From an optimization exercise on the open Yosys and OpenROAD flow, aimed at small area and a short achievable clock period; shortcuts taken in it are not production practice. Not every run is shown, and edits may drop behaviour that the tests do not exercise. Function was not checked in any run shown here: the RTL went through the layout flow alone.

[flow/design.v]
module bubble_sort (
    input  logic         clk,
    input  logic         rst_n,
    input  logic         in_vld,
    input  logic [255:0] data_in,
    output logic         out_vld,
    output logic [255:0] data_o
);
    logic [0:0] vld_q;
    always_ff @(posedge clk or negedge rst_n)
        if (!rst_n) vld_q <= '0;
        else vld_q <= in_vld;
    assign out_vld = vld_q[0];
    logic c_l1_0_13;
    logic [15:0] hi_l1_0_13, lo_l1_0_13;
    assign c_l1_0_13 = data_in[15:0] < data_in[223:208];
    assign hi_l1_0_13 = c_l1_0_13 ? data_in[223:208] : data_in[15:0];
    assign lo_l1_0_13 = c_l1_0_13 ? data_in[15:0] : data_in[223:208];
    logic c_l1_1_12;
    logic [15:0] hi_l1_1_12, lo_l1_1_12;
    assign c_l1_1_12 = data_in[31:16] < data_in[207:192];
    assign hi_l1_1_12 = c_l1_1_12 ? data_in[207:192] : data_in[31:16];
    assign lo_l1_1_12 = c_l1_1_12 ? data_in[31:16] : data_in[207:192];
    logic c_l1_2_15;
    logic [15:0] hi_l1_2_15, lo_l1_2_15;
    assign c_l1_2_15 = data_in[47:32] < data_in[255:240];
    assign hi_l1_2_15 = c_l1_2_15 ? data_in[255:240] : data_in[47:32];
    assign lo_l1_2_15 = c_l1_2_15 ? data_in[47:32] : data_in[255:240];
    logic c_l1_3_14;
    logic [15:0] hi_l1_3_14, lo_l1_3_14;
    assign c_l1_3_14 = data_in[63:48] < data_in[239:224];
    assign hi_l1_3_14 = c_l1_3_14 ? data_in[239:224] : data_in[63:48];
    assign lo_l1_3_14 = c_l1_3_14 ? data_in[63:48] : data_in[239:224];
    logic c_l1_4_8;
    logic [15:0] hi_l1_4_8, lo_l1_4_8;
    assign c_l1_4_8 = data_in[79:64] < data_in[143:128];
    assign hi_l1_4_8 = c_l1_4_8 ? data_in[143:128] : data_in[79:64];
    assign lo_l1_4_8 = c_l1_4_8 ? data_in[79:64] : data_in[143:128];
    logic c_l1_5_6;
    logic [15:0] hi_l1_5_6, lo_l1_5_6;
    assign c_l1_5_6 = data_in[95:80] < data_in[111:96];
    assign hi_l1_5_6 = c_l1_5_6 ? data_in[111:96] : data_in[95:80];
    assign lo_l1_5_6 = c_l1_5_6 ? data_in[95:80] : data_in[111:96];
    logic c_l1_7_11;
    logic [15:0] hi_l1_7_11, lo_l1_7_11;
    assign c_l1_7_11 = data_in[127:112] < data_in[191:176];
    assign hi_l1_7_11 = c_l1_7_11 ? data_in[191:176] : data_in[127:112];
    assign lo_l1_7_11 = c_l1_7_11 ? data_in[127:112] : data_in[191:176];
    logic c_l1_9_10;
    logic [15:0] hi_l1_9_10, lo_l1_9_10;
    assign c_l1_9_10 = data_in[159:144] < data_in[175:160];
    assign hi_l1_9_10 = c_l1_9_10 ? data_in[175:160] : data_in[159:144];
    assign lo_l1_9_10 = c_l1_9_10 ? data_in[159:144] : data_in[175:160];
    logic c_l2_0_5;
    logic [15:0] hi_l2_0_5, lo_l2_0_5;
    assign c_l2_0_5 = hi_l1_0_13 < hi_l1_5_6;
    assign hi_l2_0_5 = c_l2_0_5 ? hi_l1_5_6 : hi_l1_0_13;
    assign lo_l2_0_5 = c_l2_0_5 ? hi_l1_0_13 : hi_l1_5_6;
    logic c_l2_1_7;
    logic [15:0] hi_l2_1_7, lo_l2_1_7;
    assign c_l2_1_7 = hi_l1_1_12 < hi_l1_7_11;
    assign hi_l2_1_7 = c_l2_1_7 ? hi_l1_7_11 : hi_l1_1_12;
    assign lo_l2_1_7 = c_l2_1_7 ? hi_l1_1_12 : hi_l1_7_11;
    logic c_l2_2_9;
    logic [15:0] hi_l2_2_9, lo_l2_2_9;
    assign c_l2_2_9 = hi_l1_2_15 < hi_l1_9_10;
    assign hi_l2_2_9 = c_l2_2_9 ? hi_l1_9_10 : hi_l1_2_15;
    assign lo_l2_2_9 = c_l2_2_9 ? hi_l1_2_15 : hi_l1_9_10;
    logic c_l2_3_4;
    logic [15:0] hi_l2_3_4, lo_l2_3_4;
    assign c_l2_3_4 = hi_l1_3_14 < hi_l1_4_8;
    assign hi_l2_3_4 = c_l2_3_4 ? hi_l1_4_8 : hi_l1_3_14;
    assign lo_l2_3_4 = c_l2_3_4 ? hi_l1_3_14 : hi_l1_4_8;
    logic c_l2_6_13;
    logic [15:0] hi_l2_6_13, lo_l2_6_13;
    assign c_l2_6_13 = lo_l1_5_6 < lo_l1_0_13;
    assign hi_l2_6_13 = c_l2_6_13 ? lo_l1_0_13 : lo_l1_5_6;
    assign lo_l2_6_13 = c_l2_6_13 ? lo_l1_5_6 : lo_l1_0_13;
    logic c_l2_8_14;
    logic [15:0] hi_l2_8_14, lo_l2_8_14;
    assign c_l2_8_14 = lo_l1_4_8 < lo_l1_3_14;
    assign hi_l2_8_14 = c_l2_8_14 ? lo_l1_3_14 : lo_l1_4_8;
    assign lo_l2_8_14 = c_l2_8_14 ? lo_l1_4_8 : lo_l1_3_14;
    logic c_l2_10_15;
    logic [15:0] hi_l2_10_15, lo_l2_10_15;
    assign c_l2_10_15 = lo_l1_9_10 < lo_l1_2_15;
    assign hi_l2_10_15 = c_l2_10_15 ? lo_l1_2_15 : lo_l1_9_10;
    assign lo_l2_10_15 = c_l2_10_15 ? lo_l1_9_10 : lo_l1_2_15;
    logic c_l2_11_12;
    logic [15:0] hi_l2_11_12, lo_l2_11_12;
    assign c_l2_11_12 = lo_l1_7_11 < lo_l1_1_12;
    assign hi_l2_11_12 = c_l2_11_12 ? lo_l1_1_12 : lo_l1_7_11;
    assign lo_l2_11_12 = c_l2_11_12 ? lo_l1_7_11 : lo_l1_1_12;
    logic c_l3_0_1;
    logic [15:0] hi_l3_0_1, lo_l3_0_1;
    assign c_l3_0_1 = hi_l2_0_5 < hi_l2_1_7;
    assign hi_l3_0_1 = c_l3_0_1 ? hi_l2_1_7 : hi_l2_0_5;
    assign lo_l3_0_1 = c_l3_0_1 ? hi_l2_0_5 : hi_l2_1_7;
    logic c_l3_2_3;
    logic [15:0] hi_l3_2_3, lo_l3_2_3;
    assign c_l3_2_3 = hi_l2_2_9 < hi_l2_3_4;
    assign hi_l3_2_3 = c_l3_2_3 ? hi_l2_3_4 : hi_l2_2_9;
    assign lo_l3_2_3 = c_l3_2_3 ? hi_l2_2_9 : hi_l2_3_4;
    logic c_l3_4_5;
    logic [15:0] hi_l3_4_5, lo_l3_4_5;
    assign c_l3_4_5 = lo_l2_3_4 < lo_l2_0_5;
    assign hi_l3_4_5 = c_l3_4_5 ? lo_l2_0_5 : lo_l2_3_4;
    assign lo_l3_4_5 = c_l3_4_5 ? lo_l2_3_4 : lo_l2_0_5;
    logic c_l3_6_8;
    logic [15:0] hi_l3_6_8, lo_l3_6_8;
    assign c_l3_6_8 = hi_l2_6_13 < hi_l2_8_14;
    assign hi_l3_6_8 = c_l3_6_8 ? hi_l2_8_14 : hi_l2_6_13;
    assign lo_l3_6_8 = c_l3_6_8 ? hi_l2_6_13 : hi_l2_8_14;
    logic c_l3_7_9;
    logic [15:0] hi_l3_7_9, lo_l3_7_9;
    assign c_l3_7_9 = lo_l2_1_7 < lo_l2_2_9;
    assign hi_l3_7_9 = c_l3_7_9 ? lo_l2_2_9 : lo_l2_1_7;
    assign lo_l3_7_9 = c_l3_7_9 ? lo_l2_1_7 : lo_l2_2_9;
    logic c_l3_10_11;
    logic [15:0] hi_l3_10_11, lo_l3_10_11;
    assign c_l3_10_11 = hi_l2_10_15 < hi_l2_11_12;
    assign hi_l3_10_11 = c_l3_10_11 ? hi_l2_11_12 : hi_l2_10_15;
    assign lo_l3_10_11 = c_l3_10_11 ? hi_l2_10_15 : hi_l2_11_12;
    logic c_l3_12_13;
    logic [15:0] hi_l3_12_13, lo_l3_12_13;
    assign c_l3_12_13 = lo_l2_11_12 < lo_l2_6_13;
    assign hi_l3_12_13 = c_l3_12_13 ? lo_l2_6_13 : lo_l2_11_12;
    assign lo_l3_12_13 = c_l3_12_13 ? lo_l2_11_12 : lo_l2_6_13;
    logic c_l3_14_15;
    logic [15:0] hi_l3_14_15, lo_l3_14_15;
    assign c_l3_14_15 = lo_l2_8_14 < lo_l2_10_15;
    assign hi_l3_14_15 = c_l3_14_15 ? lo_l2_10_15 : lo_l2_8_14;
    assign lo_l3_14_15 = c_l3_14_15 ? lo_l2_8_14 : lo_l2_10_15;
    logic c_l4_0_2;
    logic [15:0] hi_l4_0_2, lo_l4_0_2;
    assign c_l4_0_2 = hi_l3_0_1 < hi_l3_2_3;
    assign hi_l4_0_2 = c_l4_0_2 ? hi_l3_2_3 : hi_l3_0_1;
    assign lo_l4_0_2 = c_l4_0_2 ? hi_l3_0_1 : hi_l3_2_3;
    logic c_l4_1_3;
    logic [15:0] hi_l4_1_3, lo_l4_1_3;
    assign c_l4_1_3 = lo_l3_0_1 < lo_l3_2_3;
    assign hi_l4_1_3 = c_l4_1_3 ? lo_l3_2_3 : lo_l3_0_1;
    assign lo_l4_1_3 = c_l4_1_3 ? lo_l3_0_1 : lo_l3_2_3;
    logic c_l4_4_10;
    logic [15:0] hi_l4_4_10, lo_l4_4_10;
    assign c_l4_4_10 = hi_l3_4_5 < hi_l3_10_11;
    assign hi_l4_4_10 = c_l4_4_10 ? hi_l3_10_11 : hi_l3_4_5;
    assign lo_l4_4_10 = c_l4_4_10 ? hi_l3_4_5 : hi_l3_10_11;
    logic c_l4_5_11;
    logic [15:0] hi_l4_5_11, lo_l4_5_11;
    assign c_l4_5_11 = lo_l3_4_5 < lo_l3_10_11;
    assign hi_l4_5_11 = c_l4_5_11 ? lo_l3_10_11 : lo_l3_4_5;
    assign lo_l4_5_11 = c_l4_5_11 ? lo_l3_4_5 : lo_l3_10_11;
    logic c_l4_6_7;
    logic [15:0] hi_l4_6_7, lo_l4_6_7;
    assign c_l4_6_7 = hi_l3_6_8 < hi_l3_7_9;
    assign hi_l4_6_7 = c_l4_6_7 ? hi_l3_7_9 : hi_l3_6_8;
    assign lo_l4_6_7 = c_l4_6_7 ? hi_l3_6_8 : hi_l3_7_9;
    logic c_l4_8_9;
    logic [15:0] hi_l4_8_9, lo_l4_8_9;
    assign c_l4_8_9 = lo_l3_6_8 < lo_l3_7_9;
    assign hi_l4_8_9 = c_l4_8_9 ? lo_l3_7_9 : lo_l3_6_8;
    assign lo_l4_8_9 = c_l4_8_9 ? lo_l3_6_8 : lo_l3_7_9;
    logic c_l4_12_14;
    logic [15:0] hi_l4_12_14, lo_l4_12_14;
    assign c_l4_12_14 = hi_l3_12_13 < hi_l3_14_15;
    assign hi_l4_12_14 = c_l4_12_14 ? hi_l3_14_15 : hi_l3_12_13;
    assign lo_l4_12_14 = c_l4_12_14 ? hi_l3_12_13 : hi_l3_14_15;
    logic c_l4_13_15;
    logic [15:0] hi_l4_13_15, lo_l4_13_15;
    assign c_l4_13_15 = lo_l3_12_13 < lo_l3_14_15;
    assign hi_l4_13_15 = c_l4_13_15 ? lo_l3_14_15 : lo_l3_12_13;
    assign lo_l4_13_15 = c_l4_13_15 ? lo_l3_12_13 : lo_l3_14_15;
    logic c_l5_1_2;
    logic [15:0] hi_l5_1_2, lo_l5_1_2;
    assign c_l5_1_2 = hi_l4_1_3 < lo_l4_0_2;
    assign hi_l5_1_2 = c_l5_1_2 ? lo_l4_0_2 : hi_l4_1_3;
    assign lo_l5_1_2 = c_l5_1_2 ? hi_l4_1_3 : lo_l4_0_2;
    logic c_l5_3_12;
    logic [15:0] hi_l5_3_12, lo_l5_3_12;
    assign c_l5_3_12 = lo_l4_1_3 < hi_l4_12_14;
    assign hi_l5_3_12 = c_l5_3_12 ? hi_l4_12_14 : lo_l4_1_3;
    assign lo_l5_3_12 = c_l5_3_12 ? lo_l4_1_3 : hi_l4_12_14;
    logic c_l5_4_6;
    logic [15:0] hi_l5_4_6, lo_l5_4_6;
    assign c_l5_4_6 = hi_l4_4_10 < hi_l4_6_7;
    assign hi_l5_4_6 = c_l5_4_6 ? hi_l4_6_7 : hi_l4_4_10;
    assign lo_l5_4_6 = c_l5_4_6 ? hi_l4_4_10 : hi_l4_6_7;
    logic c_l5_5_7;
    logic [15:0] hi_l5_5_7, lo_l5_5_7;
    assign c_l5_5_7 = hi_l4_5_11 < lo_l4_6_7;
    assign hi_l5_5_7 = c_l5_5_7 ? lo_l4_6_7 : hi_l4_5_11;
    assign lo_l5_5_7 = c_l5_5_7 ? hi_l4_5_11 : lo_l4_6_7;
    logic c_l5_8_10;
    logic [15:0] hi_l5_8_10, lo_l5_8_10;
    assign c_l5_8_10 = hi_l4_8_9 < lo_l4_4_10;
    assign hi_l5_8_10 = c_l5_8_10 ? lo_l4_4_10 : hi_l4_8_9;
    assign lo_l5_8_10 = c_l5_8_10 ? hi_l4_8_9 : lo_l4_4_10;
    logic c_l5_9_11;
    logic [15:0] hi_l5_9_11, lo_l5_9_11;
    assign c_l5_9_11 = lo_l4_8_9 < lo_l4_5_11;
    assign hi_l5_9_11 = c_l5_9_11 ? lo_l4_5_11 : lo_l4_8_9;
    assign lo_l5_9_11 = c_l5_9_11 ? lo_l4_8_9 : lo_l4_5_11;
    logic c_l5_13_14;
    logic [15:0] hi_l5_13_14, lo_l5_13_14;
    assign c_l5_13_14 = hi_l4_13_15 < lo_l4_12_14;
    assign hi_l5_13_14 = c_l5_13_14 ? lo_l4_12_14 : hi_l4_13_15;
    assign lo_l5_13_14 = c_l5_13_14 ? hi_l4_13_15 : lo_l4_12_14;
    logic [15:0] r0_0;
    logic [15:0] r0_1;
    logic [15:0] r0_2;
    logic [15:0] r0_3;
    logic [15:0] r0_4;
    logic [15:0] r0_5;
    logic [15:0] r0_6;
    logic [15:0] r0_7;
    logic [15:0] r0_8;
    logic [15:0] r0_9;
    logic [15:0] r0_10;
    logic [15:0] r0_11;
    logic [15:0] r0_12;
    logic [15:0] r0_13;
    logic [15:0] r0_14;
    logic [15:0] r0_15;
    always_ff @(posedge clk) begin
        r0_0 <= hi_l4_0_2;
        r0_1 <= hi_l5_1_2;
        r0_2 <= lo_l5_1_2;
        r0_3 <= hi_l5_3_12;
        r0_4 <= hi_l5_4_6;
        r0_5 <= hi_l5_5_7;
        r0_6 <= lo_l5_4_6;
        r0_7 <= lo_l5_5_7;
        r0_8 <= hi_l5_8_10;
        r0_9 <= hi_l5_9_11;
        r0_10 <= lo_l5_8_10;
        r0_11 <= lo_l5_9_11;
        r0_12 <= lo_l5_3_12;
        r0_13 <= hi_l5_13_14;
        r0_14 <= lo_l5_13_14;
        r0_15 <= lo_l4_13_15;
    end
    logic c_l6_1_4;
    logic [15:0] hi_l6_1_4, lo_l6_1_4;
    assign c_l6_1_4 = r0_1 < r0_4;
    assign hi_l6_1_4 = c_l6_1_4 ? r0_4 : r0_1;
    assign lo_l6_1_4 = c_l6_1_4 ? r0_1 : r0_4;
    logic c_l6_2_6;
    logic [15:0] hi_l6_2_6, lo_l6_2_6;
    assign c_l6_2_6 = r0_2 < r0_6;
    assign hi_l6_2_6 = c_l6_2_6 ? r0_6 : r0_2;
    assign lo_l6_2_6 = c_l6_2_6 ? r0_2 : r0_6;
    logic c_l6_5_8;
    logic [15:0] hi_l6_5_8, lo_l6_5_8;
    assign c_l6_5_8 = r0_5 < r0_8;
    assign hi_l6_5_8 = c_l6_5_8 ? r0_8 : r0_5;
    assign lo_l6_5_8 = c_l6_5_8 ? r0_5 : r0_8;
    logic c_l6_7_10;
    logic [15:0] hi_l6_7_10, lo_l6_7_10;
    assign c_l6_7_10 = r0_7 < r0_10;
    assign hi_l6_7_10 = c_l6_7_10 ? r0_10 : r0_7;
    assign lo_l6_7_10 = c_l6_7_10 ? r0_7 : r0_10;
    logic c_l6_9_13;
    logic [15:0] hi_l6_9_13, lo_l6_9_13;
    assign c_l6_9_13 = r0_9 < r0_13;
    assign hi_l6_9_13 = c_l6_9_13 ? r0_13 : r0_9;
    assign lo_l6_9_13 = c_l6_9_13 ? r0_9 : r0_13;
    logic c_l6_11_14;
    logic [15:0] hi_l6_11_14, lo_l6_11_14;
    assign c_l6_11_14 = r0_11 < r0_14;
    assign hi_l6_11_14 = c_l6_11_14 ? r0_14 : r0_11;
    assign lo_l6_11_14 = c_l6_11_14 ? r0_11 : r0_14;
    logic c_l7_2_4;
    logic [15:0] hi_l7_2_4, lo_l7_2_4;
    assign c_l7_2_4 = hi_l6_2_6 < lo_l6_1_4;
    assign hi_l7_2_4 = c_l7_2_4 ? lo_l6_1_4 : hi_l6_2_6;
    assign lo_l7_2_4 = c_l7_2_4 ? hi_l6_2_6 : lo_l6_1_4;
    logic c_l7_3_6;
    logic [15:0] hi_l7_3_6, lo_l7_3_6;
    assign c_l7_3_6 = r0_3 < lo_l6_2_6;
    assign hi_l7_3_6 = c_l7_3_6 ? lo_l6_2_6 : r0_3;
    assign lo_l7_3_6 = c_l7_3_6 ? r0_3 : lo_l6_2_6;
    logic c_l7_9_12;
    logic [15:0] hi_l7_9_12, lo_l7_9_12;
    assign c_l7_9_12 = hi_l6_9_13 < r0_12;
    assign hi_l7_9_12 = c_l7_9_12 ? r0_12 : hi_l6_9_13;
    assign lo_l7_9_12 = c_l7_9_12 ? hi_l6_9_13 : r0_12;
    logic c_l7_11_13;
    logic [15:0] hi_l7_11_13, lo_l7_11_13;
    assign c_l7_11_13 = hi_l6_11_14 < lo_l6_9_13;
    assign hi_l7_11_13 = c_l7_11_13 ? lo_l6_9_13 : hi_l6_11_14;
    assign lo_l7_11_13 = c_l7_11_13 ? hi_l6_11_14 : lo_l6_9_13;
    logic c_l8_3_5;
    logic [15:0] hi_l8_3_5, lo_l8_3_5;
    assign c_l8_3_5 = hi_l7_3_6 < hi_l6_5_8;
    assign hi_l8_3_5 = c_l8_3_5 ? hi_l6_5_8 : hi_l7_3_6;
    assign lo_l8_3_5 = c_l8_3_5 ? hi_l7_3_6 : hi_l6_5_8;
    logic c_l8_6_8;
    logic [15:0] hi_l8_6_8, lo_l8_6_8;
    assign c_l8_6_8 = lo_l7_3_6 < lo_l6_5_8;
    assign hi_l8_6_8 = c_l8_6_8 ? lo_l6_5_8 : lo_l7_3_6;
    assign lo_l8_6_8 = c_l8_6_8 ? lo_l7_3_6 : lo_l6_5_8;
    logic c_l8_7_9;
    logic [15:0] hi_l8_7_9, lo_l8_7_9;
    assign c_l8_7_9 = hi_l6_7_10 < hi_l7_9_12;
    assign hi_l8_7_9 = c_l8_7_9 ? hi_l7_9_12 : hi_l6_7_10;
    assign lo_l8_7_9 = c_l8_7_9 ? hi_l6_7_10 : hi_l7_9_12;
    logic c_l8_10_12;
    logic [15:0] hi_l8_10_12, lo_l8_10_12;
    assign c_l8_10_12 = lo_l6_7_10 < lo_l7_9_12;
    assign hi_l8_10_12 = c_l8_10_12 ? lo_l7_9_12 : lo_l6_7_10;
    assign lo_l8_10_12 = c_l8_10_12 ? lo_l6_7_10 : lo_l7_9_12;
    logic c_l9_3_4;
    logic [15:0] hi_l9_3_4, lo_l9_3_4;
    assign c_l9_3_4 = hi_l8_3_5 < lo_l7_2_4;
    assign hi_l9_3_4 = c_l9_3_4 ? lo_l7_2_4 : hi_l8_3_5;
    assign lo_l9_3_4 = c_l9_3_4 ? hi_l8_3_5 : lo_l7_2_4;
    logic c_l9_5_6;
    logic [15:0] hi_l9_5_6, lo_l9_5_6;
    assign c_l9_5_6 = lo_l8_3_5 < hi_l8_6_8;
    assign hi_l9_5_6 = c_l9_5_6 ? hi_l8_6_8 : lo_l8_3_5;
    assign lo_l9_5_6 = c_l9_5_6 ? lo_l8_3_5 : hi_l8_6_8;
    logic c_l9_7_8;
    logic [15:0] hi_l9_7_8, lo_l9_7_8;
    assign c_l9_7_8 = hi_l8_7_9 < lo_l8_6_8;
    assign hi_l9_7_8 = c_l9_7_8 ? lo_l8_6_8 : hi_l8_7_9;
    assign lo_l9_7_8 = c_l9_7_8 ? hi_l8_7_9 : lo_l8_6_8;
    logic c_l9_9_10;
    logic [15:0] hi_l9_9_10, lo_l9_9_10;
    assign c_l9_9_10 = lo_l8_7_9 < hi_l8_10_12;
    assign hi_l9_9_10 = c_l9_9_10 ? hi_l8_10_12 : lo_l8_7_9;
    assign lo_l9_9_10 = c_l9_9_10 ? lo_l8_7_9 : hi_l8_10_12;
    logic c_l9_11_12;
    logic [15:0] hi_l9_11_12, lo_l9_11_12;
    assign c_l9_11_12 = hi_l7_11_13 < lo_l8_10_12;
    assign hi_l9_11_12 = c_l9_11_12 ? lo_l8_10_12 : hi_l7_11_13;
    assign lo_l9_11_12 = c_l9_11_12 ? hi_l7_11_13 : lo_l8_10_12;
    logic c_l10_6_7;
    logic [15:0] hi_l10_6_7, lo_l10_6_7;
    assign c_l10_6_7 = lo_l9_5_6 < hi_l9_7_8;
    assign hi_l10_6_7 = c_l10_6_7 ? hi_l9_7_8 : lo_l9_5_6;
    assign lo_l10_6_7 = c_l10_6_7 ? lo_l9_5_6 : hi_l9_7_8;
    logic c_l10_8_9;
    logic [15:0] hi_l10_8_9, lo_l10_8_9;
    assign c_l10_8_9 = lo_l9_7_8 < hi_l9_9_10;
    assign hi_l10_8_9 = c_l10_8_9 ? hi_l9_9_10 : lo_l9_7_8;
    assign lo_l10_8_9 = c_l10_8_9 ? lo_l9_7_8 : hi_l9_9_10;
    assign data_o[15:0] = r0_0;
    assign data_o[31:16] = hi_l6_1_4;
    assign data_o[47:32] = hi_l7_2_4;
    assign data_o[63:48] = hi_l9_3_4;
    assign data_o[79:64] = lo_l9_3_4;
    assign data_o[95:80] = hi_l9_5_6;
    assign data_o[111:96] = hi_l10_6_7;
    assign data_o[127:112] = lo_l10_6_7;
    assign data_o[143:128] = hi_l10_8_9;
    assign data_o[159:144] = lo_l10_8_9;
    assign data_o[175:160] = lo_l9_9_10;
    assign data_o[191:176] = hi_l9_11_12;
    assign data_o[207:192] = lo_l9_11_12;
    assign data_o[223:208] = lo_l7_11_13;
    assign data_o[239:224] = lo_l6_11_14;
    assign data_o[255:240] = r0_15;
endmodule
[flow/run.sh]
#!/bin/bash
# synth_recipe.tcl (not shown) runs the flow's synth.tcl, then flattens the netlist and writes it again
# the make line also repeats each setting of config.mk as NAME=value (left out here)
make -C /OpenROAD-flow-scripts/flow DESIGN_CONFIG=/design/flow/config.mk WORK_HOME=/design/flow/orfs CLKGATE_MAP_FILE= SYNTH_SCRIPT=/design/flow/synth_recipe.tcl finish
[flow/config.mk]
export PLATFORM = sky130hd
export DESIGN_NAME = bubble_sort
export DESIGN_NICKNAME = bubble_sort
export VERILOG_FILES = /design/flow/design.v
export SDC_FILE = /design/flow/constraint.sdc
export NUM_CORES = 4
export LEC_CHECK = 0
export CAP_MARGIN = 20
export CORE_MARGIN = 2
export CORE_UTILIZATION = 40
export SLEW_MARGIN = 20
[flow/constraint.sdc]
create_clock -name core_clock -period 45.0 [get_ports {clk}]
set_input_delay 9.0000 -clock core_clock [delete_from_list [all_inputs] [get_ports {clk}]]
set_output_delay 9.0000 -clock core_clock [all_outputs]
set_load 0.01 [all_outputs]
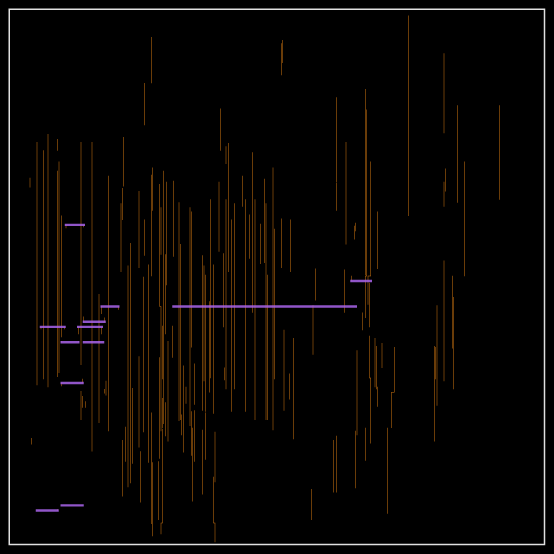
Fig. 1. Signal wires by layer (run 1).
Scale: 1.5 px per micron. Two of the layers only.
Orange stands for metal 4, wire length 8870 microns. Purple stands for metal 5, wire length 268 microns.

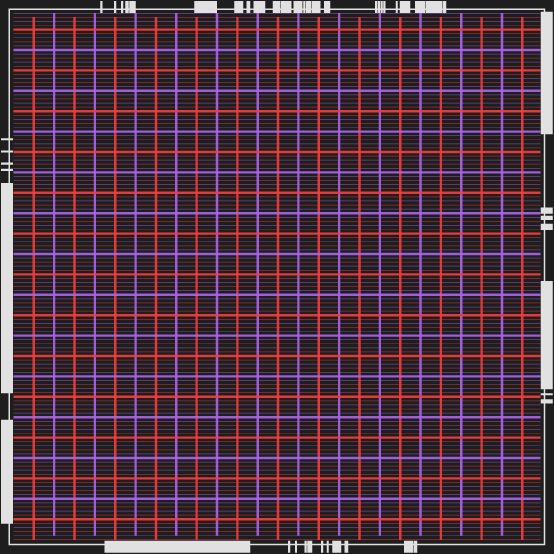
Fig. 2. Floorplan with the power grid (run 1).
Scale: 1.5 px per micron. Pins as bars on the die edge.
Purple stands for VDD. Red stands for VSS.
25 straps on met4. 130 met1 rails follow the rows. The core has 129 rows. 516 signal pins sit on the boundary.

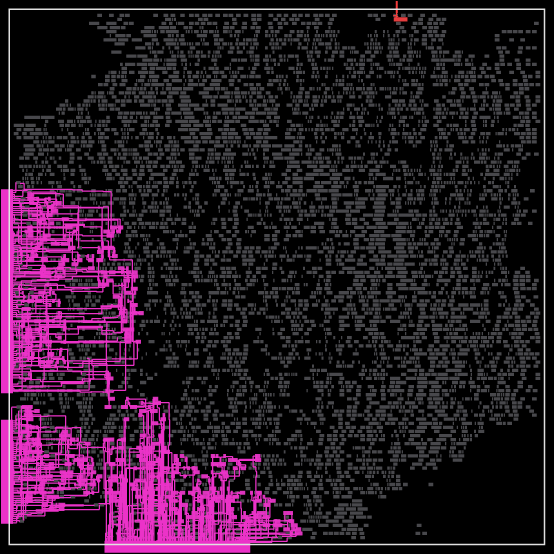
Fig. 3. Port wiring (run 1).
Scale: 1.5 px per micron.
Red stands for in_vld, direction input, edge top, end cells 1, buffers 1, wire 8.30 microns. Magenta stands for data_in, direction input, edge 151 left, 105 bottom, end cells 525, buffers 256, wire 15100 microns.
ports placed on the boundary: 516
count of input and output buffers: 515

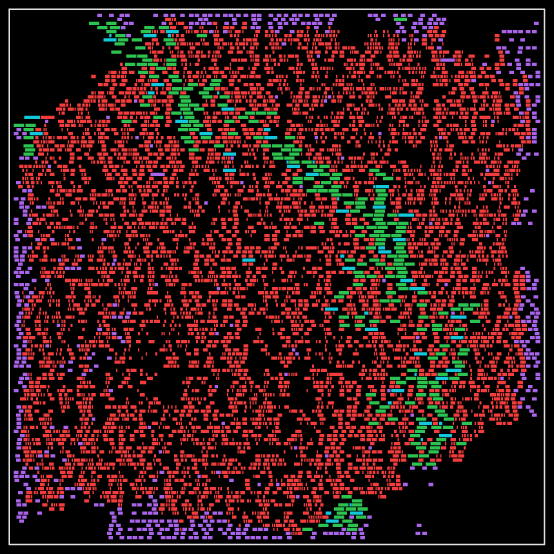
Fig. 4. Cells colored by class (run 1).
Scale: 1.5 px per micron.
Green stands for flops, cells 257, share of their area 9.3%. Red stands for combinational and other logic, cells 5924, share of their area 79%. Cyan stands for clock drivers and dummy loads, cells 55, share of their area 1.9%. Purple stands for other buffers and delay cells, cells 576, share of their area 10%.
core occupancy in the finished layout: 46.71%
cell area after layout: 0.05760 sq mm

==> run notes, run 1 <==
- The flow ran to the end and the layout has no timing, DRC or antenna violations.
- Tracing the worst setup path back leads to its startpoint at data_in[237].
- The required arrival time at the worst endpoint is roughly 45000 ps.
- The routed design has roughly 210000 microns of wire.
- The die boundary height is 355.8 microns.
- In this run the worst path has a maximum fanout of between 40 and 50.
- After floorplanning, the core was sized to cover 0.1233 sq mm.
- The number of buffers added by the clock tree synthesis step is 30.
- The signal arrival time at the worst endpoint is between 20000 and 25000 ps.
- The count of unique library cells instantiated by Yosys is 97.
- By startpoint and endpoint, the worst setup path is classified as in -> reg.
- Timing would allow up to around 42 MHz.
- In this design, the stage delay of the slowest critical-path cell is 940 ps.
- Setup violations remaining at the end of the flow were counted as 0.
- The starting utilization of the core area is 40.14%.
- The total overflow left after global routing is 0.
- The startpoint type of the worst setup path is an input pin.
- The clock passes through at most 3 buffers.
- The share of Yosys cell area claimed by the top area cell type is a little over a fifth.
- The congestion estimate from routability-driven global placement came to just over 1.
- The detailed placement HPWL is between 150000 and 200000 microns.
- In the post-synthesis netlist, the biggest area contributors are sky130_fd_sc_hd__ha_1 (22%), sky130_fd_sc_hd__mux2i_1 (21%), sky130_fd_sc_hd__dfxtp_1 (10%).
- Setup repair after global routing left no endpoint under its margin.
- After the first detailed-routing iteration, the DRC count stood at 4432.
- The via count of the first global-routing pass is ~46000.
- The average via count per standard cell is a little under 6.
- Clock-pin slew was measured on the worst setup and hold paths at approximately 80 ps.
- Global routing used a little under a third of the available tracks.
- The maximum number of pins on one net before global-route repair is 61.
- The count of nets after finishing is between 7000 and 8000.
- The biggest area consumer among synthesized cells is sky130_fd_sc_hd__ha_1.
- The total iterations of the first detailed-routing run is 5.
- The total of max-cap violations is 0.
- In this run the clock root is driven by a sky130_fd_sc_hd__clkbuf_16.
- The critical path endpoint category is a flip-flop.
- When the netlist entered floorplanning its net count stood at about 7500.
- The share of cells above drive strength 1 is 5.226%.
- The detail route stage leaves a number of antenna-violating nets equal to 0.
- The synthesized netlist cell count is 6424.
- The number of antenna violations at the first check in global routing is 16.
- CTS built an H-tree with a depth of 1.
- The final route contains 48756 vias.
- Measured against its own limit, the worst slew margin works out to under 10%.
- The yosys synthesis warning count is 1.
- In this run the worst hold path is classified as in -> async.
- The most instantiated flip-flop cell in the synthesis netlist is sky130_fd_sc_hd__dfxtp_1.
- The floorplan step set the die width to between 300 and 400 microns.
run 1: logic make-up after synthesis:
logic type | count (synthesis) | share of synthesized area (%)
flops | 257 | 10.40
compound gates | 1539 | 18.83
buf+inv | 1114 | 8.675
mux | 1336 | 27.80
simple gates | 1315 | 12.52
fa+ha+maj | 863 | 21.77
run 1: stage by stage:
step	area (sq um)	cells	worst slack [ps]
after floorplan	49500	6424	23350
after global placement	56430	8392	21420
after CTS	57500	8447	21690
final	57600	8457	21350
after detailed placement	56430	8392	21090
after global routing	57580	8450	20620
run 1: layout make-up:
| class | instances | area, sq um | share of cell area [%] |
|---|---|---|---|
| sequential | 257 | 5150 | 8.942 |
| multi-input combinational | 5053 | 40390 | 70.13 |
| clock buffer | 40 | 839.6 | 1.458 |
| clock inverter | 15 | 222.7 | 0.3867 |
| antenna | 8 | 20.02 | 0.03476 |
| inverter | 871 | 3269 | 5.676 |
| timing repair buffer | 576 | 5653 | 9.815 |
| tap | 1637 | 2048 | 3.556 |
run 1: worst max-delay path: cells and delay by family:
family                     cells  cell delay [ps]
buffers and inverters          8             2450
adders and majority gates      5             1670
and+or+nand+nor               13             1690
AOI/OAI and AO/OA             26             6730
muxes                          5             2540
run 1: per-layer routing:
metal / global-route usage, % / part of all wire, %
met1: 40.94 / 43
met4: 11.38 / 4.2
met3: 4.656 / 6.6
met5: 0 / 0.13
met2: 54.17 / 46
run 1: how the worst max path moves through the flow:
stage | cells after the start | slack [ps] | to
final | 57 | 21350 | r0_12[15]
after CTS | 57 | 21690 | r0_12[15]
after global routing | 57 | 20620 | r0_14[7]
after detailed placement | 57 | 21090 | r0_12[3]
after floorplan | 58 | 23350 | r0_14[10]
after global placement | 57 | 21420 | r0_12[3]
run 1: cell usage in the layout, fill, tap and decap left out, drive strengths merged, types with 14 or more instances in the layout:
cell type,n
a211o,17
a211oi,29
a21boi,14
a21o,224
a21oi,671
a31oi,30
and2,21
and3,19
and4,26
buf,61
clkbuf,40
clkdlybuf4s50,515
dfxtp,256
ha,854
inv,871
mux2,303
mux2i,1033
nand2,268
nand2b,75
nand3,52
nand4,137
nor2,537
nor2b,86
nor3,36
nor4,17
o211ai,35
o21a,26
o21ai,332
o22ai,18
or2,15
run 1: sequential cells by signal, indices dropped and copies added (netlist names):
signal	flops
r0_0	16
r0_14	16
r0_3	16
r0_8	16
r0_4	16
r0_2	16
r0_15	16
r0_10	16
r0_12	16
r0_6	16
r0_13	16
r0_9	16
r0_5	16
vld_q	1
r0_11	16
r0_7	16
r0_1	16
--- run 2 (changed files replaced; the others as in run 1) ---
==> flow/design.v <==
module bubble_sort (
    input  logic         clk,
    input  logic         rst_n,
    input  logic         in_vld,
    input  logic [255:0] data_in,
    output logic         out_vld,
    output logic [255:0] data_o
);
    logic [1:0] vld_q;
    always_ff @(posedge clk or negedge rst_n)
        if (!rst_n) vld_q <= '0;
        else vld_q <= {vld_q[0:0], in_vld};
    assign out_vld = vld_q[1];
    logic c_l1_0_13;
    logic [15:0] hi_l1_0_13, lo_l1_0_13;
    assign c_l1_0_13 = data_in[15:0] < data_in[223:208];
    assign hi_l1_0_13 = c_l1_0_13 ? data_in[223:208] : data_in[15:0];
    assign lo_l1_0_13 = c_l1_0_13 ? data_in[15:0] : data_in[223:208];
    logic c_l1_1_12;
    logic [15:0] hi_l1_1_12, lo_l1_1_12;
    assign c_l1_1_12 = data_in[31:16] < data_in[207:192];
    assign hi_l1_1_12 = c_l1_1_12 ? data_in[207:192] : data_in[31:16];
    assign lo_l1_1_12 = c_l1_1_12 ? data_in[31:16] : data_in[207:192];
    logic c_l1_2_15;
    logic [15:0] hi_l1_2_15, lo_l1_2_15;
    assign c_l1_2_15 = data_in[47:32] < data_in[255:240];
    assign hi_l1_2_15 = c_l1_2_15 ? data_in[255:240] : data_in[47:32];
    assign lo_l1_2_15 = c_l1_2_15 ? data_in[47:32] : data_in[255:240];
    logic c_l1_3_14;
    logic [15:0] hi_l1_3_14, lo_l1_3_14;
    assign c_l1_3_14 = data_in[63:48] < data_in[239:224];
    assign hi_l1_3_14 = c_l1_3_14 ? data_in[239:224] : data_in[63:48];
    assign lo_l1_3_14 = c_l1_3_14 ? data_in[63:48] : data_in[239:224];
    logic c_l1_4_8;
    logic [15:0] hi_l1_4_8, lo_l1_4_8;
    assign c_l1_4_8 = data_in[79:64] < data_in[143:128];
    assign hi_l1_4_8 = c_l1_4_8 ? data_in[143:128] : data_in[79:64];
    assign lo_l1_4_8 = c_l1_4_8 ? data_in[79:64] : data_in[143:128];
    logic c_l1_5_6;
    logic [15:0] hi_l1_5_6, lo_l1_5_6;
    assign c_l1_5_6 = data_in[95:80] < data_in[111:96];
    assign hi_l1_5_6 = c_l1_5_6 ? data_in[111:96] : data_in[95:80];
    assign lo_l1_5_6 = c_l1_5_6 ? data_in[95:80] : data_in[111:96];
    logic c_l1_7_11;
    logic [15:0] hi_l1_7_11, lo_l1_7_11;
    assign c_l1_7_11 = data_in[127:112] < data_in[191:176];
    assign hi_l1_7_11 = c_l1_7_11 ? data_in[191:176] : data_in[127:112];
    assign lo_l1_7_11 = c_l1_7_11 ? data_in[127:112] : data_in[191:176];
    logic c_l1_9_10;
    logic [15:0] hi_l1_9_10, lo_l1_9_10;
    assign c_l1_9_10 = data_in[159:144] < data_in[175:160];
    assign hi_l1_9_10 = c_l1_9_10 ? data_in[175:160] : data_in[159:144];
    assign lo_l1_9_10 = c_l1_9_10 ? data_in[159:144] : data_in[175:160];
    logic c_l2_0_5;
    logic [15:0] hi_l2_0_5, lo_l2_0_5;
    assign c_l2_0_5 = hi_l1_0_13 < hi_l1_5_6;
    assign hi_l2_0_5 = c_l2_0_5 ? hi_l1_5_6 : hi_l1_0_13;
    assign lo_l2_0_5 = c_l2_0_5 ? hi_l1_0_13 : hi_l1_5_6;
    logic c_l2_1_7;
    logic [15:0] hi_l2_1_7, lo_l2_1_7;
    assign c_l2_1_7 = hi_l1_1_12 < hi_l1_7_11;
    assign hi_l2_1_7 = c_l2_1_7 ? hi_l1_7_11 : hi_l1_1_12;
    assign lo_l2_1_7 = c_l2_1_7 ? hi_l1_1_12 : hi_l1_7_11;
    logic c_l2_2_9;
    logic [15:0] hi_l2_2_9, lo_l2_2_9;
    assign c_l2_2_9 = hi_l1_2_15 < hi_l1_9_10;
    assign hi_l2_2_9 = c_l2_2_9 ? hi_l1_9_10 : hi_l1_2_15;
    assign lo_l2_2_9 = c_l2_2_9 ? hi_l1_2_15 : hi_l1_9_10;
    logic c_l2_3_4;
    logic [15:0] hi_l2_3_4, lo_l2_3_4;
    assign c_l2_3_4 = hi_l1_3_14 < hi_l1_4_8;
    assign hi_l2_3_4 = c_l2_3_4 ? hi_l1_4_8 : hi_l1_3_14;
    assign lo_l2_3_4 = c_l2_3_4 ? hi_l1_3_14 : hi_l1_4_8;
    logic c_l2_6_13;
    logic [15:0] hi_l2_6_13, lo_l2_6_13;
    assign c_l2_6_13 = lo_l1_5_6 < lo_l1_0_13;
    assign hi_l2_6_13 = c_l2_6_13 ? lo_l1_0_13 : lo_l1_5_6;
    assign lo_l2_6_13 = c_l2_6_13 ? lo_l1_5_6 : lo_l1_0_13;
    logic c_l2_8_14;
    logic [15:0] hi_l2_8_14, lo_l2_8_14;
    assign c_l2_8_14 = lo_l1_4_8 < lo_l1_3_14;
    assign hi_l2_8_14 = c_l2_8_14 ? lo_l1_3_14 : lo_l1_4_8;
    assign lo_l2_8_14 = c_l2_8_14 ? lo_l1_4_8 : lo_l1_3_14;
    logic c_l2_10_15;
    logic [15:0] hi_l2_10_15, lo_l2_10_15;
    assign c_l2_10_15 = lo_l1_9_10 < lo_l1_2_15;
    assign hi_l2_10_15 = c_l2_10_15 ? lo_l1_2_15 : lo_l1_9_10;
    assign lo_l2_10_15 = c_l2_10_15 ? lo_l1_9_10 : lo_l1_2_15;
    logic c_l2_11_12;
    logic [15:0] hi_l2_11_12, lo_l2_11_12;
    assign c_l2_11_12 = lo_l1_7_11 < lo_l1_1_12;
    assign hi_l2_11_12 = c_l2_11_12 ? lo_l1_1_12 : lo_l1_7_11;
    assign lo_l2_11_12 = c_l2_11_12 ? lo_l1_7_11 : lo_l1_1_12;
    logic c_l3_0_1;
    logic [15:0] hi_l3_0_1, lo_l3_0_1;
    assign c_l3_0_1 = hi_l2_0_5 < hi_l2_1_7;
    assign hi_l3_0_1 = c_l3_0_1 ? hi_l2_1_7 : hi_l2_0_5;
    assign lo_l3_0_1 = c_l3_0_1 ? hi_l2_0_5 : hi_l2_1_7;
    logic c_l3_2_3;
    logic [15:0] hi_l3_2_3, lo_l3_2_3;
    assign c_l3_2_3 = hi_l2_2_9 < hi_l2_3_4;
    assign hi_l3_2_3 = c_l3_2_3 ? hi_l2_3_4 : hi_l2_2_9;
    assign lo_l3_2_3 = c_l3_2_3 ? hi_l2_2_9 : hi_l2_3_4;
    logic c_l3_4_5;
    logic [15:0] hi_l3_4_5, lo_l3_4_5;
    assign c_l3_4_5 = lo_l2_3_4 < lo_l2_0_5;
    assign hi_l3_4_5 = c_l3_4_5 ? lo_l2_0_5 : lo_l2_3_4;
    assign lo_l3_4_5 = c_l3_4_5 ? lo_l2_3_4 : lo_l2_0_5;
    logic c_l3_6_8;
    logic [15:0] hi_l3_6_8, lo_l3_6_8;
    assign c_l3_6_8 = hi_l2_6_13 < hi_l2_8_14;
    assign hi_l3_6_8 = c_l3_6_8 ? hi_l2_8_14 : hi_l2_6_13;
    assign lo_l3_6_8 = c_l3_6_8 ? hi_l2_6_13 : hi_l2_8_14;
    logic c_l3_7_9;
    logic [15:0] hi_l3_7_9, lo_l3_7_9;
    assign c_l3_7_9 = lo_l2_1_7 < lo_l2_2_9;
    assign hi_l3_7_9 = c_l3_7_9 ? lo_l2_2_9 : lo_l2_1_7;
    assign lo_l3_7_9 = c_l3_7_9 ? lo_l2_1_7 : lo_l2_2_9;
    logic c_l3_10_11;
    logic [15:0] hi_l3_10_11, lo_l3_10_11;
    assign c_l3_10_11 = hi_l2_10_15 < hi_l2_11_12;
    assign hi_l3_10_11 = c_l3_10_11 ? hi_l2_11_12 : hi_l2_10_15;
    assign lo_l3_10_11 = c_l3_10_11 ? hi_l2_10_15 : hi_l2_11_12;
    logic c_l3_12_13;
    logic [15:0] hi_l3_12_13, lo_l3_12_13;
    assign c_l3_12_13 = lo_l2_11_12 < lo_l2_6_13;
    assign hi_l3_12_13 = c_l3_12_13 ? lo_l2_6_13 : lo_l2_11_12;
    assign lo_l3_12_13 = c_l3_12_13 ? lo_l2_11_12 : lo_l2_6_13;
    logic c_l3_14_15;
    logic [15:0] hi_l3_14_15, lo_l3_14_15;
    assign c_l3_14_15 = lo_l2_8_14 < lo_l2_10_15;
    assign hi_l3_14_15 = c_l3_14_15 ? lo_l2_10_15 : lo_l2_8_14;
    assign lo_l3_14_15 = c_l3_14_15 ? lo_l2_8_14 : lo_l2_10_15;
    logic [15:0] r0_0;
    logic [15:0] r0_1;
    logic [15:0] r0_2;
    logic [15:0] r0_3;
    logic [15:0] r0_4;
    logic [15:0] r0_5;
    logic [15:0] r0_6;
    logic [15:0] r0_7;
    logic [15:0] r0_8;
    logic [15:0] r0_9;
    logic [15:0] r0_10;
    logic [15:0] r0_11;
    logic [15:0] r0_12;
    logic [15:0] r0_13;
    logic [15:0] r0_14;
    logic [15:0] r0_15;
    always_ff @(posedge clk) begin
        r0_0 <= hi_l3_0_1;
        r0_1 <= lo_l3_0_1;
        r0_2 <= hi_l3_2_3;
        r0_3 <= lo_l3_2_3;
        r0_4 <= hi_l3_4_5;
        r0_5 <= lo_l3_4_5;
        r0_6 <= hi_l3_6_8;
        r0_7 <= hi_l3_7_9;
        r0_8 <= lo_l3_6_8;
        r0_9 <= lo_l3_7_9;
        r0_10 <= hi_l3_10_11;
        r0_11 <= lo_l3_10_11;
        r0_12 <= hi_l3_12_13;
        r0_13 <= lo_l3_12_13;
        r0_14 <= hi_l3_14_15;
        r0_15 <= lo_l3_14_15;
    end
    logic c_l4_0_2;
    logic [15:0] hi_l4_0_2, lo_l4_0_2;
    assign c_l4_0_2 = r0_0 < r0_2;
    assign hi_l4_0_2 = c_l4_0_2 ? r0_2 : r0_0;
    assign lo_l4_0_2 = c_l4_0_2 ? r0_0 : r0_2;
    logic c_l4_1_3;
    logic [15:0] hi_l4_1_3, lo_l4_1_3;
    assign c_l4_1_3 = r0_1 < r0_3;
    assign hi_l4_1_3 = c_l4_1_3 ? r0_3 : r0_1;
    assign lo_l4_1_3 = c_l4_1_3 ? r0_1 : r0_3;
    logic c_l4_4_10;
    logic [15:0] hi_l4_4_10, lo_l4_4_10;
    assign c_l4_4_10 = r0_4 < r0_10;
    assign hi_l4_4_10 = c_l4_4_10 ? r0_10 : r0_4;
    assign lo_l4_4_10 = c_l4_4_10 ? r0_4 : r0_10;
    logic c_l4_5_11;
    logic [15:0] hi_l4_5_11, lo_l4_5_11;
    assign c_l4_5_11 = r0_5 < r0_11;
    assign hi_l4_5_11 = c_l4_5_11 ? r0_11 : r0_5;
    assign lo_l4_5_11 = c_l4_5_11 ? r0_5 : r0_11;
    logic c_l4_6_7;
    logic [15:0] hi_l4_6_7, lo_l4_6_7;
    assign c_l4_6_7 = r0_6 < r0_7;
    assign hi_l4_6_7 = c_l4_6_7 ? r0_7 : r0_6;
    assign lo_l4_6_7 = c_l4_6_7 ? r0_6 : r0_7;
    logic c_l4_8_9;
    logic [15:0] hi_l4_8_9, lo_l4_8_9;
    assign c_l4_8_9 = r0_8 < r0_9;
    assign hi_l4_8_9 = c_l4_8_9 ? r0_9 : r0_8;
    assign lo_l4_8_9 = c_l4_8_9 ? r0_8 : r0_9;
    logic c_l4_12_14;
    logic [15:0] hi_l4_12_14, lo_l4_12_14;
    assign c_l4_12_14 = r0_12 < r0_14;
    assign hi_l4_12_14 = c_l4_12_14 ? r0_14 : r0_12;
    assign lo_l4_12_14 = c_l4_12_14 ? r0_12 : r0_14;
    logic c_l4_13_15;
    logic [15:0] hi_l4_13_15, lo_l4_13_15;
    assign c_l4_13_15 = r0_13 < r0_15;
    assign hi_l4_13_15 = c_l4_13_15 ? r0_15 : r0_13;
    assign lo_l4_13_15 = c_l4_13_15 ? r0_13 : r0_15;
    logic c_l5_1_2;
    logic [15:0] hi_l5_1_2, lo_l5_1_2;
    assign c_l5_1_2 = hi_l4_1_3 < lo_l4_0_2;
    assign hi_l5_1_2 = c_l5_1_2 ? lo_l4_0_2 : hi_l4_1_3;
    assign lo_l5_1_2 = c_l5_1_2 ? hi_l4_1_3 : lo_l4_0_2;
    logic c_l5_3_12;
    logic [15:0] hi_l5_3_12, lo_l5_3_12;
    assign c_l5_3_12 = lo_l4_1_3 < hi_l4_12_14;
    assign hi_l5_3_12 = c_l5_3_12 ? hi_l4_12_14 : lo_l4_1_3;
    assign lo_l5_3_12 = c_l5_3_12 ? lo_l4_1_3 : hi_l4_12_14;
    logic c_l5_4_6;
    logic [15:0] hi_l5_4_6, lo_l5_4_6;
    assign c_l5_4_6 = hi_l4_4_10 < hi_l4_6_7;
    assign hi_l5_4_6 = c_l5_4_6 ? hi_l4_6_7 : hi_l4_4_10;
    assign lo_l5_4_6 = c_l5_4_6 ? hi_l4_4_10 : hi_l4_6_7;
    logic c_l5_5_7;
    logic [15:0] hi_l5_5_7, lo_l5_5_7;
    assign c_l5_5_7 = hi_l4_5_11 < lo_l4_6_7;
    assign hi_l5_5_7 = c_l5_5_7 ? lo_l4_6_7 : hi_l4_5_11;
    assign lo_l5_5_7 = c_l5_5_7 ? hi_l4_5_11 : lo_l4_6_7;
    logic c_l5_8_10;
    logic [15:0] hi_l5_8_10, lo_l5_8_10;
    assign c_l5_8_10 = hi_l4_8_9 < lo_l4_4_10;
    assign hi_l5_8_10 = c_l5_8_10 ? lo_l4_4_10 : hi_l4_8_9;
    assign lo_l5_8_10 = c_l5_8_10 ? hi_l4_8_9 : lo_l4_4_10;
    logic c_l5_9_11;
    logic [15:0] hi_l5_9_11, lo_l5_9_11;
    assign c_l5_9_11 = lo_l4_8_9 < lo_l4_5_11;
    assign hi_l5_9_11 = c_l5_9_11 ? lo_l4_5_11 : lo_l4_8_9;
    assign lo_l5_9_11 = c_l5_9_11 ? lo_l4_8_9 : lo_l4_5_11;
    logic c_l5_13_14;
    logic [15:0] hi_l5_13_14, lo_l5_13_14;
    assign c_l5_13_14 = hi_l4_13_15 < lo_l4_12_14;
    assign hi_l5_13_14 = c_l5_13_14 ? lo_l4_12_14 : hi_l4_13_15;
    assign lo_l5_13_14 = c_l5_13_14 ? hi_l4_13_15 : lo_l4_12_14;
    logic c_l6_1_4;
    logic [15:0] hi_l6_1_4, lo_l6_1_4;
    assign c_l6_1_4 = hi_l5_1_2 < hi_l5_4_6;
    assign hi_l6_1_4 = c_l6_1_4 ? hi_l5_4_6 : hi_l5_1_2;
    assign lo_l6_1_4 = c_l6_1_4 ? hi_l5_1_2 : hi_l5_4_6;
    logic c_l6_2_6;
    logic [15:0] hi_l6_2_6, lo_l6_2_6;
    assign c_l6_2_6 = lo_l5_1_2 < lo_l5_4_6;
    assign hi_l6_2_6 = c_l6_2_6 ? lo_l5_4_6 : lo_l5_1_2;
    assign lo_l6_2_6 = c_l6_2_6 ? lo_l5_1_2 : lo_l5_4_6;
    logic c_l6_5_8;
    logic [15:0] hi_l6_5_8, lo_l6_5_8;
    assign c_l6_5_8 = hi_l5_5_7 < hi_l5_8_10;
    assign hi_l6_5_8 = c_l6_5_8 ? hi_l5_8_10 : hi_l5_5_7;
    assign lo_l6_5_8 = c_l6_5_8 ? hi_l5_5_7 : hi_l5_8_10;
    logic c_l6_7_10;
    logic [15:0] hi_l6_7_10, lo_l6_7_10;
    assign c_l6_7_10 = lo_l5_5_7 < lo_l5_8_10;
    assign hi_l6_7_10 = c_l6_7_10 ? lo_l5_8_10 : lo_l5_5_7;
    assign lo_l6_7_10 = c_l6_7_10 ? lo_l5_5_7 : lo_l5_8_10;
    logic c_l6_9_13;
    logic [15:0] hi_l6_9_13, lo_l6_9_13;
    assign c_l6_9_13 = hi_l5_9_11 < hi_l5_13_14;
    assign hi_l6_9_13 = c_l6_9_13 ? hi_l5_13_14 : hi_l5_9_11;
    assign lo_l6_9_13 = c_l6_9_13 ? hi_l5_9_11 : hi_l5_13_14;
    logic c_l6_11_14;
    logic [15:0] hi_l6_11_14, lo_l6_11_14;
    assign c_l6_11_14 = lo_l5_9_11 < lo_l5_13_14;
    assign hi_l6_11_14 = c_l6_11_14 ? lo_l5_13_14 : lo_l5_9_11;
    assign lo_l6_11_14 = c_l6_11_14 ? lo_l5_9_11 : lo_l5_13_14;
    logic c_l7_2_4;
    logic [15:0] hi_l7_2_4, lo_l7_2_4;
    assign c_l7_2_4 = hi_l6_2_6 < lo_l6_1_4;
    assign hi_l7_2_4 = c_l7_2_4 ? lo_l6_1_4 : hi_l6_2_6;
    assign lo_l7_2_4 = c_l7_2_4 ? hi_l6_2_6 : lo_l6_1_4;
    logic c_l7_3_6;
    logic [15:0] hi_l7_3_6, lo_l7_3_6;
    assign c_l7_3_6 = hi_l5_3_12 < lo_l6_2_6;
    assign hi_l7_3_6 = c_l7_3_6 ? lo_l6_2_6 : hi_l5_3_12;
    assign lo_l7_3_6 = c_l7_3_6 ? hi_l5_3_12 : lo_l6_2_6;
    logic c_l7_9_12;
    logic [15:0] hi_l7_9_12, lo_l7_9_12;
    assign c_l7_9_12 = hi_l6_9_13 < lo_l5_3_12;
    assign hi_l7_9_12 = c_l7_9_12 ? lo_l5_3_12 : hi_l6_9_13;
    assign lo_l7_9_12 = c_l7_9_12 ? hi_l6_9_13 : lo_l5_3_12;
    logic c_l7_11_13;
    logic [15:0] hi_l7_11_13, lo_l7_11_13;
    assign c_l7_11_13 = hi_l6_11_14 < lo_l6_9_13;
    assign hi_l7_11_13 = c_l7_11_13 ? lo_l6_9_13 : hi_l6_11_14;
    assign lo_l7_11_13 = c_l7_11_13 ? hi_l6_11_14 : lo_l6_9_13;
    logic [15:0] r1_0;
    logic [15:0] r1_1;
    logic [15:0] r1_2;
    logic [15:0] r1_3;
    logic [15:0] r1_4;
    logic [15:0] r1_5;
    logic [15:0] r1_6;
    logic [15:0] r1_7;
    logic [15:0] r1_8;
    logic [15:0] r1_9;
    logic [15:0] r1_10;
    logic [15:0] r1_11;
    logic [15:0] r1_12;
    logic [15:0] r1_13;
    logic [15:0] r1_14;
    logic [15:0] r1_15;
    always_ff @(posedge clk) begin
        r1_0 <= hi_l4_0_2;
        r1_1 <= hi_l6_1_4;
        r1_2 <= hi_l7_2_4;
        r1_3 <= hi_l7_3_6;
        r1_4 <= lo_l7_2_4;
        r1_5 <= hi_l6_5_8;
        r1_6 <= lo_l7_3_6;
        r1_7 <= hi_l6_7_10;
        r1_8 <= lo_l6_5_8;
        r1_9 <= hi_l7_9_12;
        r1_10 <= lo_l6_7_10;
        r1_11 <= hi_l7_11_13;
        r1_12 <= lo_l7_9_12;
        r1_13 <= lo_l7_11_13;
        r1_14 <= lo_l6_11_14;
        r1_15 <= lo_l4_13_15;
    end
    logic c_l8_3_5;
    logic [15:0] hi_l8_3_5, lo_l8_3_5;
    assign c_l8_3_5 = r1_3 < r1_5;
    assign hi_l8_3_5 = c_l8_3_5 ? r1_5 : r1_3;
    assign lo_l8_3_5 = c_l8_3_5 ? r1_3 : r1_5;
    logic c_l8_6_8;
    logic [15:0] hi_l8_6_8, lo_l8_6_8;
    assign c_l8_6_8 = r1_6 < r1_8;
    assign hi_l8_6_8 = c_l8_6_8 ? r1_8 : r1_6;
    assign lo_l8_6_8 = c_l8_6_8 ? r1_6 : r1_8;
    logic c_l8_7_9;
    logic [15:0] hi_l8_7_9, lo_l8_7_9;
    assign c_l8_7_9 = r1_7 < r1_9;
    assign hi_l8_7_9 = c_l8_7_9 ? r1_9 : r1_7;
    assign lo_l8_7_9 = c_l8_7_9 ? r1_7 : r1_9;
    logic c_l8_10_12;
    logic [15:0] hi_l8_10_12, lo_l8_10_12;
    assign c_l8_10_12 = r1_10 < r1_12;
    assign hi_l8_10_12 = c_l8_10_12 ? r1_12 : r1_10;
    assign lo_l8_10_12 = c_l8_10_12 ? r1_10 : r1_12;
    logic c_l9_3_4;
    logic [15:0] hi_l9_3_4, lo_l9_3_4;
    assign c_l9_3_4 = hi_l8_3_5 < r1_4;
    assign hi_l9_3_4 = c_l9_3_4 ? r1_4 : hi_l8_3_5;
    assign lo_l9_3_4 = c_l9_3_4 ? hi_l8_3_5 : r1_4;
    logic c_l9_5_6;
    logic [15:0] hi_l9_5_6, lo_l9_5_6;
    assign c_l9_5_6 = lo_l8_3_5 < hi_l8_6_8;
    assign hi_l9_5_6 = c_l9_5_6 ? hi_l8_6_8 : lo_l8_3_5;
    assign lo_l9_5_6 = c_l9_5_6 ? lo_l8_3_5 : hi_l8_6_8;
    logic c_l9_7_8;
    logic [15:0] hi_l9_7_8, lo_l9_7_8;
    assign c_l9_7_8 = hi_l8_7_9 < lo_l8_6_8;
    assign hi_l9_7_8 = c_l9_7_8 ? lo_l8_6_8 : hi_l8_7_9;
    assign lo_l9_7_8 = c_l9_7_8 ? hi_l8_7_9 : lo_l8_6_8;
    logic c_l9_9_10;
    logic [15:0] hi_l9_9_10, lo_l9_9_10;
    assign c_l9_9_10 = lo_l8_7_9 < hi_l8_10_12;
    assign hi_l9_9_10 = c_l9_9_10 ? hi_l8_10_12 : lo_l8_7_9;
    assign lo_l9_9_10 = c_l9_9_10 ? lo_l8_7_9 : hi_l8_10_12;
    logic c_l9_11_12;
    logic [15:0] hi_l9_11_12, lo_l9_11_12;
    assign c_l9_11_12 = r1_11 < lo_l8_10_12;
    assign hi_l9_11_12 = c_l9_11_12 ? lo_l8_10_12 : r1_11;
    assign lo_l9_11_12 = c_l9_11_12 ? r1_11 : lo_l8_10_12;
    logic c_l10_6_7;
    logic [15:0] hi_l10_6_7, lo_l10_6_7;
    assign c_l10_6_7 = lo_l9_5_6 < hi_l9_7_8;
    assign hi_l10_6_7 = c_l10_6_7 ? hi_l9_7_8 : lo_l9_5_6;
    assign lo_l10_6_7 = c_l10_6_7 ? lo_l9_5_6 : hi_l9_7_8;
    logic c_l10_8_9;
    logic [15:0] hi_l10_8_9, lo_l10_8_9;
    assign c_l10_8_9 = lo_l9_7_8 < hi_l9_9_10;
    assign hi_l10_8_9 = c_l10_8_9 ? hi_l9_9_10 : lo_l9_7_8;
    assign lo_l10_8_9 = c_l10_8_9 ? lo_l9_7_8 : hi_l9_9_10;
    assign data_o[15:0] = r1_0;
    assign data_o[31:16] = r1_1;
    assign data_o[47:32] = r1_2;
    assign data_o[63:48] = hi_l9_3_4;
    assign data_o[79:64] = lo_l9_3_4;
    assign data_o[95:80] = hi_l9_5_6;
    assign data_o[111:96] = hi_l10_6_7;
    assign data_o[127:112] = lo_l10_6_7;
    assign data_o[143:128] = hi_l10_8_9;
    assign data_o[159:144] = lo_l10_8_9;
    assign data_o[175:160] = lo_l9_9_10;
    assign data_o[191:176] = hi_l9_11_12;
    assign data_o[207:192] = lo_l9_11_12;
    assign data_o[223:208] = r1_13;
    assign data_o[239:224] = r1_14;
    assign data_o[255:240] = r1_15;
endmodule
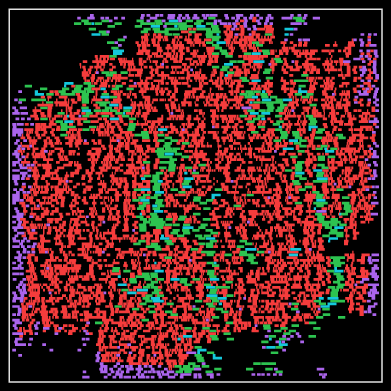
Fig. 5. Cells colored by class (run 2).
Scale: 1 px per micron.
Purple stands for other buffers and delay cells, cells 572, share of their area 9.3%. Cyan stands for clock drivers and dummy loads, cells 111, share of their area 3.5%. Red stands for combinational and other logic, cells 5724, share of their area 70%. Green stands for flops, cells 514, share of their area 17%.

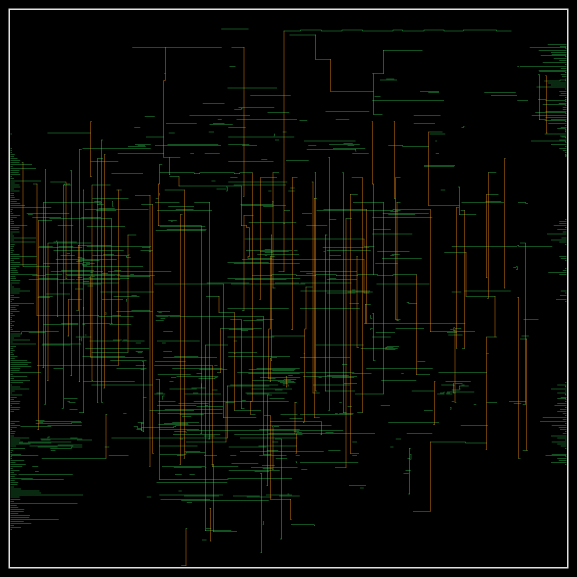
Fig. 6. Signal wires by layer (run 2).
Scale: 1.5 px per micron. Two of the layers only.
total via count after detailed routing: 48564
average wire per cell in the routed design: 23.88 microns
Routed Wire Length: 207500 microns

==> run 2 against run 1 <==
  * Still clean on timing, DRC and antenna
  * Sequential share of layout area up 7.3 points
  * Critical path depth decreased by 21
  * Via count fell by 0.39%
  * Utilization rose by 0.82 points
==> run notes, run 2 <==
- The flow ran to the end and the layout has no timing, DRC or antenna violations.
- TritonCTS created 60 clock buffers.
- On the worst path, the slowest cell contributes a delay of 590 ps.
- The remaining max-slew budget at the tightest pin is 25.88%.
- The highest net fanout along the worst path is 33.
- The critical path endpoint category is a primary output.
- The share of Yosys cell area claimed by the top area cell type is 20.61%.
- The count of boundary I/O pins is between 500 and 600.
- The worst hold path belongs to the class reg -> reg.
- The initial DRC count is 3964.
- No sink is reached through more buffers than the 3 on the longest clock path.
- The buffers plus inverters on the worst setup path is 7.
- Counting every instance in the synthesized netlist gives ~6500.
- By startpoint and endpoint, the worst setup path is classified as reg -> out.
- The register area is around 0.010 sq mm.
- The post-placement cell count is 8573.
- The worst setup path is launched from a flip-flop.
- Setup repair after global routing left no endpoint under its margin.
- Routability-driven placement finished with a final weighted congestion of about 1.0.
- The most used flip-flop cell after synthesis is sky130_fd_sc_hd__dfxtp_1.
- The clock transition at the registers of the reported paths is ~60 ps.
- Among cell families on the critical path, the largest total delay comes from compound AO/OA/AOI/OAI gates.
- The maximum number of pins on one net before global-route repair is slightly below 50.
- The count of H-tree levels built during CTS is 2.
- The most frequent standard cell in the layout excluding fill and tap cells is sky130_fd_sc_hd__mux2i_1.
- The total of max-cap violations is 0.
- Excluding fillers, the count of instances in the completed layout stands at slightly below 9000.
- In this run the remaining antenna-violating nets after routing total 0.
- The count of nets after finishing is 8020.
- Row generation in the floorplan step produced around 130 rows.
- The signal arrival time at the worst endpoint is around 9700 ps.
- 0 antenna diodes ended up in the layout.
- Timing would allow up to around 54 MHz.
- Counting distinct cell types in the post-synthesis netlist gives 78.
- The biggest area consumer among synthesized cells is sky130_fd_sc_hd__ha_1.
- In the layout the commonest cells are sky130_fd_sc_hd__mux2i_1 (922), sky130_fd_sc_hd__inv_1 (913), sky130_fd_sc_hd__ha_1 (889).
- The net count of the mapped netlist is approximately 7600.
- The number of buffer cells added on primary ports is 515.
- The detailed placement HPWL is approximately 180000 microns.
- The least setup slack across all paths after layout is around 26000 ps.
- The via count of the first global-routing pass is 45228.
- The yosys synthesis warning count is 1.
- The number of antenna violations at the first check in global routing is 8.
- For this run, the total global-route usage over all layers was measured as between 20 and 30%.
- The final number of setup-violating endpoints is 0.
- The total iterations of the first detailed-routing run is 6.
- The required arrival time at the worst endpoint is around 36000 ps.
- The total congestion overflow is 0.
- In the routed layout, each cell is associated on average with a via count of 5.589.
- Of the cells placed in the final design, the portion with a size suffix greater than 1 is 10.16%.
- The worst slack at placement is 27060 ps.
- The starting utilization of the core area is between 40% and 50%.
- Clock tree synthesis selected as its root buffer the cell sky130_fd_sc_hd__clkbuf_16.
- By area the synthesized netlist is led by sky130_fd_sc_hd__ha_1 (21%), sky130_fd_sc_hd__dfxtp_1 (19%), sky130_fd_sc_hd__mux2i_1 (17%).
- In the final layout, the multi-input gates occupy just under 0.04 sq mm.
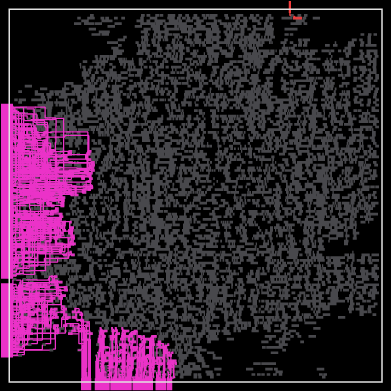
Fig. 7. Port wiring (run 2).
Scale: 1 px per micron.

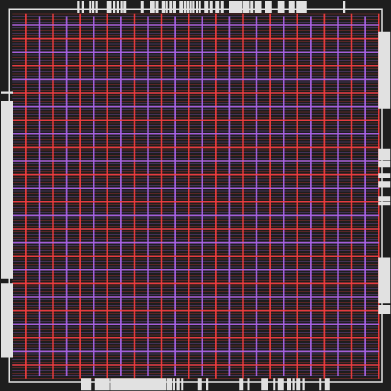
Fig. 8. Floorplan with the power grid (run 2).
Scale: 1 px per micron. Pins as bars on the die edge.
Red stands for VSS. Purple stands for VDD.
135 met1 rails follow the rows. 27 straps on met4. 26 straps on met5. The core has 134 rows. 516 signal pins sit on the boundary.
die height: 371.3 microns
Die X-Extent: 371.3 microns
core outline area: 0.1336 sq mm

[run 2: changes by cell type after synthesis, sizes merged, moves of 35 or more]
cell	change
mux2	+161
ha	+35
clkbuf	+39
a21oi	-60
mux2i	-111
buf	-43
dfxtp	+256
nor2	-88
inv	+43
[run 2: metal layers]
metal  vias to the layer above  global-route usage [%]  part of all wire, %
li1                      23724                       -                    -
met1                     23005                   38.31                   45
met2                      1570                   47.77                   45
met3                       265                   3.096                  5.9
met4                         0                   11.80                  4.4
met5                         -                       0                    0
[run 2: kinds of logic (layout without fill, tap and decap cells)]
kind of cell    Yosys count  in the layout  synth area share, %
flops                   514            514                19.09
compound gates         1408           1408                15.59
mux                    1386           1386                26.78
fa+ha+maj               891            891                20.65
buf+inv                1152           1596                8.098
simple gates           1126           1126                9.791
[run 2: cell type report]
cell class              instances  share of cell area, %
flip-flops and latches        514                  16.22
clock buffers                  70                  2.520
repair buffers                572                  8.948
inverters                     913                  5.396
clock inverters                41                 0.8333
well taps                    1768                  3.483
multi-input cells            4811                  62.60
[run 2: final timing paths]
path	cells after the start	slack, ps	end	start
setup / recovery	36	26340	data_o[149]	r1_9[9]
hold / removal	0	350	vld_q[1]	vld_q[0]
setup reg to reg	48	32860	r1_3[1]	r0_7[7]
hold reg to reg	0	350	vld_q[1]	vld_q[0]
max in group asynchronous	1	36390	vld_q[0]	rst_n
min in group asynchronous	1	8500	vld_q[0]	rst_n
[run 2: per-stage QoR]
step / hold slack, ps / util (%) / cell area [sq um]
6_report: 353.4 / 47.53 / 63510
4_1_cts: 357.0 / 47.41 / 63350
5_1_grt: 363.9 / 47.53 / 63510
3_3_place_gp: 336.3 / 45.82 / 61230
2_1_floorplan: 331.2 / - / 53970
3_5_place_dp: 343.6 / 45.82 / 61230
## Run 3: large edit since run 2, in outline
flow/design.v: 398 -> 680 lines; modules unchanged: 0
  bubble_sort: edited, 398 -> 646 lines
  sort_mux16: new, 5 lines
  sort_mux1: new, 3 lines
  sort_inv: new, 3 lines
  sort_inv16: new, 3 lines
  sort_cmp: new, 20 lines
==> module sort_inv as of run 3 <==
module sort_inv (input logic a, output logic y);
    assign y = ~a;
endmodule
==> module sort_mux16 as of run 3 <==
module sort_mux16 (input logic [15:0] a, b, input logic s, sn, output logic [15:0] y);
    for (genvar k = 0; k < 16; k++) begin : g
        sort_mux1 u (.a(a[k]), .b(b[k]), .s(s), .sn(sn), .y(y[k]));
    end
endmodule
==> module sort_inv16 as of run 3 <==
module sort_inv16 (input logic [15:0] a, output logic [15:0] y);
    assign y = ~a;
endmodule
==> module sort_mux1 as of run 3 <==
module sort_mux1 (input logic a, b, s, sn, output logic y);
    assign y = ~((a | sn) & (b | s));
endmodule
==> module sort_cmp as of run 3 <==
module sort_cmp (input logic [15:0] x, y, output logic lt);
    logic [15:0] e;
    logic [7:0] g1, e1;
    logic [3:0] g2, e2;
    logic [1:0] g3, e3;
    assign e = ~(x ^ y);
    for (genvar i = 0; i < 8; i++) begin : l1
        assign g1[i] = e[2*i+1] ? y[2*i] : y[2*i+1];
        assign e1[i] = e[2*i+1] & e[2*i];
    end
    for (genvar i = 0; i < 4; i++) begin : l2
        assign g2[i] = e1[2*i+1] ? g1[2*i] : g1[2*i+1];
        assign e2[i] = e1[2*i+1] & e1[2*i];
    end
    for (genvar i = 0; i < 2; i++) begin : l3
        assign g3[i] = e2[2*i+1] ? g2[2*i] : g2[2*i+1];
        assign e3[i] = e2[2*i+1] & e2[2*i];
    end
    assign lt = e3[1] ? g3[0] : g3[1];
endmodule
--- a/flow/config.mk
+++ b/flow/config.mk
@@ -10,2 +10,4 @@
 export CORE_UTILIZATION = 40
 export SLEW_MARGIN = 20
+export SYNTH_HIERARCHICAL = 1
+export SYNTH_MINIMUM_KEEP_SIZE = 0
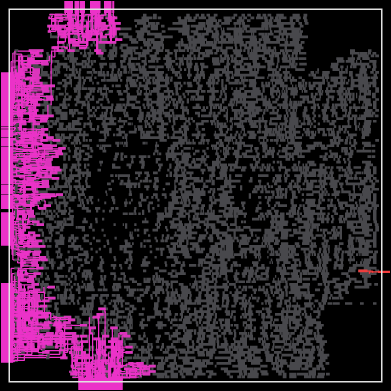
Fig. 9. Port wiring (run 3).
Scale: 1 px per micron.

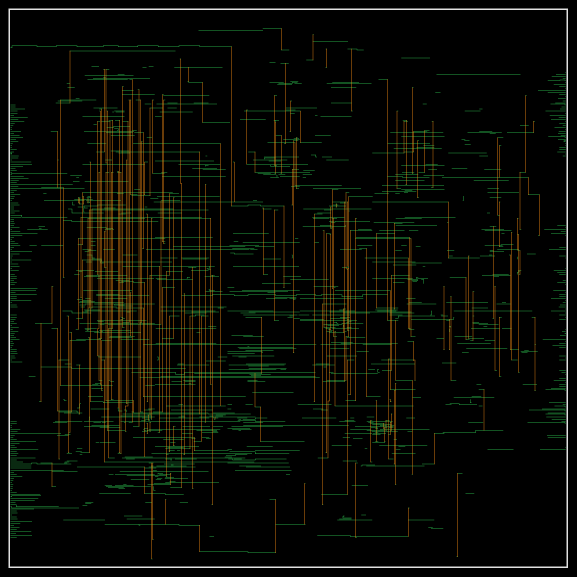
Fig. 10. Signal wires by layer (run 3).
Scale: 1.5 px per micron. Two of the layers only.
Green stands for metal 3, wire length 14500 microns. Orange stands for metal 4, wire length 13700 microns.
average wire per cell in the routed design: 24.59 microns
GRT Total Usage: 29.84%
Routed Wire Length: 213800 microns

==> run 3 against run 2 <==
  * Count of clock-buffer cells in the layout up 71
  * Still clean
  * Register-to-register slack better by 2200 ps
  * First-iteration DRC count is 20% higher
  * Design area up 4.2%
  * Highest routed layer unchanged
==> run notes, run 3 <==
- The flow ran to the end and the layout has no timing, DRC or antenna violations.
- The critical path starts at r3_15[0].
- The required arrival time at the worst endpoint is around 36000 ps.
- For this run, global-route usage on met3 was measured as under 10%.
- The library cell contributing the largest single delay on the critical path is sky130_fd_sc_hd__clkdlybuf4s50_1.
- In the routed layout, each cell is associated on average with a via count of ~5.9.
- STA puts the critical path data arrival time at ~1700 ps.
- The clock arrives with 52.92 ps of skew.
- The number of clock buffers added by TritonCTS is 107.
- The cell count after synthesis came out at approximately 6100.
- The transition time of the tightest slew-check pin is 1242 ps.
- The net count of the mapped netlist is approximately 6400.
- The count of nets left with antenna violations once routing finished came out at 0.
- The largest single stage delay on the critical path is 600 ps.
- The final design area excluding fillers is approximately 0.066 sq mm.
- The root buffer selected by CTS is sky130_fd_sc_hd__clkbuf_16.
- Once placement completed, the tool counted placed cells totaling roughly 8500.
- Setup violations remaining at the end of the flow were counted as 0.
- In this run the biggest area consumer among cell types represents between 30% and 40% of the synthesized area.
- The count of unique library cells instantiated by Yosys is 21.
- The area of the mapped netlist is approximately 0.054 sq mm.
- After synthesis, the share of flip-flops with an asynchronous set or reset is less than 1%.
- The critical path endpoint category is a primary output.
- The floorplan step defined a die boundary enclosing between 0.1 and 0.15 sq mm.
- The count of nets after finishing is a little over 7000.
- For this run, global-route usage on met1 was measured as about 37%.
- The routed via count is 51667.
- The core region is approximately 0.13 sq mm.
- Broken down by cell family, the worst path's largest delay share belongs to buffers and inverters.
- The most instantiated flip-flop cell in the synthesis netlist is sky130_fd_sc_hd__dfxtp_1.
- After synthesis the netlist holds a flip-flop and latch count of ~1000.
- The register area is approximately 0.021 sq mm.
- The number of instances resized during post-cts repair is 0.
- The post-place instance area is roughly 0.062 sq mm.
- Setup repair after global routing left no endpoint under its margin.
- Headroom to the max-slew limit came out at approximately 17%.
- Max-cap violations in this run came to 0.
- The startpoint identified for the worst hold timing path is r2_0[6].
- The number of antenna violations at the first check in global routing is 2.
- The share of the clock period used by the worst path after layout is between 20% and 30%.
- The starting utilization of the core area is 40.32%.
- After filler insertion, the fill cell instance count of the layout stands at ~13000.
- The biggest area consumer among synthesized cells is sky130_fd_sc_hd__dfxtp_1.
- The number of sinks on the clock net is approximately 1000.
- The detailed placement HPWL is roughly 180000 microns.
- The clock period could shrink to roughly 11000 ps.
- The final hold violation count is 0.
- The clock transition at the registers of the reported paths is around 70 ps.
- The signal on the critical path passes through clkdlybuf4s50_1.
- The clock passes through at most 3 buffers.
- The yosys synthesis warning count is 7.
- The count of H-tree levels built during CTS is 3.
- The aggregate negative setup slack is 0 ps.
- The first detailed-routing pass ran for 7 iterations.
- The path class of the lowest-slack min-delay path is reg -> reg.
- Sorting the synthesized cells by how often they occur yields sky130_fd_sc_hd__o22ai_1 (1980), sky130_fd_sc_hd__dfxtp_1 (1044), sky130_fd_sc_hd__inv_1 (820).
- Global routing finished with a remaining overflow of 0.
- Together, buffers and inverters on the worst path number 1.
- The CTS tree is built.
- The met2 usage in global routing is around half.
- The maximum frequency from static timing analysis is between 90 and 100 MHz.
- The buffers inserted during post-CTS setup optimization is 0.
- Leaving out fill and tap cells, the most frequent cell in the layout is sky130_fd_sc_hd__o22ai_1.
- The number of remaining DRC errors is 0.
- The number of max-slew violations in the final report was 0.
- The worst setup path is of the reg -> out kind.
- The library cells used most frequently in the layout, excluding fill and tap cells, are sky130_fd_sc_hd__o22ai_1 (1975), sky130_fd_sc_hd__dfxtp_1 (1044), sky130_fd_sc_hd__inv_1 (820).
- The mean area per synthesized cell is between 8 and 9 sq um.
- The global routing stage identified its most utilized layer as met2.
- The startpoint identified for the worst register-to-register timing path is s_7_9_12_q.
- around 520 I/O pins were placed.
- The startpoint type of the worst setup path is a flip-flop.
- The highest net fanout along the worst path is 1.
- The clock reaches the later pin of the worst-skew pair after 750 ps.
- Among all cell types in the netlist, the one instantiated most often is sky130_fd_sc_hd__o22ai_1.
- Entering global routing, the biggest net connects 34 pins.
- The initial DRC count is around 4700.
- OpenSTA, run right after detailed placement, puts the worst setup slack at ~34000 ps.
- In the final layout, the share of cells above drive strength 1 is around 6.6%.
- Yosys mapped a number of flops with a built-in enable equal to 0.
- At the end of routability-driven placement, the weighted congestion stood at ~1.0.
- The signed area change from the synthesized netlist to the final layout is 22.82%.
- The antenna diode count is 0.
- Summing all multi-input logic gate instances after layout gives ~0.03 sq mm.
- The least setup slack across all paths after layout is 34320 ps.
- The number of hold buffers added after CTS was 0.
- The finished layout holds between 8000 and 9000 standard cells, fillers aside.
- The via count of the first global-routing pass is between 40000 and 50000.
- In the post-synthesis netlist, the biggest area contributors are sky130_fd_sc_hd__dfxtp_1 (39%), sky130_fd_sc_hd__o22ai_1 (23%), sky130_fd_sc_hd__xnor2_1 (7.8%).
- The sequential fraction of the synthesis area is between 30% and 40%.
- The number of buffer cells added on primary ports is 515.
- The first-pass GRT wire length is approximately 310000 microns.
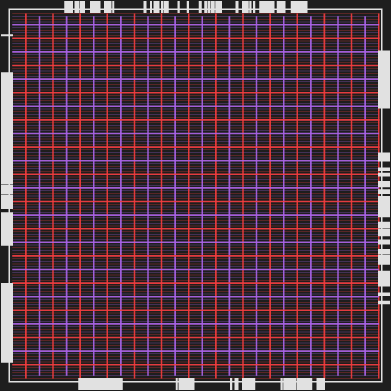
Fig. 11. Floorplan with the power grid (run 3).
Scale: 1 px per micron. Pins as bars on the die edge.
Purple stands for VDD. Red stands for VSS.
26 straps on met5. 27 straps on met4. 135 met1 rails follow the rows. The core has 134 rows. 516 signal pins sit on the boundary.
die height: 371.0 microns
Die X-Extent: 371.0 microns

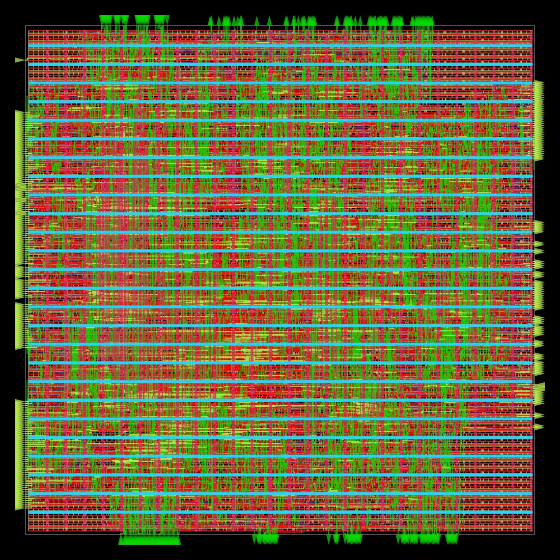
Fig. 12. Top view of the die (run 3).
Rows: 134
core occupancy in the finished layout: 49.52%

## run 3: area by class of cell
| cell class | count | share of cell area (%) |
|---|---|---|
| inverters | 820 | 4.651 |
| well taps | 1768 | 3.343 |
| repair buffers | 596 | 8.765 |
| flip-flops and latches | 1048 | 31.73 |
| multi-input cells | 4260 | 45.61 |
| clock buffers | 141 | 4.636 |
| clock inverters | 60 | 1.259 |
## run 3: path summary, 6_finish.rpt
path	to	slack, ps	cells after the start
worst max-delay path	data_o[240]	34320	1
worst min-delay path	r3_0[6]	300	0
worst max register to register	r3_7[13]	35060	27
worst min register to register	r3_0[6]	300	0
max in group asynchronous	vld_q[3]	36390	1
min in group asynchronous	vld_q[0]	8450	1
## run 3: kinds of logic after synthesis
family / synth area share [%]
compound gates: 29.12
flops: 38.97
buf+inv: 5.712
xor+xnor: 11.70
simple gates: 6.409
fa+ha+maj: 8.081
## run 3: per-module statistics from Yosys, one instance, submodules excluded, excerpt
module / cells / area [sq um]
bubble_sort: 1048 / 21000
sort_cmp: 49 / 334.1
sort_inv16: 16 / 60.06
sort_mux1: 1 / 6.256
sort_inv: 1 / 3.754
## run 3: layer usage
metal | vias up | routed length [microns]
met2 | 2093 | 97050
met3 | 445 | 14540
met1 | 24417 | 88490
met5 | - | 0
li1 | 24712 | -
met4 | 0 | 13710
## run 3: metrics by stage
stage	utilization [%]	hold slack (ps)
after floorplan	-	309.6
after global placement	46.51	312.2
after detailed placement	46.51	312.8
after CTS	49.43	299.7
after global routing	49.52	302.5
final	49.52	301.1
--- run 4 (diff from run 3) ---
--- a/flow/design.v
+++ b/flow/design.v
@@ -660,21 +660,39 @@
 endmodule
 module sort_cmp (input logic [15:0] x, y, output logic lt);
-    logic [15:0] e;
-    logic [7:0] g1, e1;
+    logic [15:1] e;
+    logic [7:0] g1n, e1n;
     logic [3:0] g2, e2;
-    logic [1:0] g3, e3;
-    assign e = ~(x ^ y);
+    logic [1:0] g3n, e3n;
+    for (genvar i = 1; i < 16; i++) begin : l0
+        sort_xnor u (.a(x[i]), .b(y[i]), .y(e[i]));
+    end
     for (genvar i = 0; i < 8; i++) begin : l1
-        assign g1[i] = e[2*i+1] ? y[2*i] : y[2*i+1];
-        assign e1[i] = e[2*i+1] & e[2*i];
+        sort_mux2i um (.s(e[2*i+1]), .a(y[2*i]), .b(y[2*i+1]), .y(g1n[i]));
+        if (i > 0) begin : ge
+            sort_nand2 ua (.a(e[2*i+1]), .b(e[2*i]), .y(e1n[i]));
+        end else begin : gz
+            assign e1n[i] = 1'b0;
+        end
     end
     for (genvar i = 0; i < 4; i++) begin : l2
-        assign g2[i] = e1[2*i+1] ? g1[2*i] : g1[2*i+1];
-        assign e2[i] = e1[2*i+1] & e1[2*i];
+        sort_mux2i um (.s(e1n[2*i+1]), .a(g1n[2*i+1]), .b(g1n[2*i]), .y(g2[i]));
+        sort_nor2 ua (.a(e1n[2*i+1]), .b(e1n[2*i]), .y(e2[i]));
     end
     for (genvar i = 0; i < 2; i++) begin : l3
-        assign g3[i] = e2[2*i+1] ? g2[2*i] : g2[2*i+1];
-        assign e3[i] = e2[2*i+1] & e2[2*i];
+        sort_mux2i um (.s(e2[2*i+1]), .a(g2[2*i]), .b(g2[2*i+1]), .y(g3n[i]));
+        sort_nand2 ua (.a(e2[2*i+1]), .b(e2[2*i]), .y(e3n[i]));
     end
-    assign lt = e3[1] ? g3[0] : g3[1];
+    sort_mux2i ur (.s(e3n[1]), .a(g3n[1]), .b(g3n[0]), .y(lt));
+endmodule
+module sort_xnor (input logic a, b, output logic y);
+    assign y = ~(a ^ b);
+endmodule
+module sort_mux2i (input logic s, a, b, output logic y);
+    assign y = ~(s ? a : b);
+endmodule
+module sort_nand2 (input logic a, b, output logic y);
+    assign y = ~(a & b);
+endmodule
+module sort_nor2 (input logic a, b, output logic y);
+    assign y = ~(a | b);
 endmodule
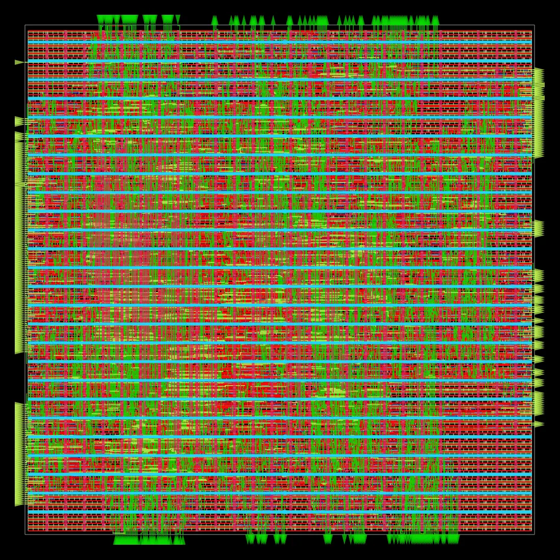
Fig. 13. Top view of the die (run 4).
area of the die: 0.1359 sq mm
Rows: 133
Die X-Extent: 368.7 microns

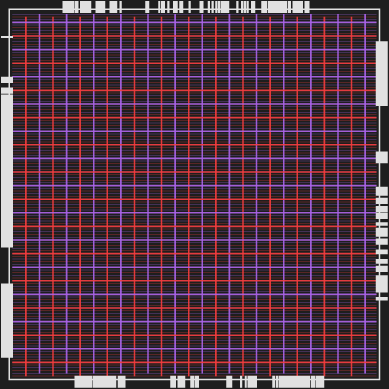
Fig. 14. Floorplan with the power grid (run 4).
Scale: 1 px per micron. Pins as bars on the die edge.
Red stands for VSS. Purple stands for VDD.
26 straps on met4. 26 straps on met5. 516 signal pins sit on the boundary.

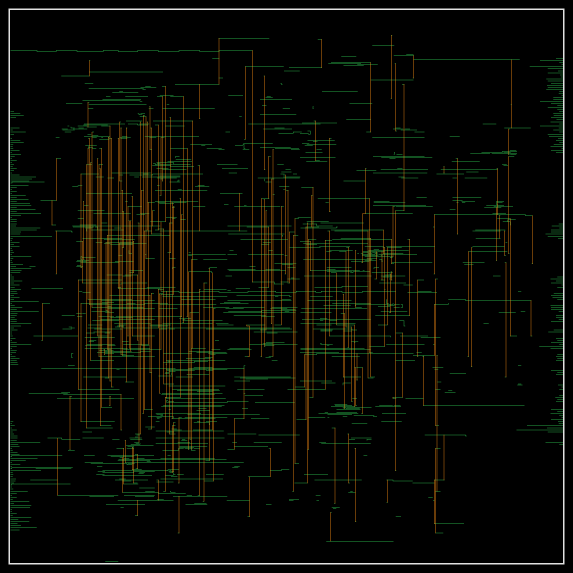
Fig. 15. Signal wires by layer (run 4).
Scale: 1.5 px per micron. Two of the layers only.
Green stands for metal 3, wire length 13500 microns. Orange stands for metal 4, wire length 13100 microns.
total via count after detailed routing: 48672
average wire per cell in the routed design: 24.81 microns

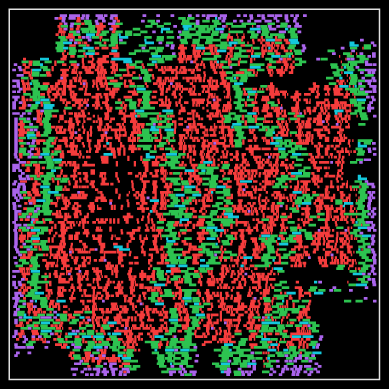
Fig. 16. Cells colored by class (run 4).
Scale: 1 px per micron.
Cyan stands for clock drivers and dummy loads, cells 204, share of their area 6.1%. Red stands for combinational and other logic, cells 4600, share of their area 52%. Purple stands for other buffers and delay cells, cells 563, share of their area 8.8%. Green stands for flops, cells 1048, share of their area 33%.

==> run 4 against run 3 <==
  * Still clean
  * Largest cell class unchanged
  * Register-to-register slack better by 850 ps
  * Clock skew shrank 4.4 ps
==> run notes, run 4 <==
- The flow ran to the end and the layout has no timing, DRC or antenna violations.
- In this run the number of H-tree levels came out at 3.
- The share of Yosys cell area claimed by the top area cell type is 39.28%.
- Counting both buffers and inverters, the worst setup path holds a total of 1.
- The starting utilization of the core area is 40.37%.
- The category of cells accounting for the largest share of critical-path delay is buffers and inverters.
- The global-route usage over all layers is approximately 28%.
- In the final timing run, aggregate negative setup slack is 0 ps.
- The synthesized netlist cell count is around 5600.
- Of all flip-flops after synthesis, the portion carrying an async set or reset was less than 1%.
- The final hold violation count is 0.
- TritonCTS created 109 clock buffers.
- After global routing the overflow that remains totals 0.
- The number of register bits inferred by synthesis is 1048.
- The detailed placement HPWL is approximately 170000 microns.
- Data on the critical path arrives at its endpoint at approximately 1700 ps.
- Setup violations remaining at the end of the flow were counted as 0.
- The first-pass GRT wire length is between 200000 and 300000 microns.
- In this run the standard cell core region covers 0.1318 sq mm.
- Across all register-to-register paths, the minimum setup slack is between 30000 and 40000 ps.
- The critical path endpoint category is a primary output.
- At the end of the flow, the number of nets in the layout was 6581.
- The net count of the mapped netlist is between 5000 and 6000.
- Multiplexer cells account for approximately 17% of the synthesized area.
- The maximum frequency from static timing analysis is ~94 MHz.
- The count of unique library cells instantiated by Yosys is 8.
- Each instance of the synthesized netlist takes up on average 9.420 sq um.
- In the post-synthesis netlist, the cell with the most instances is sky130_fd_sc_hd__o22ai_1.
- The synthesized-area fraction occupied by adder cells is 0%.
- The total routed wirelength is roughly 200000 microns.
- For this design, the slowest cell found on the critical path is sky130_fd_sc_hd__clkdlybuf4s50_1.
- The required arrival time at the worst endpoint is 36000 ps.
- At the pin with the least slew margin, the transition time is ~1400 ps.
- STA classifies the critical path startpoint as a flip-flop.
- In this run the cell area measured after placement is between 0.06 and 0.07 sq mm.
- Summing the areas of all xor and xnor instances in the mapped netlist gives around 15% of the synthesized area.
- CTS saw ~1000 sinks.
- In this run the tightest slew margin relative to its limit is between 8 and 9%.
- Port buffering added around 500 buffers.
- Summing the areas of all compound-gate instances in the mapped netlist gives 22.58% of the synthesized area.
- The path class of the lowest-slack min-delay path is reg -> reg.
- Between clock sinks in the finished design, the worst skew comes to 48.49 ps.
- The sequential fraction of the synthesis area is between 30% and 40%.
- The library cell used most frequently in the layout, excluding fill and tap cells, is sky130_fd_sc_hd__o22ai_1.
- In the routed design, unresolved DRC markers number 0.
- The library cells used most frequently in the layout, excluding fill and tap cells, are sky130_fd_sc_hd__o22ai_1 (1917), sky130_fd_sc_hd__dfxtp_1 (1044), sky130_fd_sc_hd__xnor2_1 (900).
- The total iterations of the first detailed-routing run is 6.
- The mapped netlist covers roughly 0.053 sq mm.
- The final weighted congestion of routability-driven global placement is ~1.1.
- In this run the post-CTS setup repair buffer count came out at 0.
-- run 4: changes by cell type in the layout (fill, tap and decap cells not counted), moves of 120 or more --
cell and delta:
sky130_fd_sc_hd__maj3_2 -120, sky130_fd_sc_hd__a21oi_1 -180, sky130_fd_sc_hd__nor2b_1 -180, sky130_fd_sc_hd__maj3_1 -300
sky130_fd_sc_hd__nand2_1 +360, sky130_fd_sc_hd__mux2i_1 +860, sky130_fd_sc_hd__inv_1 -600, sky130_fd_sc_hd__xnor2_1 +420
sky130_fd_sc_hd__xor2_1 -240
-- run 4: per-layer routing --
layer / routed length [microns] / GRT usage, %
met2: 91580 / 45.86
met1: 84550 / 36.04
met3: 13510 / 3.680
met5: 0 / 0
met4: 13090 / 16.92
-- run 4: cell type report --
class                   instances  area, sq um
clock buffers                 144         2989
well taps                    1755         2196
repair buffers                563         5515
inverters                     220        825.8
diodes                          2        5.005
multi-input cells            4380        31550
flip-flops and latches       1048        21000
fillers                     12404        66850
clock inverters                60        869.6
-- run 4: stage by stage --
step	hold slack (ps)	setup WS, ps	util [%]	cells
detailed placement	312.1	34350	46.33	7966
global route	327.0	34300	49.28	8170
floorplan	309.6	33870	-	5648
CTS	317.2	34300	49.26	8170
finish	312.7	34330	49.28	8172
global placement	312.6	34420	46.33	7966
-- run 4: Yosys stat by module, one instance, submodules excluded, a selection --
module       flip-flops and latches  cells inside
sort_nor2                         0             1
sort_inv                          0             1
sort_nand2                        0             1
sort_mux1                         0             1
sort_mux2i                        0             1
sort_xnor                         0             1
sort_inv16                        0            16
bubble_sort                    1048          1048
-- run 4: final timing paths --
kind                                start          to  depth (start not counted)
worst max register to register  s_7_3_6_q    r3_7[15]                         27
min in group asynchronous           rst_n    vld_q[3]                          1
worst min register to register  r2_14[13]   r3_14[13]                          0
worst max-delay path              r3_2[3]  data_o[35]                          1
worst min-delay path            r2_14[13]   r3_14[13]                          0
max in group asynchronous           rst_n    vld_q[0]                          1
-- run 4: kinds of logic after synthesis --
family | count (synthesis)
compound gates | 1920
xor+xnor | 900
buf+inv | 220
flops | 1048
mux | 900
simple gates | 660
--- run 5: outline of the changes from run 4 ---
flow/design.v: 698 -> 652 lines; modules unchanged: 9
  bubble_sort: edited, 646 -> 600 lines
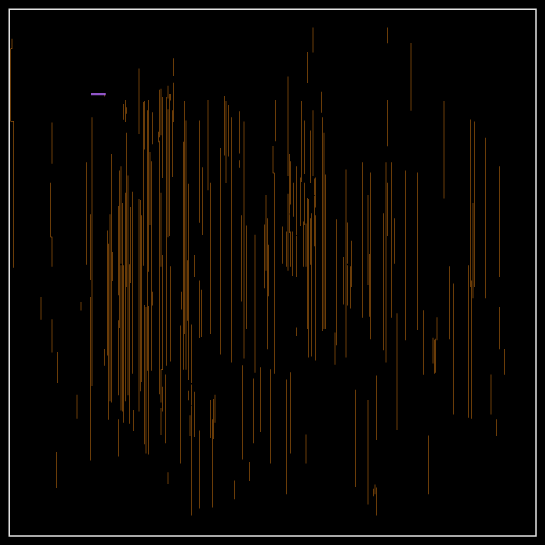
Fig. 17. Signal wires by layer (run 5).
Scale: 1.5 px per micron. Two of the layers only.
Orange stands for metal 4, wire length 12400 microns. Purple stands for metal 5, wire length 8.30 microns.

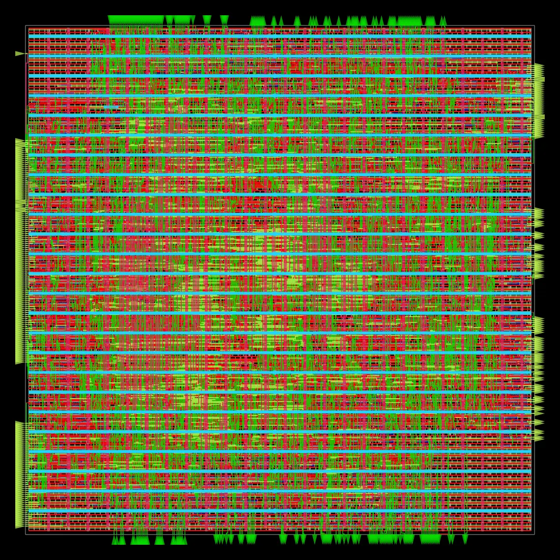
Fig. 18. Top view of the die (run 5).
Routed Wire Length: 198700 microns
Final Instance Count excl. Fillers: 7723
die height: 350.2 microns
core occupancy in the finished layout: 49.26%
Die X-Extent: 350.2 microns

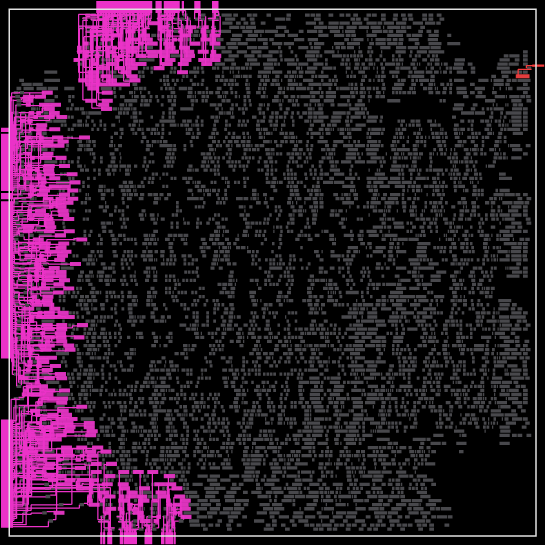
Fig. 19. Port wiring (run 5).
Scale: 1.5 px per micron.
Red stands for in_vld, direction input, edge right, end cells 1, buffers 1, wire 19.8 microns. Magenta stands for data_in, direction input, edge 163 left, 64 top, 29 bottom, end cells 440, buffers 256, wire 11700 microns.

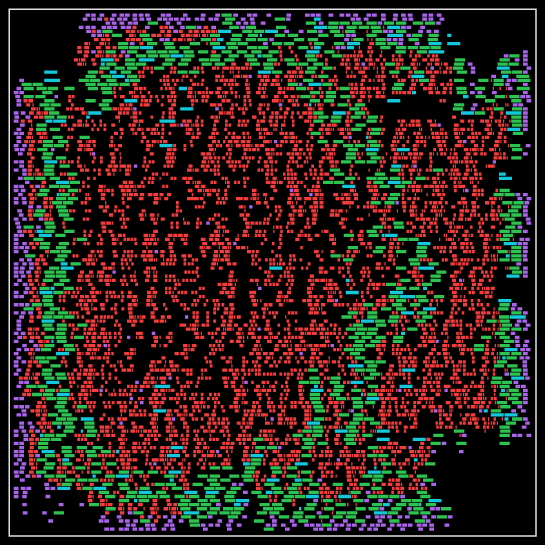
Fig. 20. Cells colored by class (run 5).
Scale: 1.5 px per micron.
Red stands for combinational and other logic, cells 4600, share of their area 57%. Green stands for flops, cells 785, share of their area 28%. Purple stands for other buffers and delay cells, cells 573, share of their area 9.8%. Cyan stands for clock drivers and dummy loads, cells 153, share of their area 5.4%.
core outline area: 0.1193 sq mm
cell area after layout: 0.05879 sq mm
Rows: 127
sequential share of cell area: 26.76%

==> run 5 against run 4 <==
  * Still clean
  * First-iteration DRC count up 3.6%
  * Count of clock-buffer cells in the layout down 31
  * Global-route usage up 2.4 points
  * Utilization about the same
  * Die area down 9.8%
  * Via count down 2.3%
  * Critical endpoint is now s_6_7_10_q
==> run notes, run 5 <==
- For this design, the sink count on the clock tree is a little under 800.
- Synthesis instantiated 8 different standard cells from the library.
- The final number of setup-violating endpoints is 0.
- STA puts the critical path data required time at approximately 46000 ps.
- The count of flip-flops with a built-in enable after synthesis is 0.
- The clock tree synthesis step divided the H-tree into 3 levels.
- After synthesis, the most frequently instantiated cells are sky130_fd_sc_hd__o22ai_1 (1920), sky130_fd_sc_hd__mux2i_1 (900), sky130_fd_sc_hd__xnor2_1 (900).
- The cell with the most instances after synthesis is sky130_fd_sc_hd__o22ai_1.
- The CTS tree is built.
- The via count of the first global-routing pass is ~42000.
- The count of nets after finishing is 6303.
- The count of boundary I/O pins is 516.
- Together, buffers and inverters on the worst path number 8.
- The share of Yosys cell area claimed by the top area cell type is between 30% and 40%.
- Counting flops and latches in the post-synthesis netlist gives between 700 and 800.
- The cell repeated most along the worst path is sky130_fd_sc_hd__mux2i_1.
- The wire length per cell is between 20 and 30 microns.
- The library cells used most frequently in the layout, excluding fill and tap cells, are sky130_fd_sc_hd__o22ai_1 (1919), sky130_fd_sc_hd__xnor2_1 (900), sky130_fd_sc_hd__mux2i_1 (854).
- Once detailed placement completed, the half-perimeter wirelength came to 163800 microns.
- Across all register-to-register paths, the minimum setup slack is 31250 ps.
- The classification of the worst setup path is reg -> reg.
- In this run the deepest clock path goes through 3 buffers.
- The aggregate negative setup slack is 0 ps.
- Summing all flip-flop and latch instances after layout gives about 0.016 sq mm.
- The clock period minus worst slack is approximately 14000 ps.
- The final weighted congestion of routability-driven global placement is between 1 and 1.5.
- Of the synthesized area, sequential elements account for 32.81%.
- Entering global routing, the biggest net connects 34 pins.
- The first global-routing pass estimated ~280000 microns of wire.
- The starting utilization of the core area is 40.17%.
- sky130_fd_sc_hd__dfxtp_1 takes more of the synthesized area than any other cell.
- After clock tree synthesis, the clock-pin slew on the worst setup and hold paths is roughly 60 ps.
- The maximum frequency from static timing analysis is approximately 73 MHz.
- Clock skew on the completed layout was measured at about 52 ps.
- The average via count per standard cell is 6.157.
- The number of antenna violations at the first check in global routing is 1.
- The root buffer cell chosen for the clock tree is sky130_fd_sc_hd__clkbuf_16.
- The routed via count is between 40000 and 50000.
- The endpoint of the worst hold-timing path is r2_0[12].
- The number of buffers added by the clock tree synthesis step is 84.
- The highest net fanout along the worst path is 33.
- Of the cells placed in the final design, the portion with a size suffix greater than 1 is 4.075%.
- Dividing the synthesized area by the synthesized cell count gives between 8 and 9 sq um.
- The signal arrival time at the worst endpoint is ~14000 ps.
- The path class of the lowest-slack min-delay path is reg -> reg.
- The final critical path takes up a little under a third of the cycle.
- The startpoint of the most critical register-to-register path is s_1_0_13_q.
- The number of instances resized during post-cts repair is 0.
- The multi-input combinational cell area is between 0.03 and 0.04 sq mm.
- The yosys synthesis warning count is 7.
- The worst setup path is launched from a flip-flop.
- After detailed placement, the total cell area comes to approximately 0.056 sq mm.
- For this run, the leading register cell type out of synthesis is sky130_fd_sc_hd__dfxtp_1.
- The final hold violation count is 0.
- Once detail routing completed, the nets flagged for antenna violations numbered 0.
- Input and output buffers added on the ports amount to around 520.
- The number of max-slew violations in the final report is 0.
- Setup repair after global routing left no endpoint under its margin.
- Buffers added to address setup during post-CTS repair amount to 0.
- The total die area is between 0.1 and 0.15 sq mm.
- Across the run, the number of max-cap violations was 0.
- The synthesized netlist cell count is about 5400.
- The initial DRC count is 4752.
- For the pin with the worst max-slew slack, the measured transition is 1333 ps.
- The category of cells accounting for the largest share of critical-path delay is multiplexers.
- The share of synthesized flip-flops with an asynchronous set or reset is less than 1%.
- The global-route usage over all layers is a little under a third.
- In this run the most critical hold path is launched from r1_0[12].
- The depth of the most critical reg-to-reg path is 38.
- The net count of the mapped netlist is ~5600.
- The total congestion overflow is 0.
- For this run, design rule violations remaining after detail routing come to 0.
- The repair_antennas step left the layout with diodes totalling 0.
- The hold-critical path depth is 0.
- The area of the mapped netlist is ~0.048 sq mm.
- The count of hold-fix buffers inserted at cts is 0.
- The remaining max-slew budget at the tightest pin is 11.13%.
- The total iterations of the first detailed-routing run is 6.
- STA classifies the critical path endpoint as a flip-flop.
- Yosys attributes the largest share of cell area to sky130_fd_sc_hd__dfxtp_1 (33%), sky130_fd_sc_hd__o22ai_1 (25%), sky130_fd_sc_hd__mux2i_1 (19%).
- At the later pin of the worst-skew pair, clock insertion delay measures 700 ps.
- The signed area change from the synthesized netlist to the final layout is 22.63%.
- Among all stages on the critical path, the largest delay is contributed by sky130_fd_sc_hd__dfxtp_1.
- For this run, the slowest stage of the critical path takes approximately 1000 ps.
- The count of fill cells added during filler insertion is 11358.
- The run finished with no timing, DRC or antenna violations.
- Leaving out fill and tap cells, the most frequent cell in the layout is sky130_fd_sc_hd__o22ai_1.
==> run 5: cell types whose count changed after synthesis, sizes merged <==
cell,before,now
dfrtp,4,3
dfxtp,1044,782
==> run 5: worst reg2reg max path: cells and delay by family (launching register included) <==
kind            cells  cell delay [ps]
mux                19             3930
xor+xnor            5             1120
simple gates        1              170
flops               1              990
buf+inv             8             3790
compound gates      5             3650
==> run 5: per-layer routing <==
layer / track usage, % / vias up / share of wire, %
li1: - / 22358 / -
met1: 38.36 / 22502 / 40
met2: 49.99 / 2252 / 45
met3: 5.371 / 438 / 8.0
met4: 17.44 / 2 / 6.3
met5: 0 / - / 0.0040
==> run 5: worst max-delay path by stage <==
| stage | startpoint | endpoint | slack (ps) | cells after the start |
|---|---|---|---|---|
| 2_1_floorplan | s_1_0_13_q | s_6_11_14_q | 29960 | 35 |
| 3_3_place_gp | s_1_9_10_q | s_6_5_8_q | 32320 | 36 |
| 3_5_place_dp | s_1_3_14_q | s_6_5_8_q | 32260 | 38 |
| 4_1_cts | s_1_0_13_q | s_6_5_8_q | 32250 | 38 |
| 5_1_grt | s_1_0_13_q | s_6_5_8_q | 30550 | 38 |
| 6_report | s_1_0_13_q | s_6_7_10_q | 31250 | 38 |
==> run 5: logic make-up after synthesis <==
family          Yosys count  synth area share, %
xor+xnor                900                16.44
mux                     900                18.79
flops                   785                32.81
buf+inv                 220                1.723
simple gates            660                5.168
compound gates         1920                25.06
==> run 5: layout make-up <==
class / count / area share [%]
multi-input combinational: 4380 / 53.72
sequential: 785 / 26.76
timing repair buffer: 573 / 9.510
clock buffer: 113 / 4.142
tap: 1612 / 3.431
inverter: 220 / 1.405
clock inverter: 40 / 1.037
==> run 5: per-stage QoR <==
step,std cells,util [%],hold slack [ps],setup WS (ps)
6_report,7723,49.26,325.0,31250
5_1_grt,7723,49.26,330.2,30550
4_1_cts,7723,49.25,326.2,32250
3_5_place_dp,7570,46.70,312.1,32260
3_3_place_gp,7570,46.70,312.2,32320
2_1_floorplan,5385,-,309.6,29960
==> run 5: per-module statistics from Yosys (local to each module, per instance), a selection <==
module	cells inside	area (sq um)
bubble_sort	785	15730
sort_inv16	16	60.06
sort_mux2i	1	10.01
sort_xnor	1	8.758
sort_mux1	1	6.256
sort_inv	1	3.754
sort_nand2	1	3.754
sort_nor2	1	3.754

separate check: timing with driven ports:
How much do the figures lean on ideal ports? The routed layouts below were timed once more, with nothing changed but the port constraints. Step 1 sets driving cells, clkbuf_16 on the clock port and buf_2 on the other inputs (assumed; they add their load-dependent delay and slew). Step 2 times the ports against the registers' clock, not the clock port: input delays grow and output delays shrink by t, the midpoint of the rising clock arrivals with the driver on. Three values: no drivers, after step 1, after step 2; two values: the first two.
run | t, ns | slack for setup (ns) | worst setup path after step 2 | worst data-port slew with drivers (ns)
run 1 | 0.667 | 21.346 / 21.403 / 20.736 | input to register | 0.10
run 2 | 0.753 | 26.336 / 26.257 / 27.010 | register to output | 0.06
run 3 | 0.806 | 34.316 / 34.237 / 34.243 | input to register | 0.10
run 4 | 0.798 | 34.332 / 34.255 / 34.384 | input to register | 0.07
run 5 | 0.756 | 31.250 / 31.250 / 31.250 | register to register | 0.08
After both steps every run listed still meets setup and hold. For run 1, which loses most, drivers alone change the setup slack by +0.057 ns; drivers and shift together by -0.610 ns.
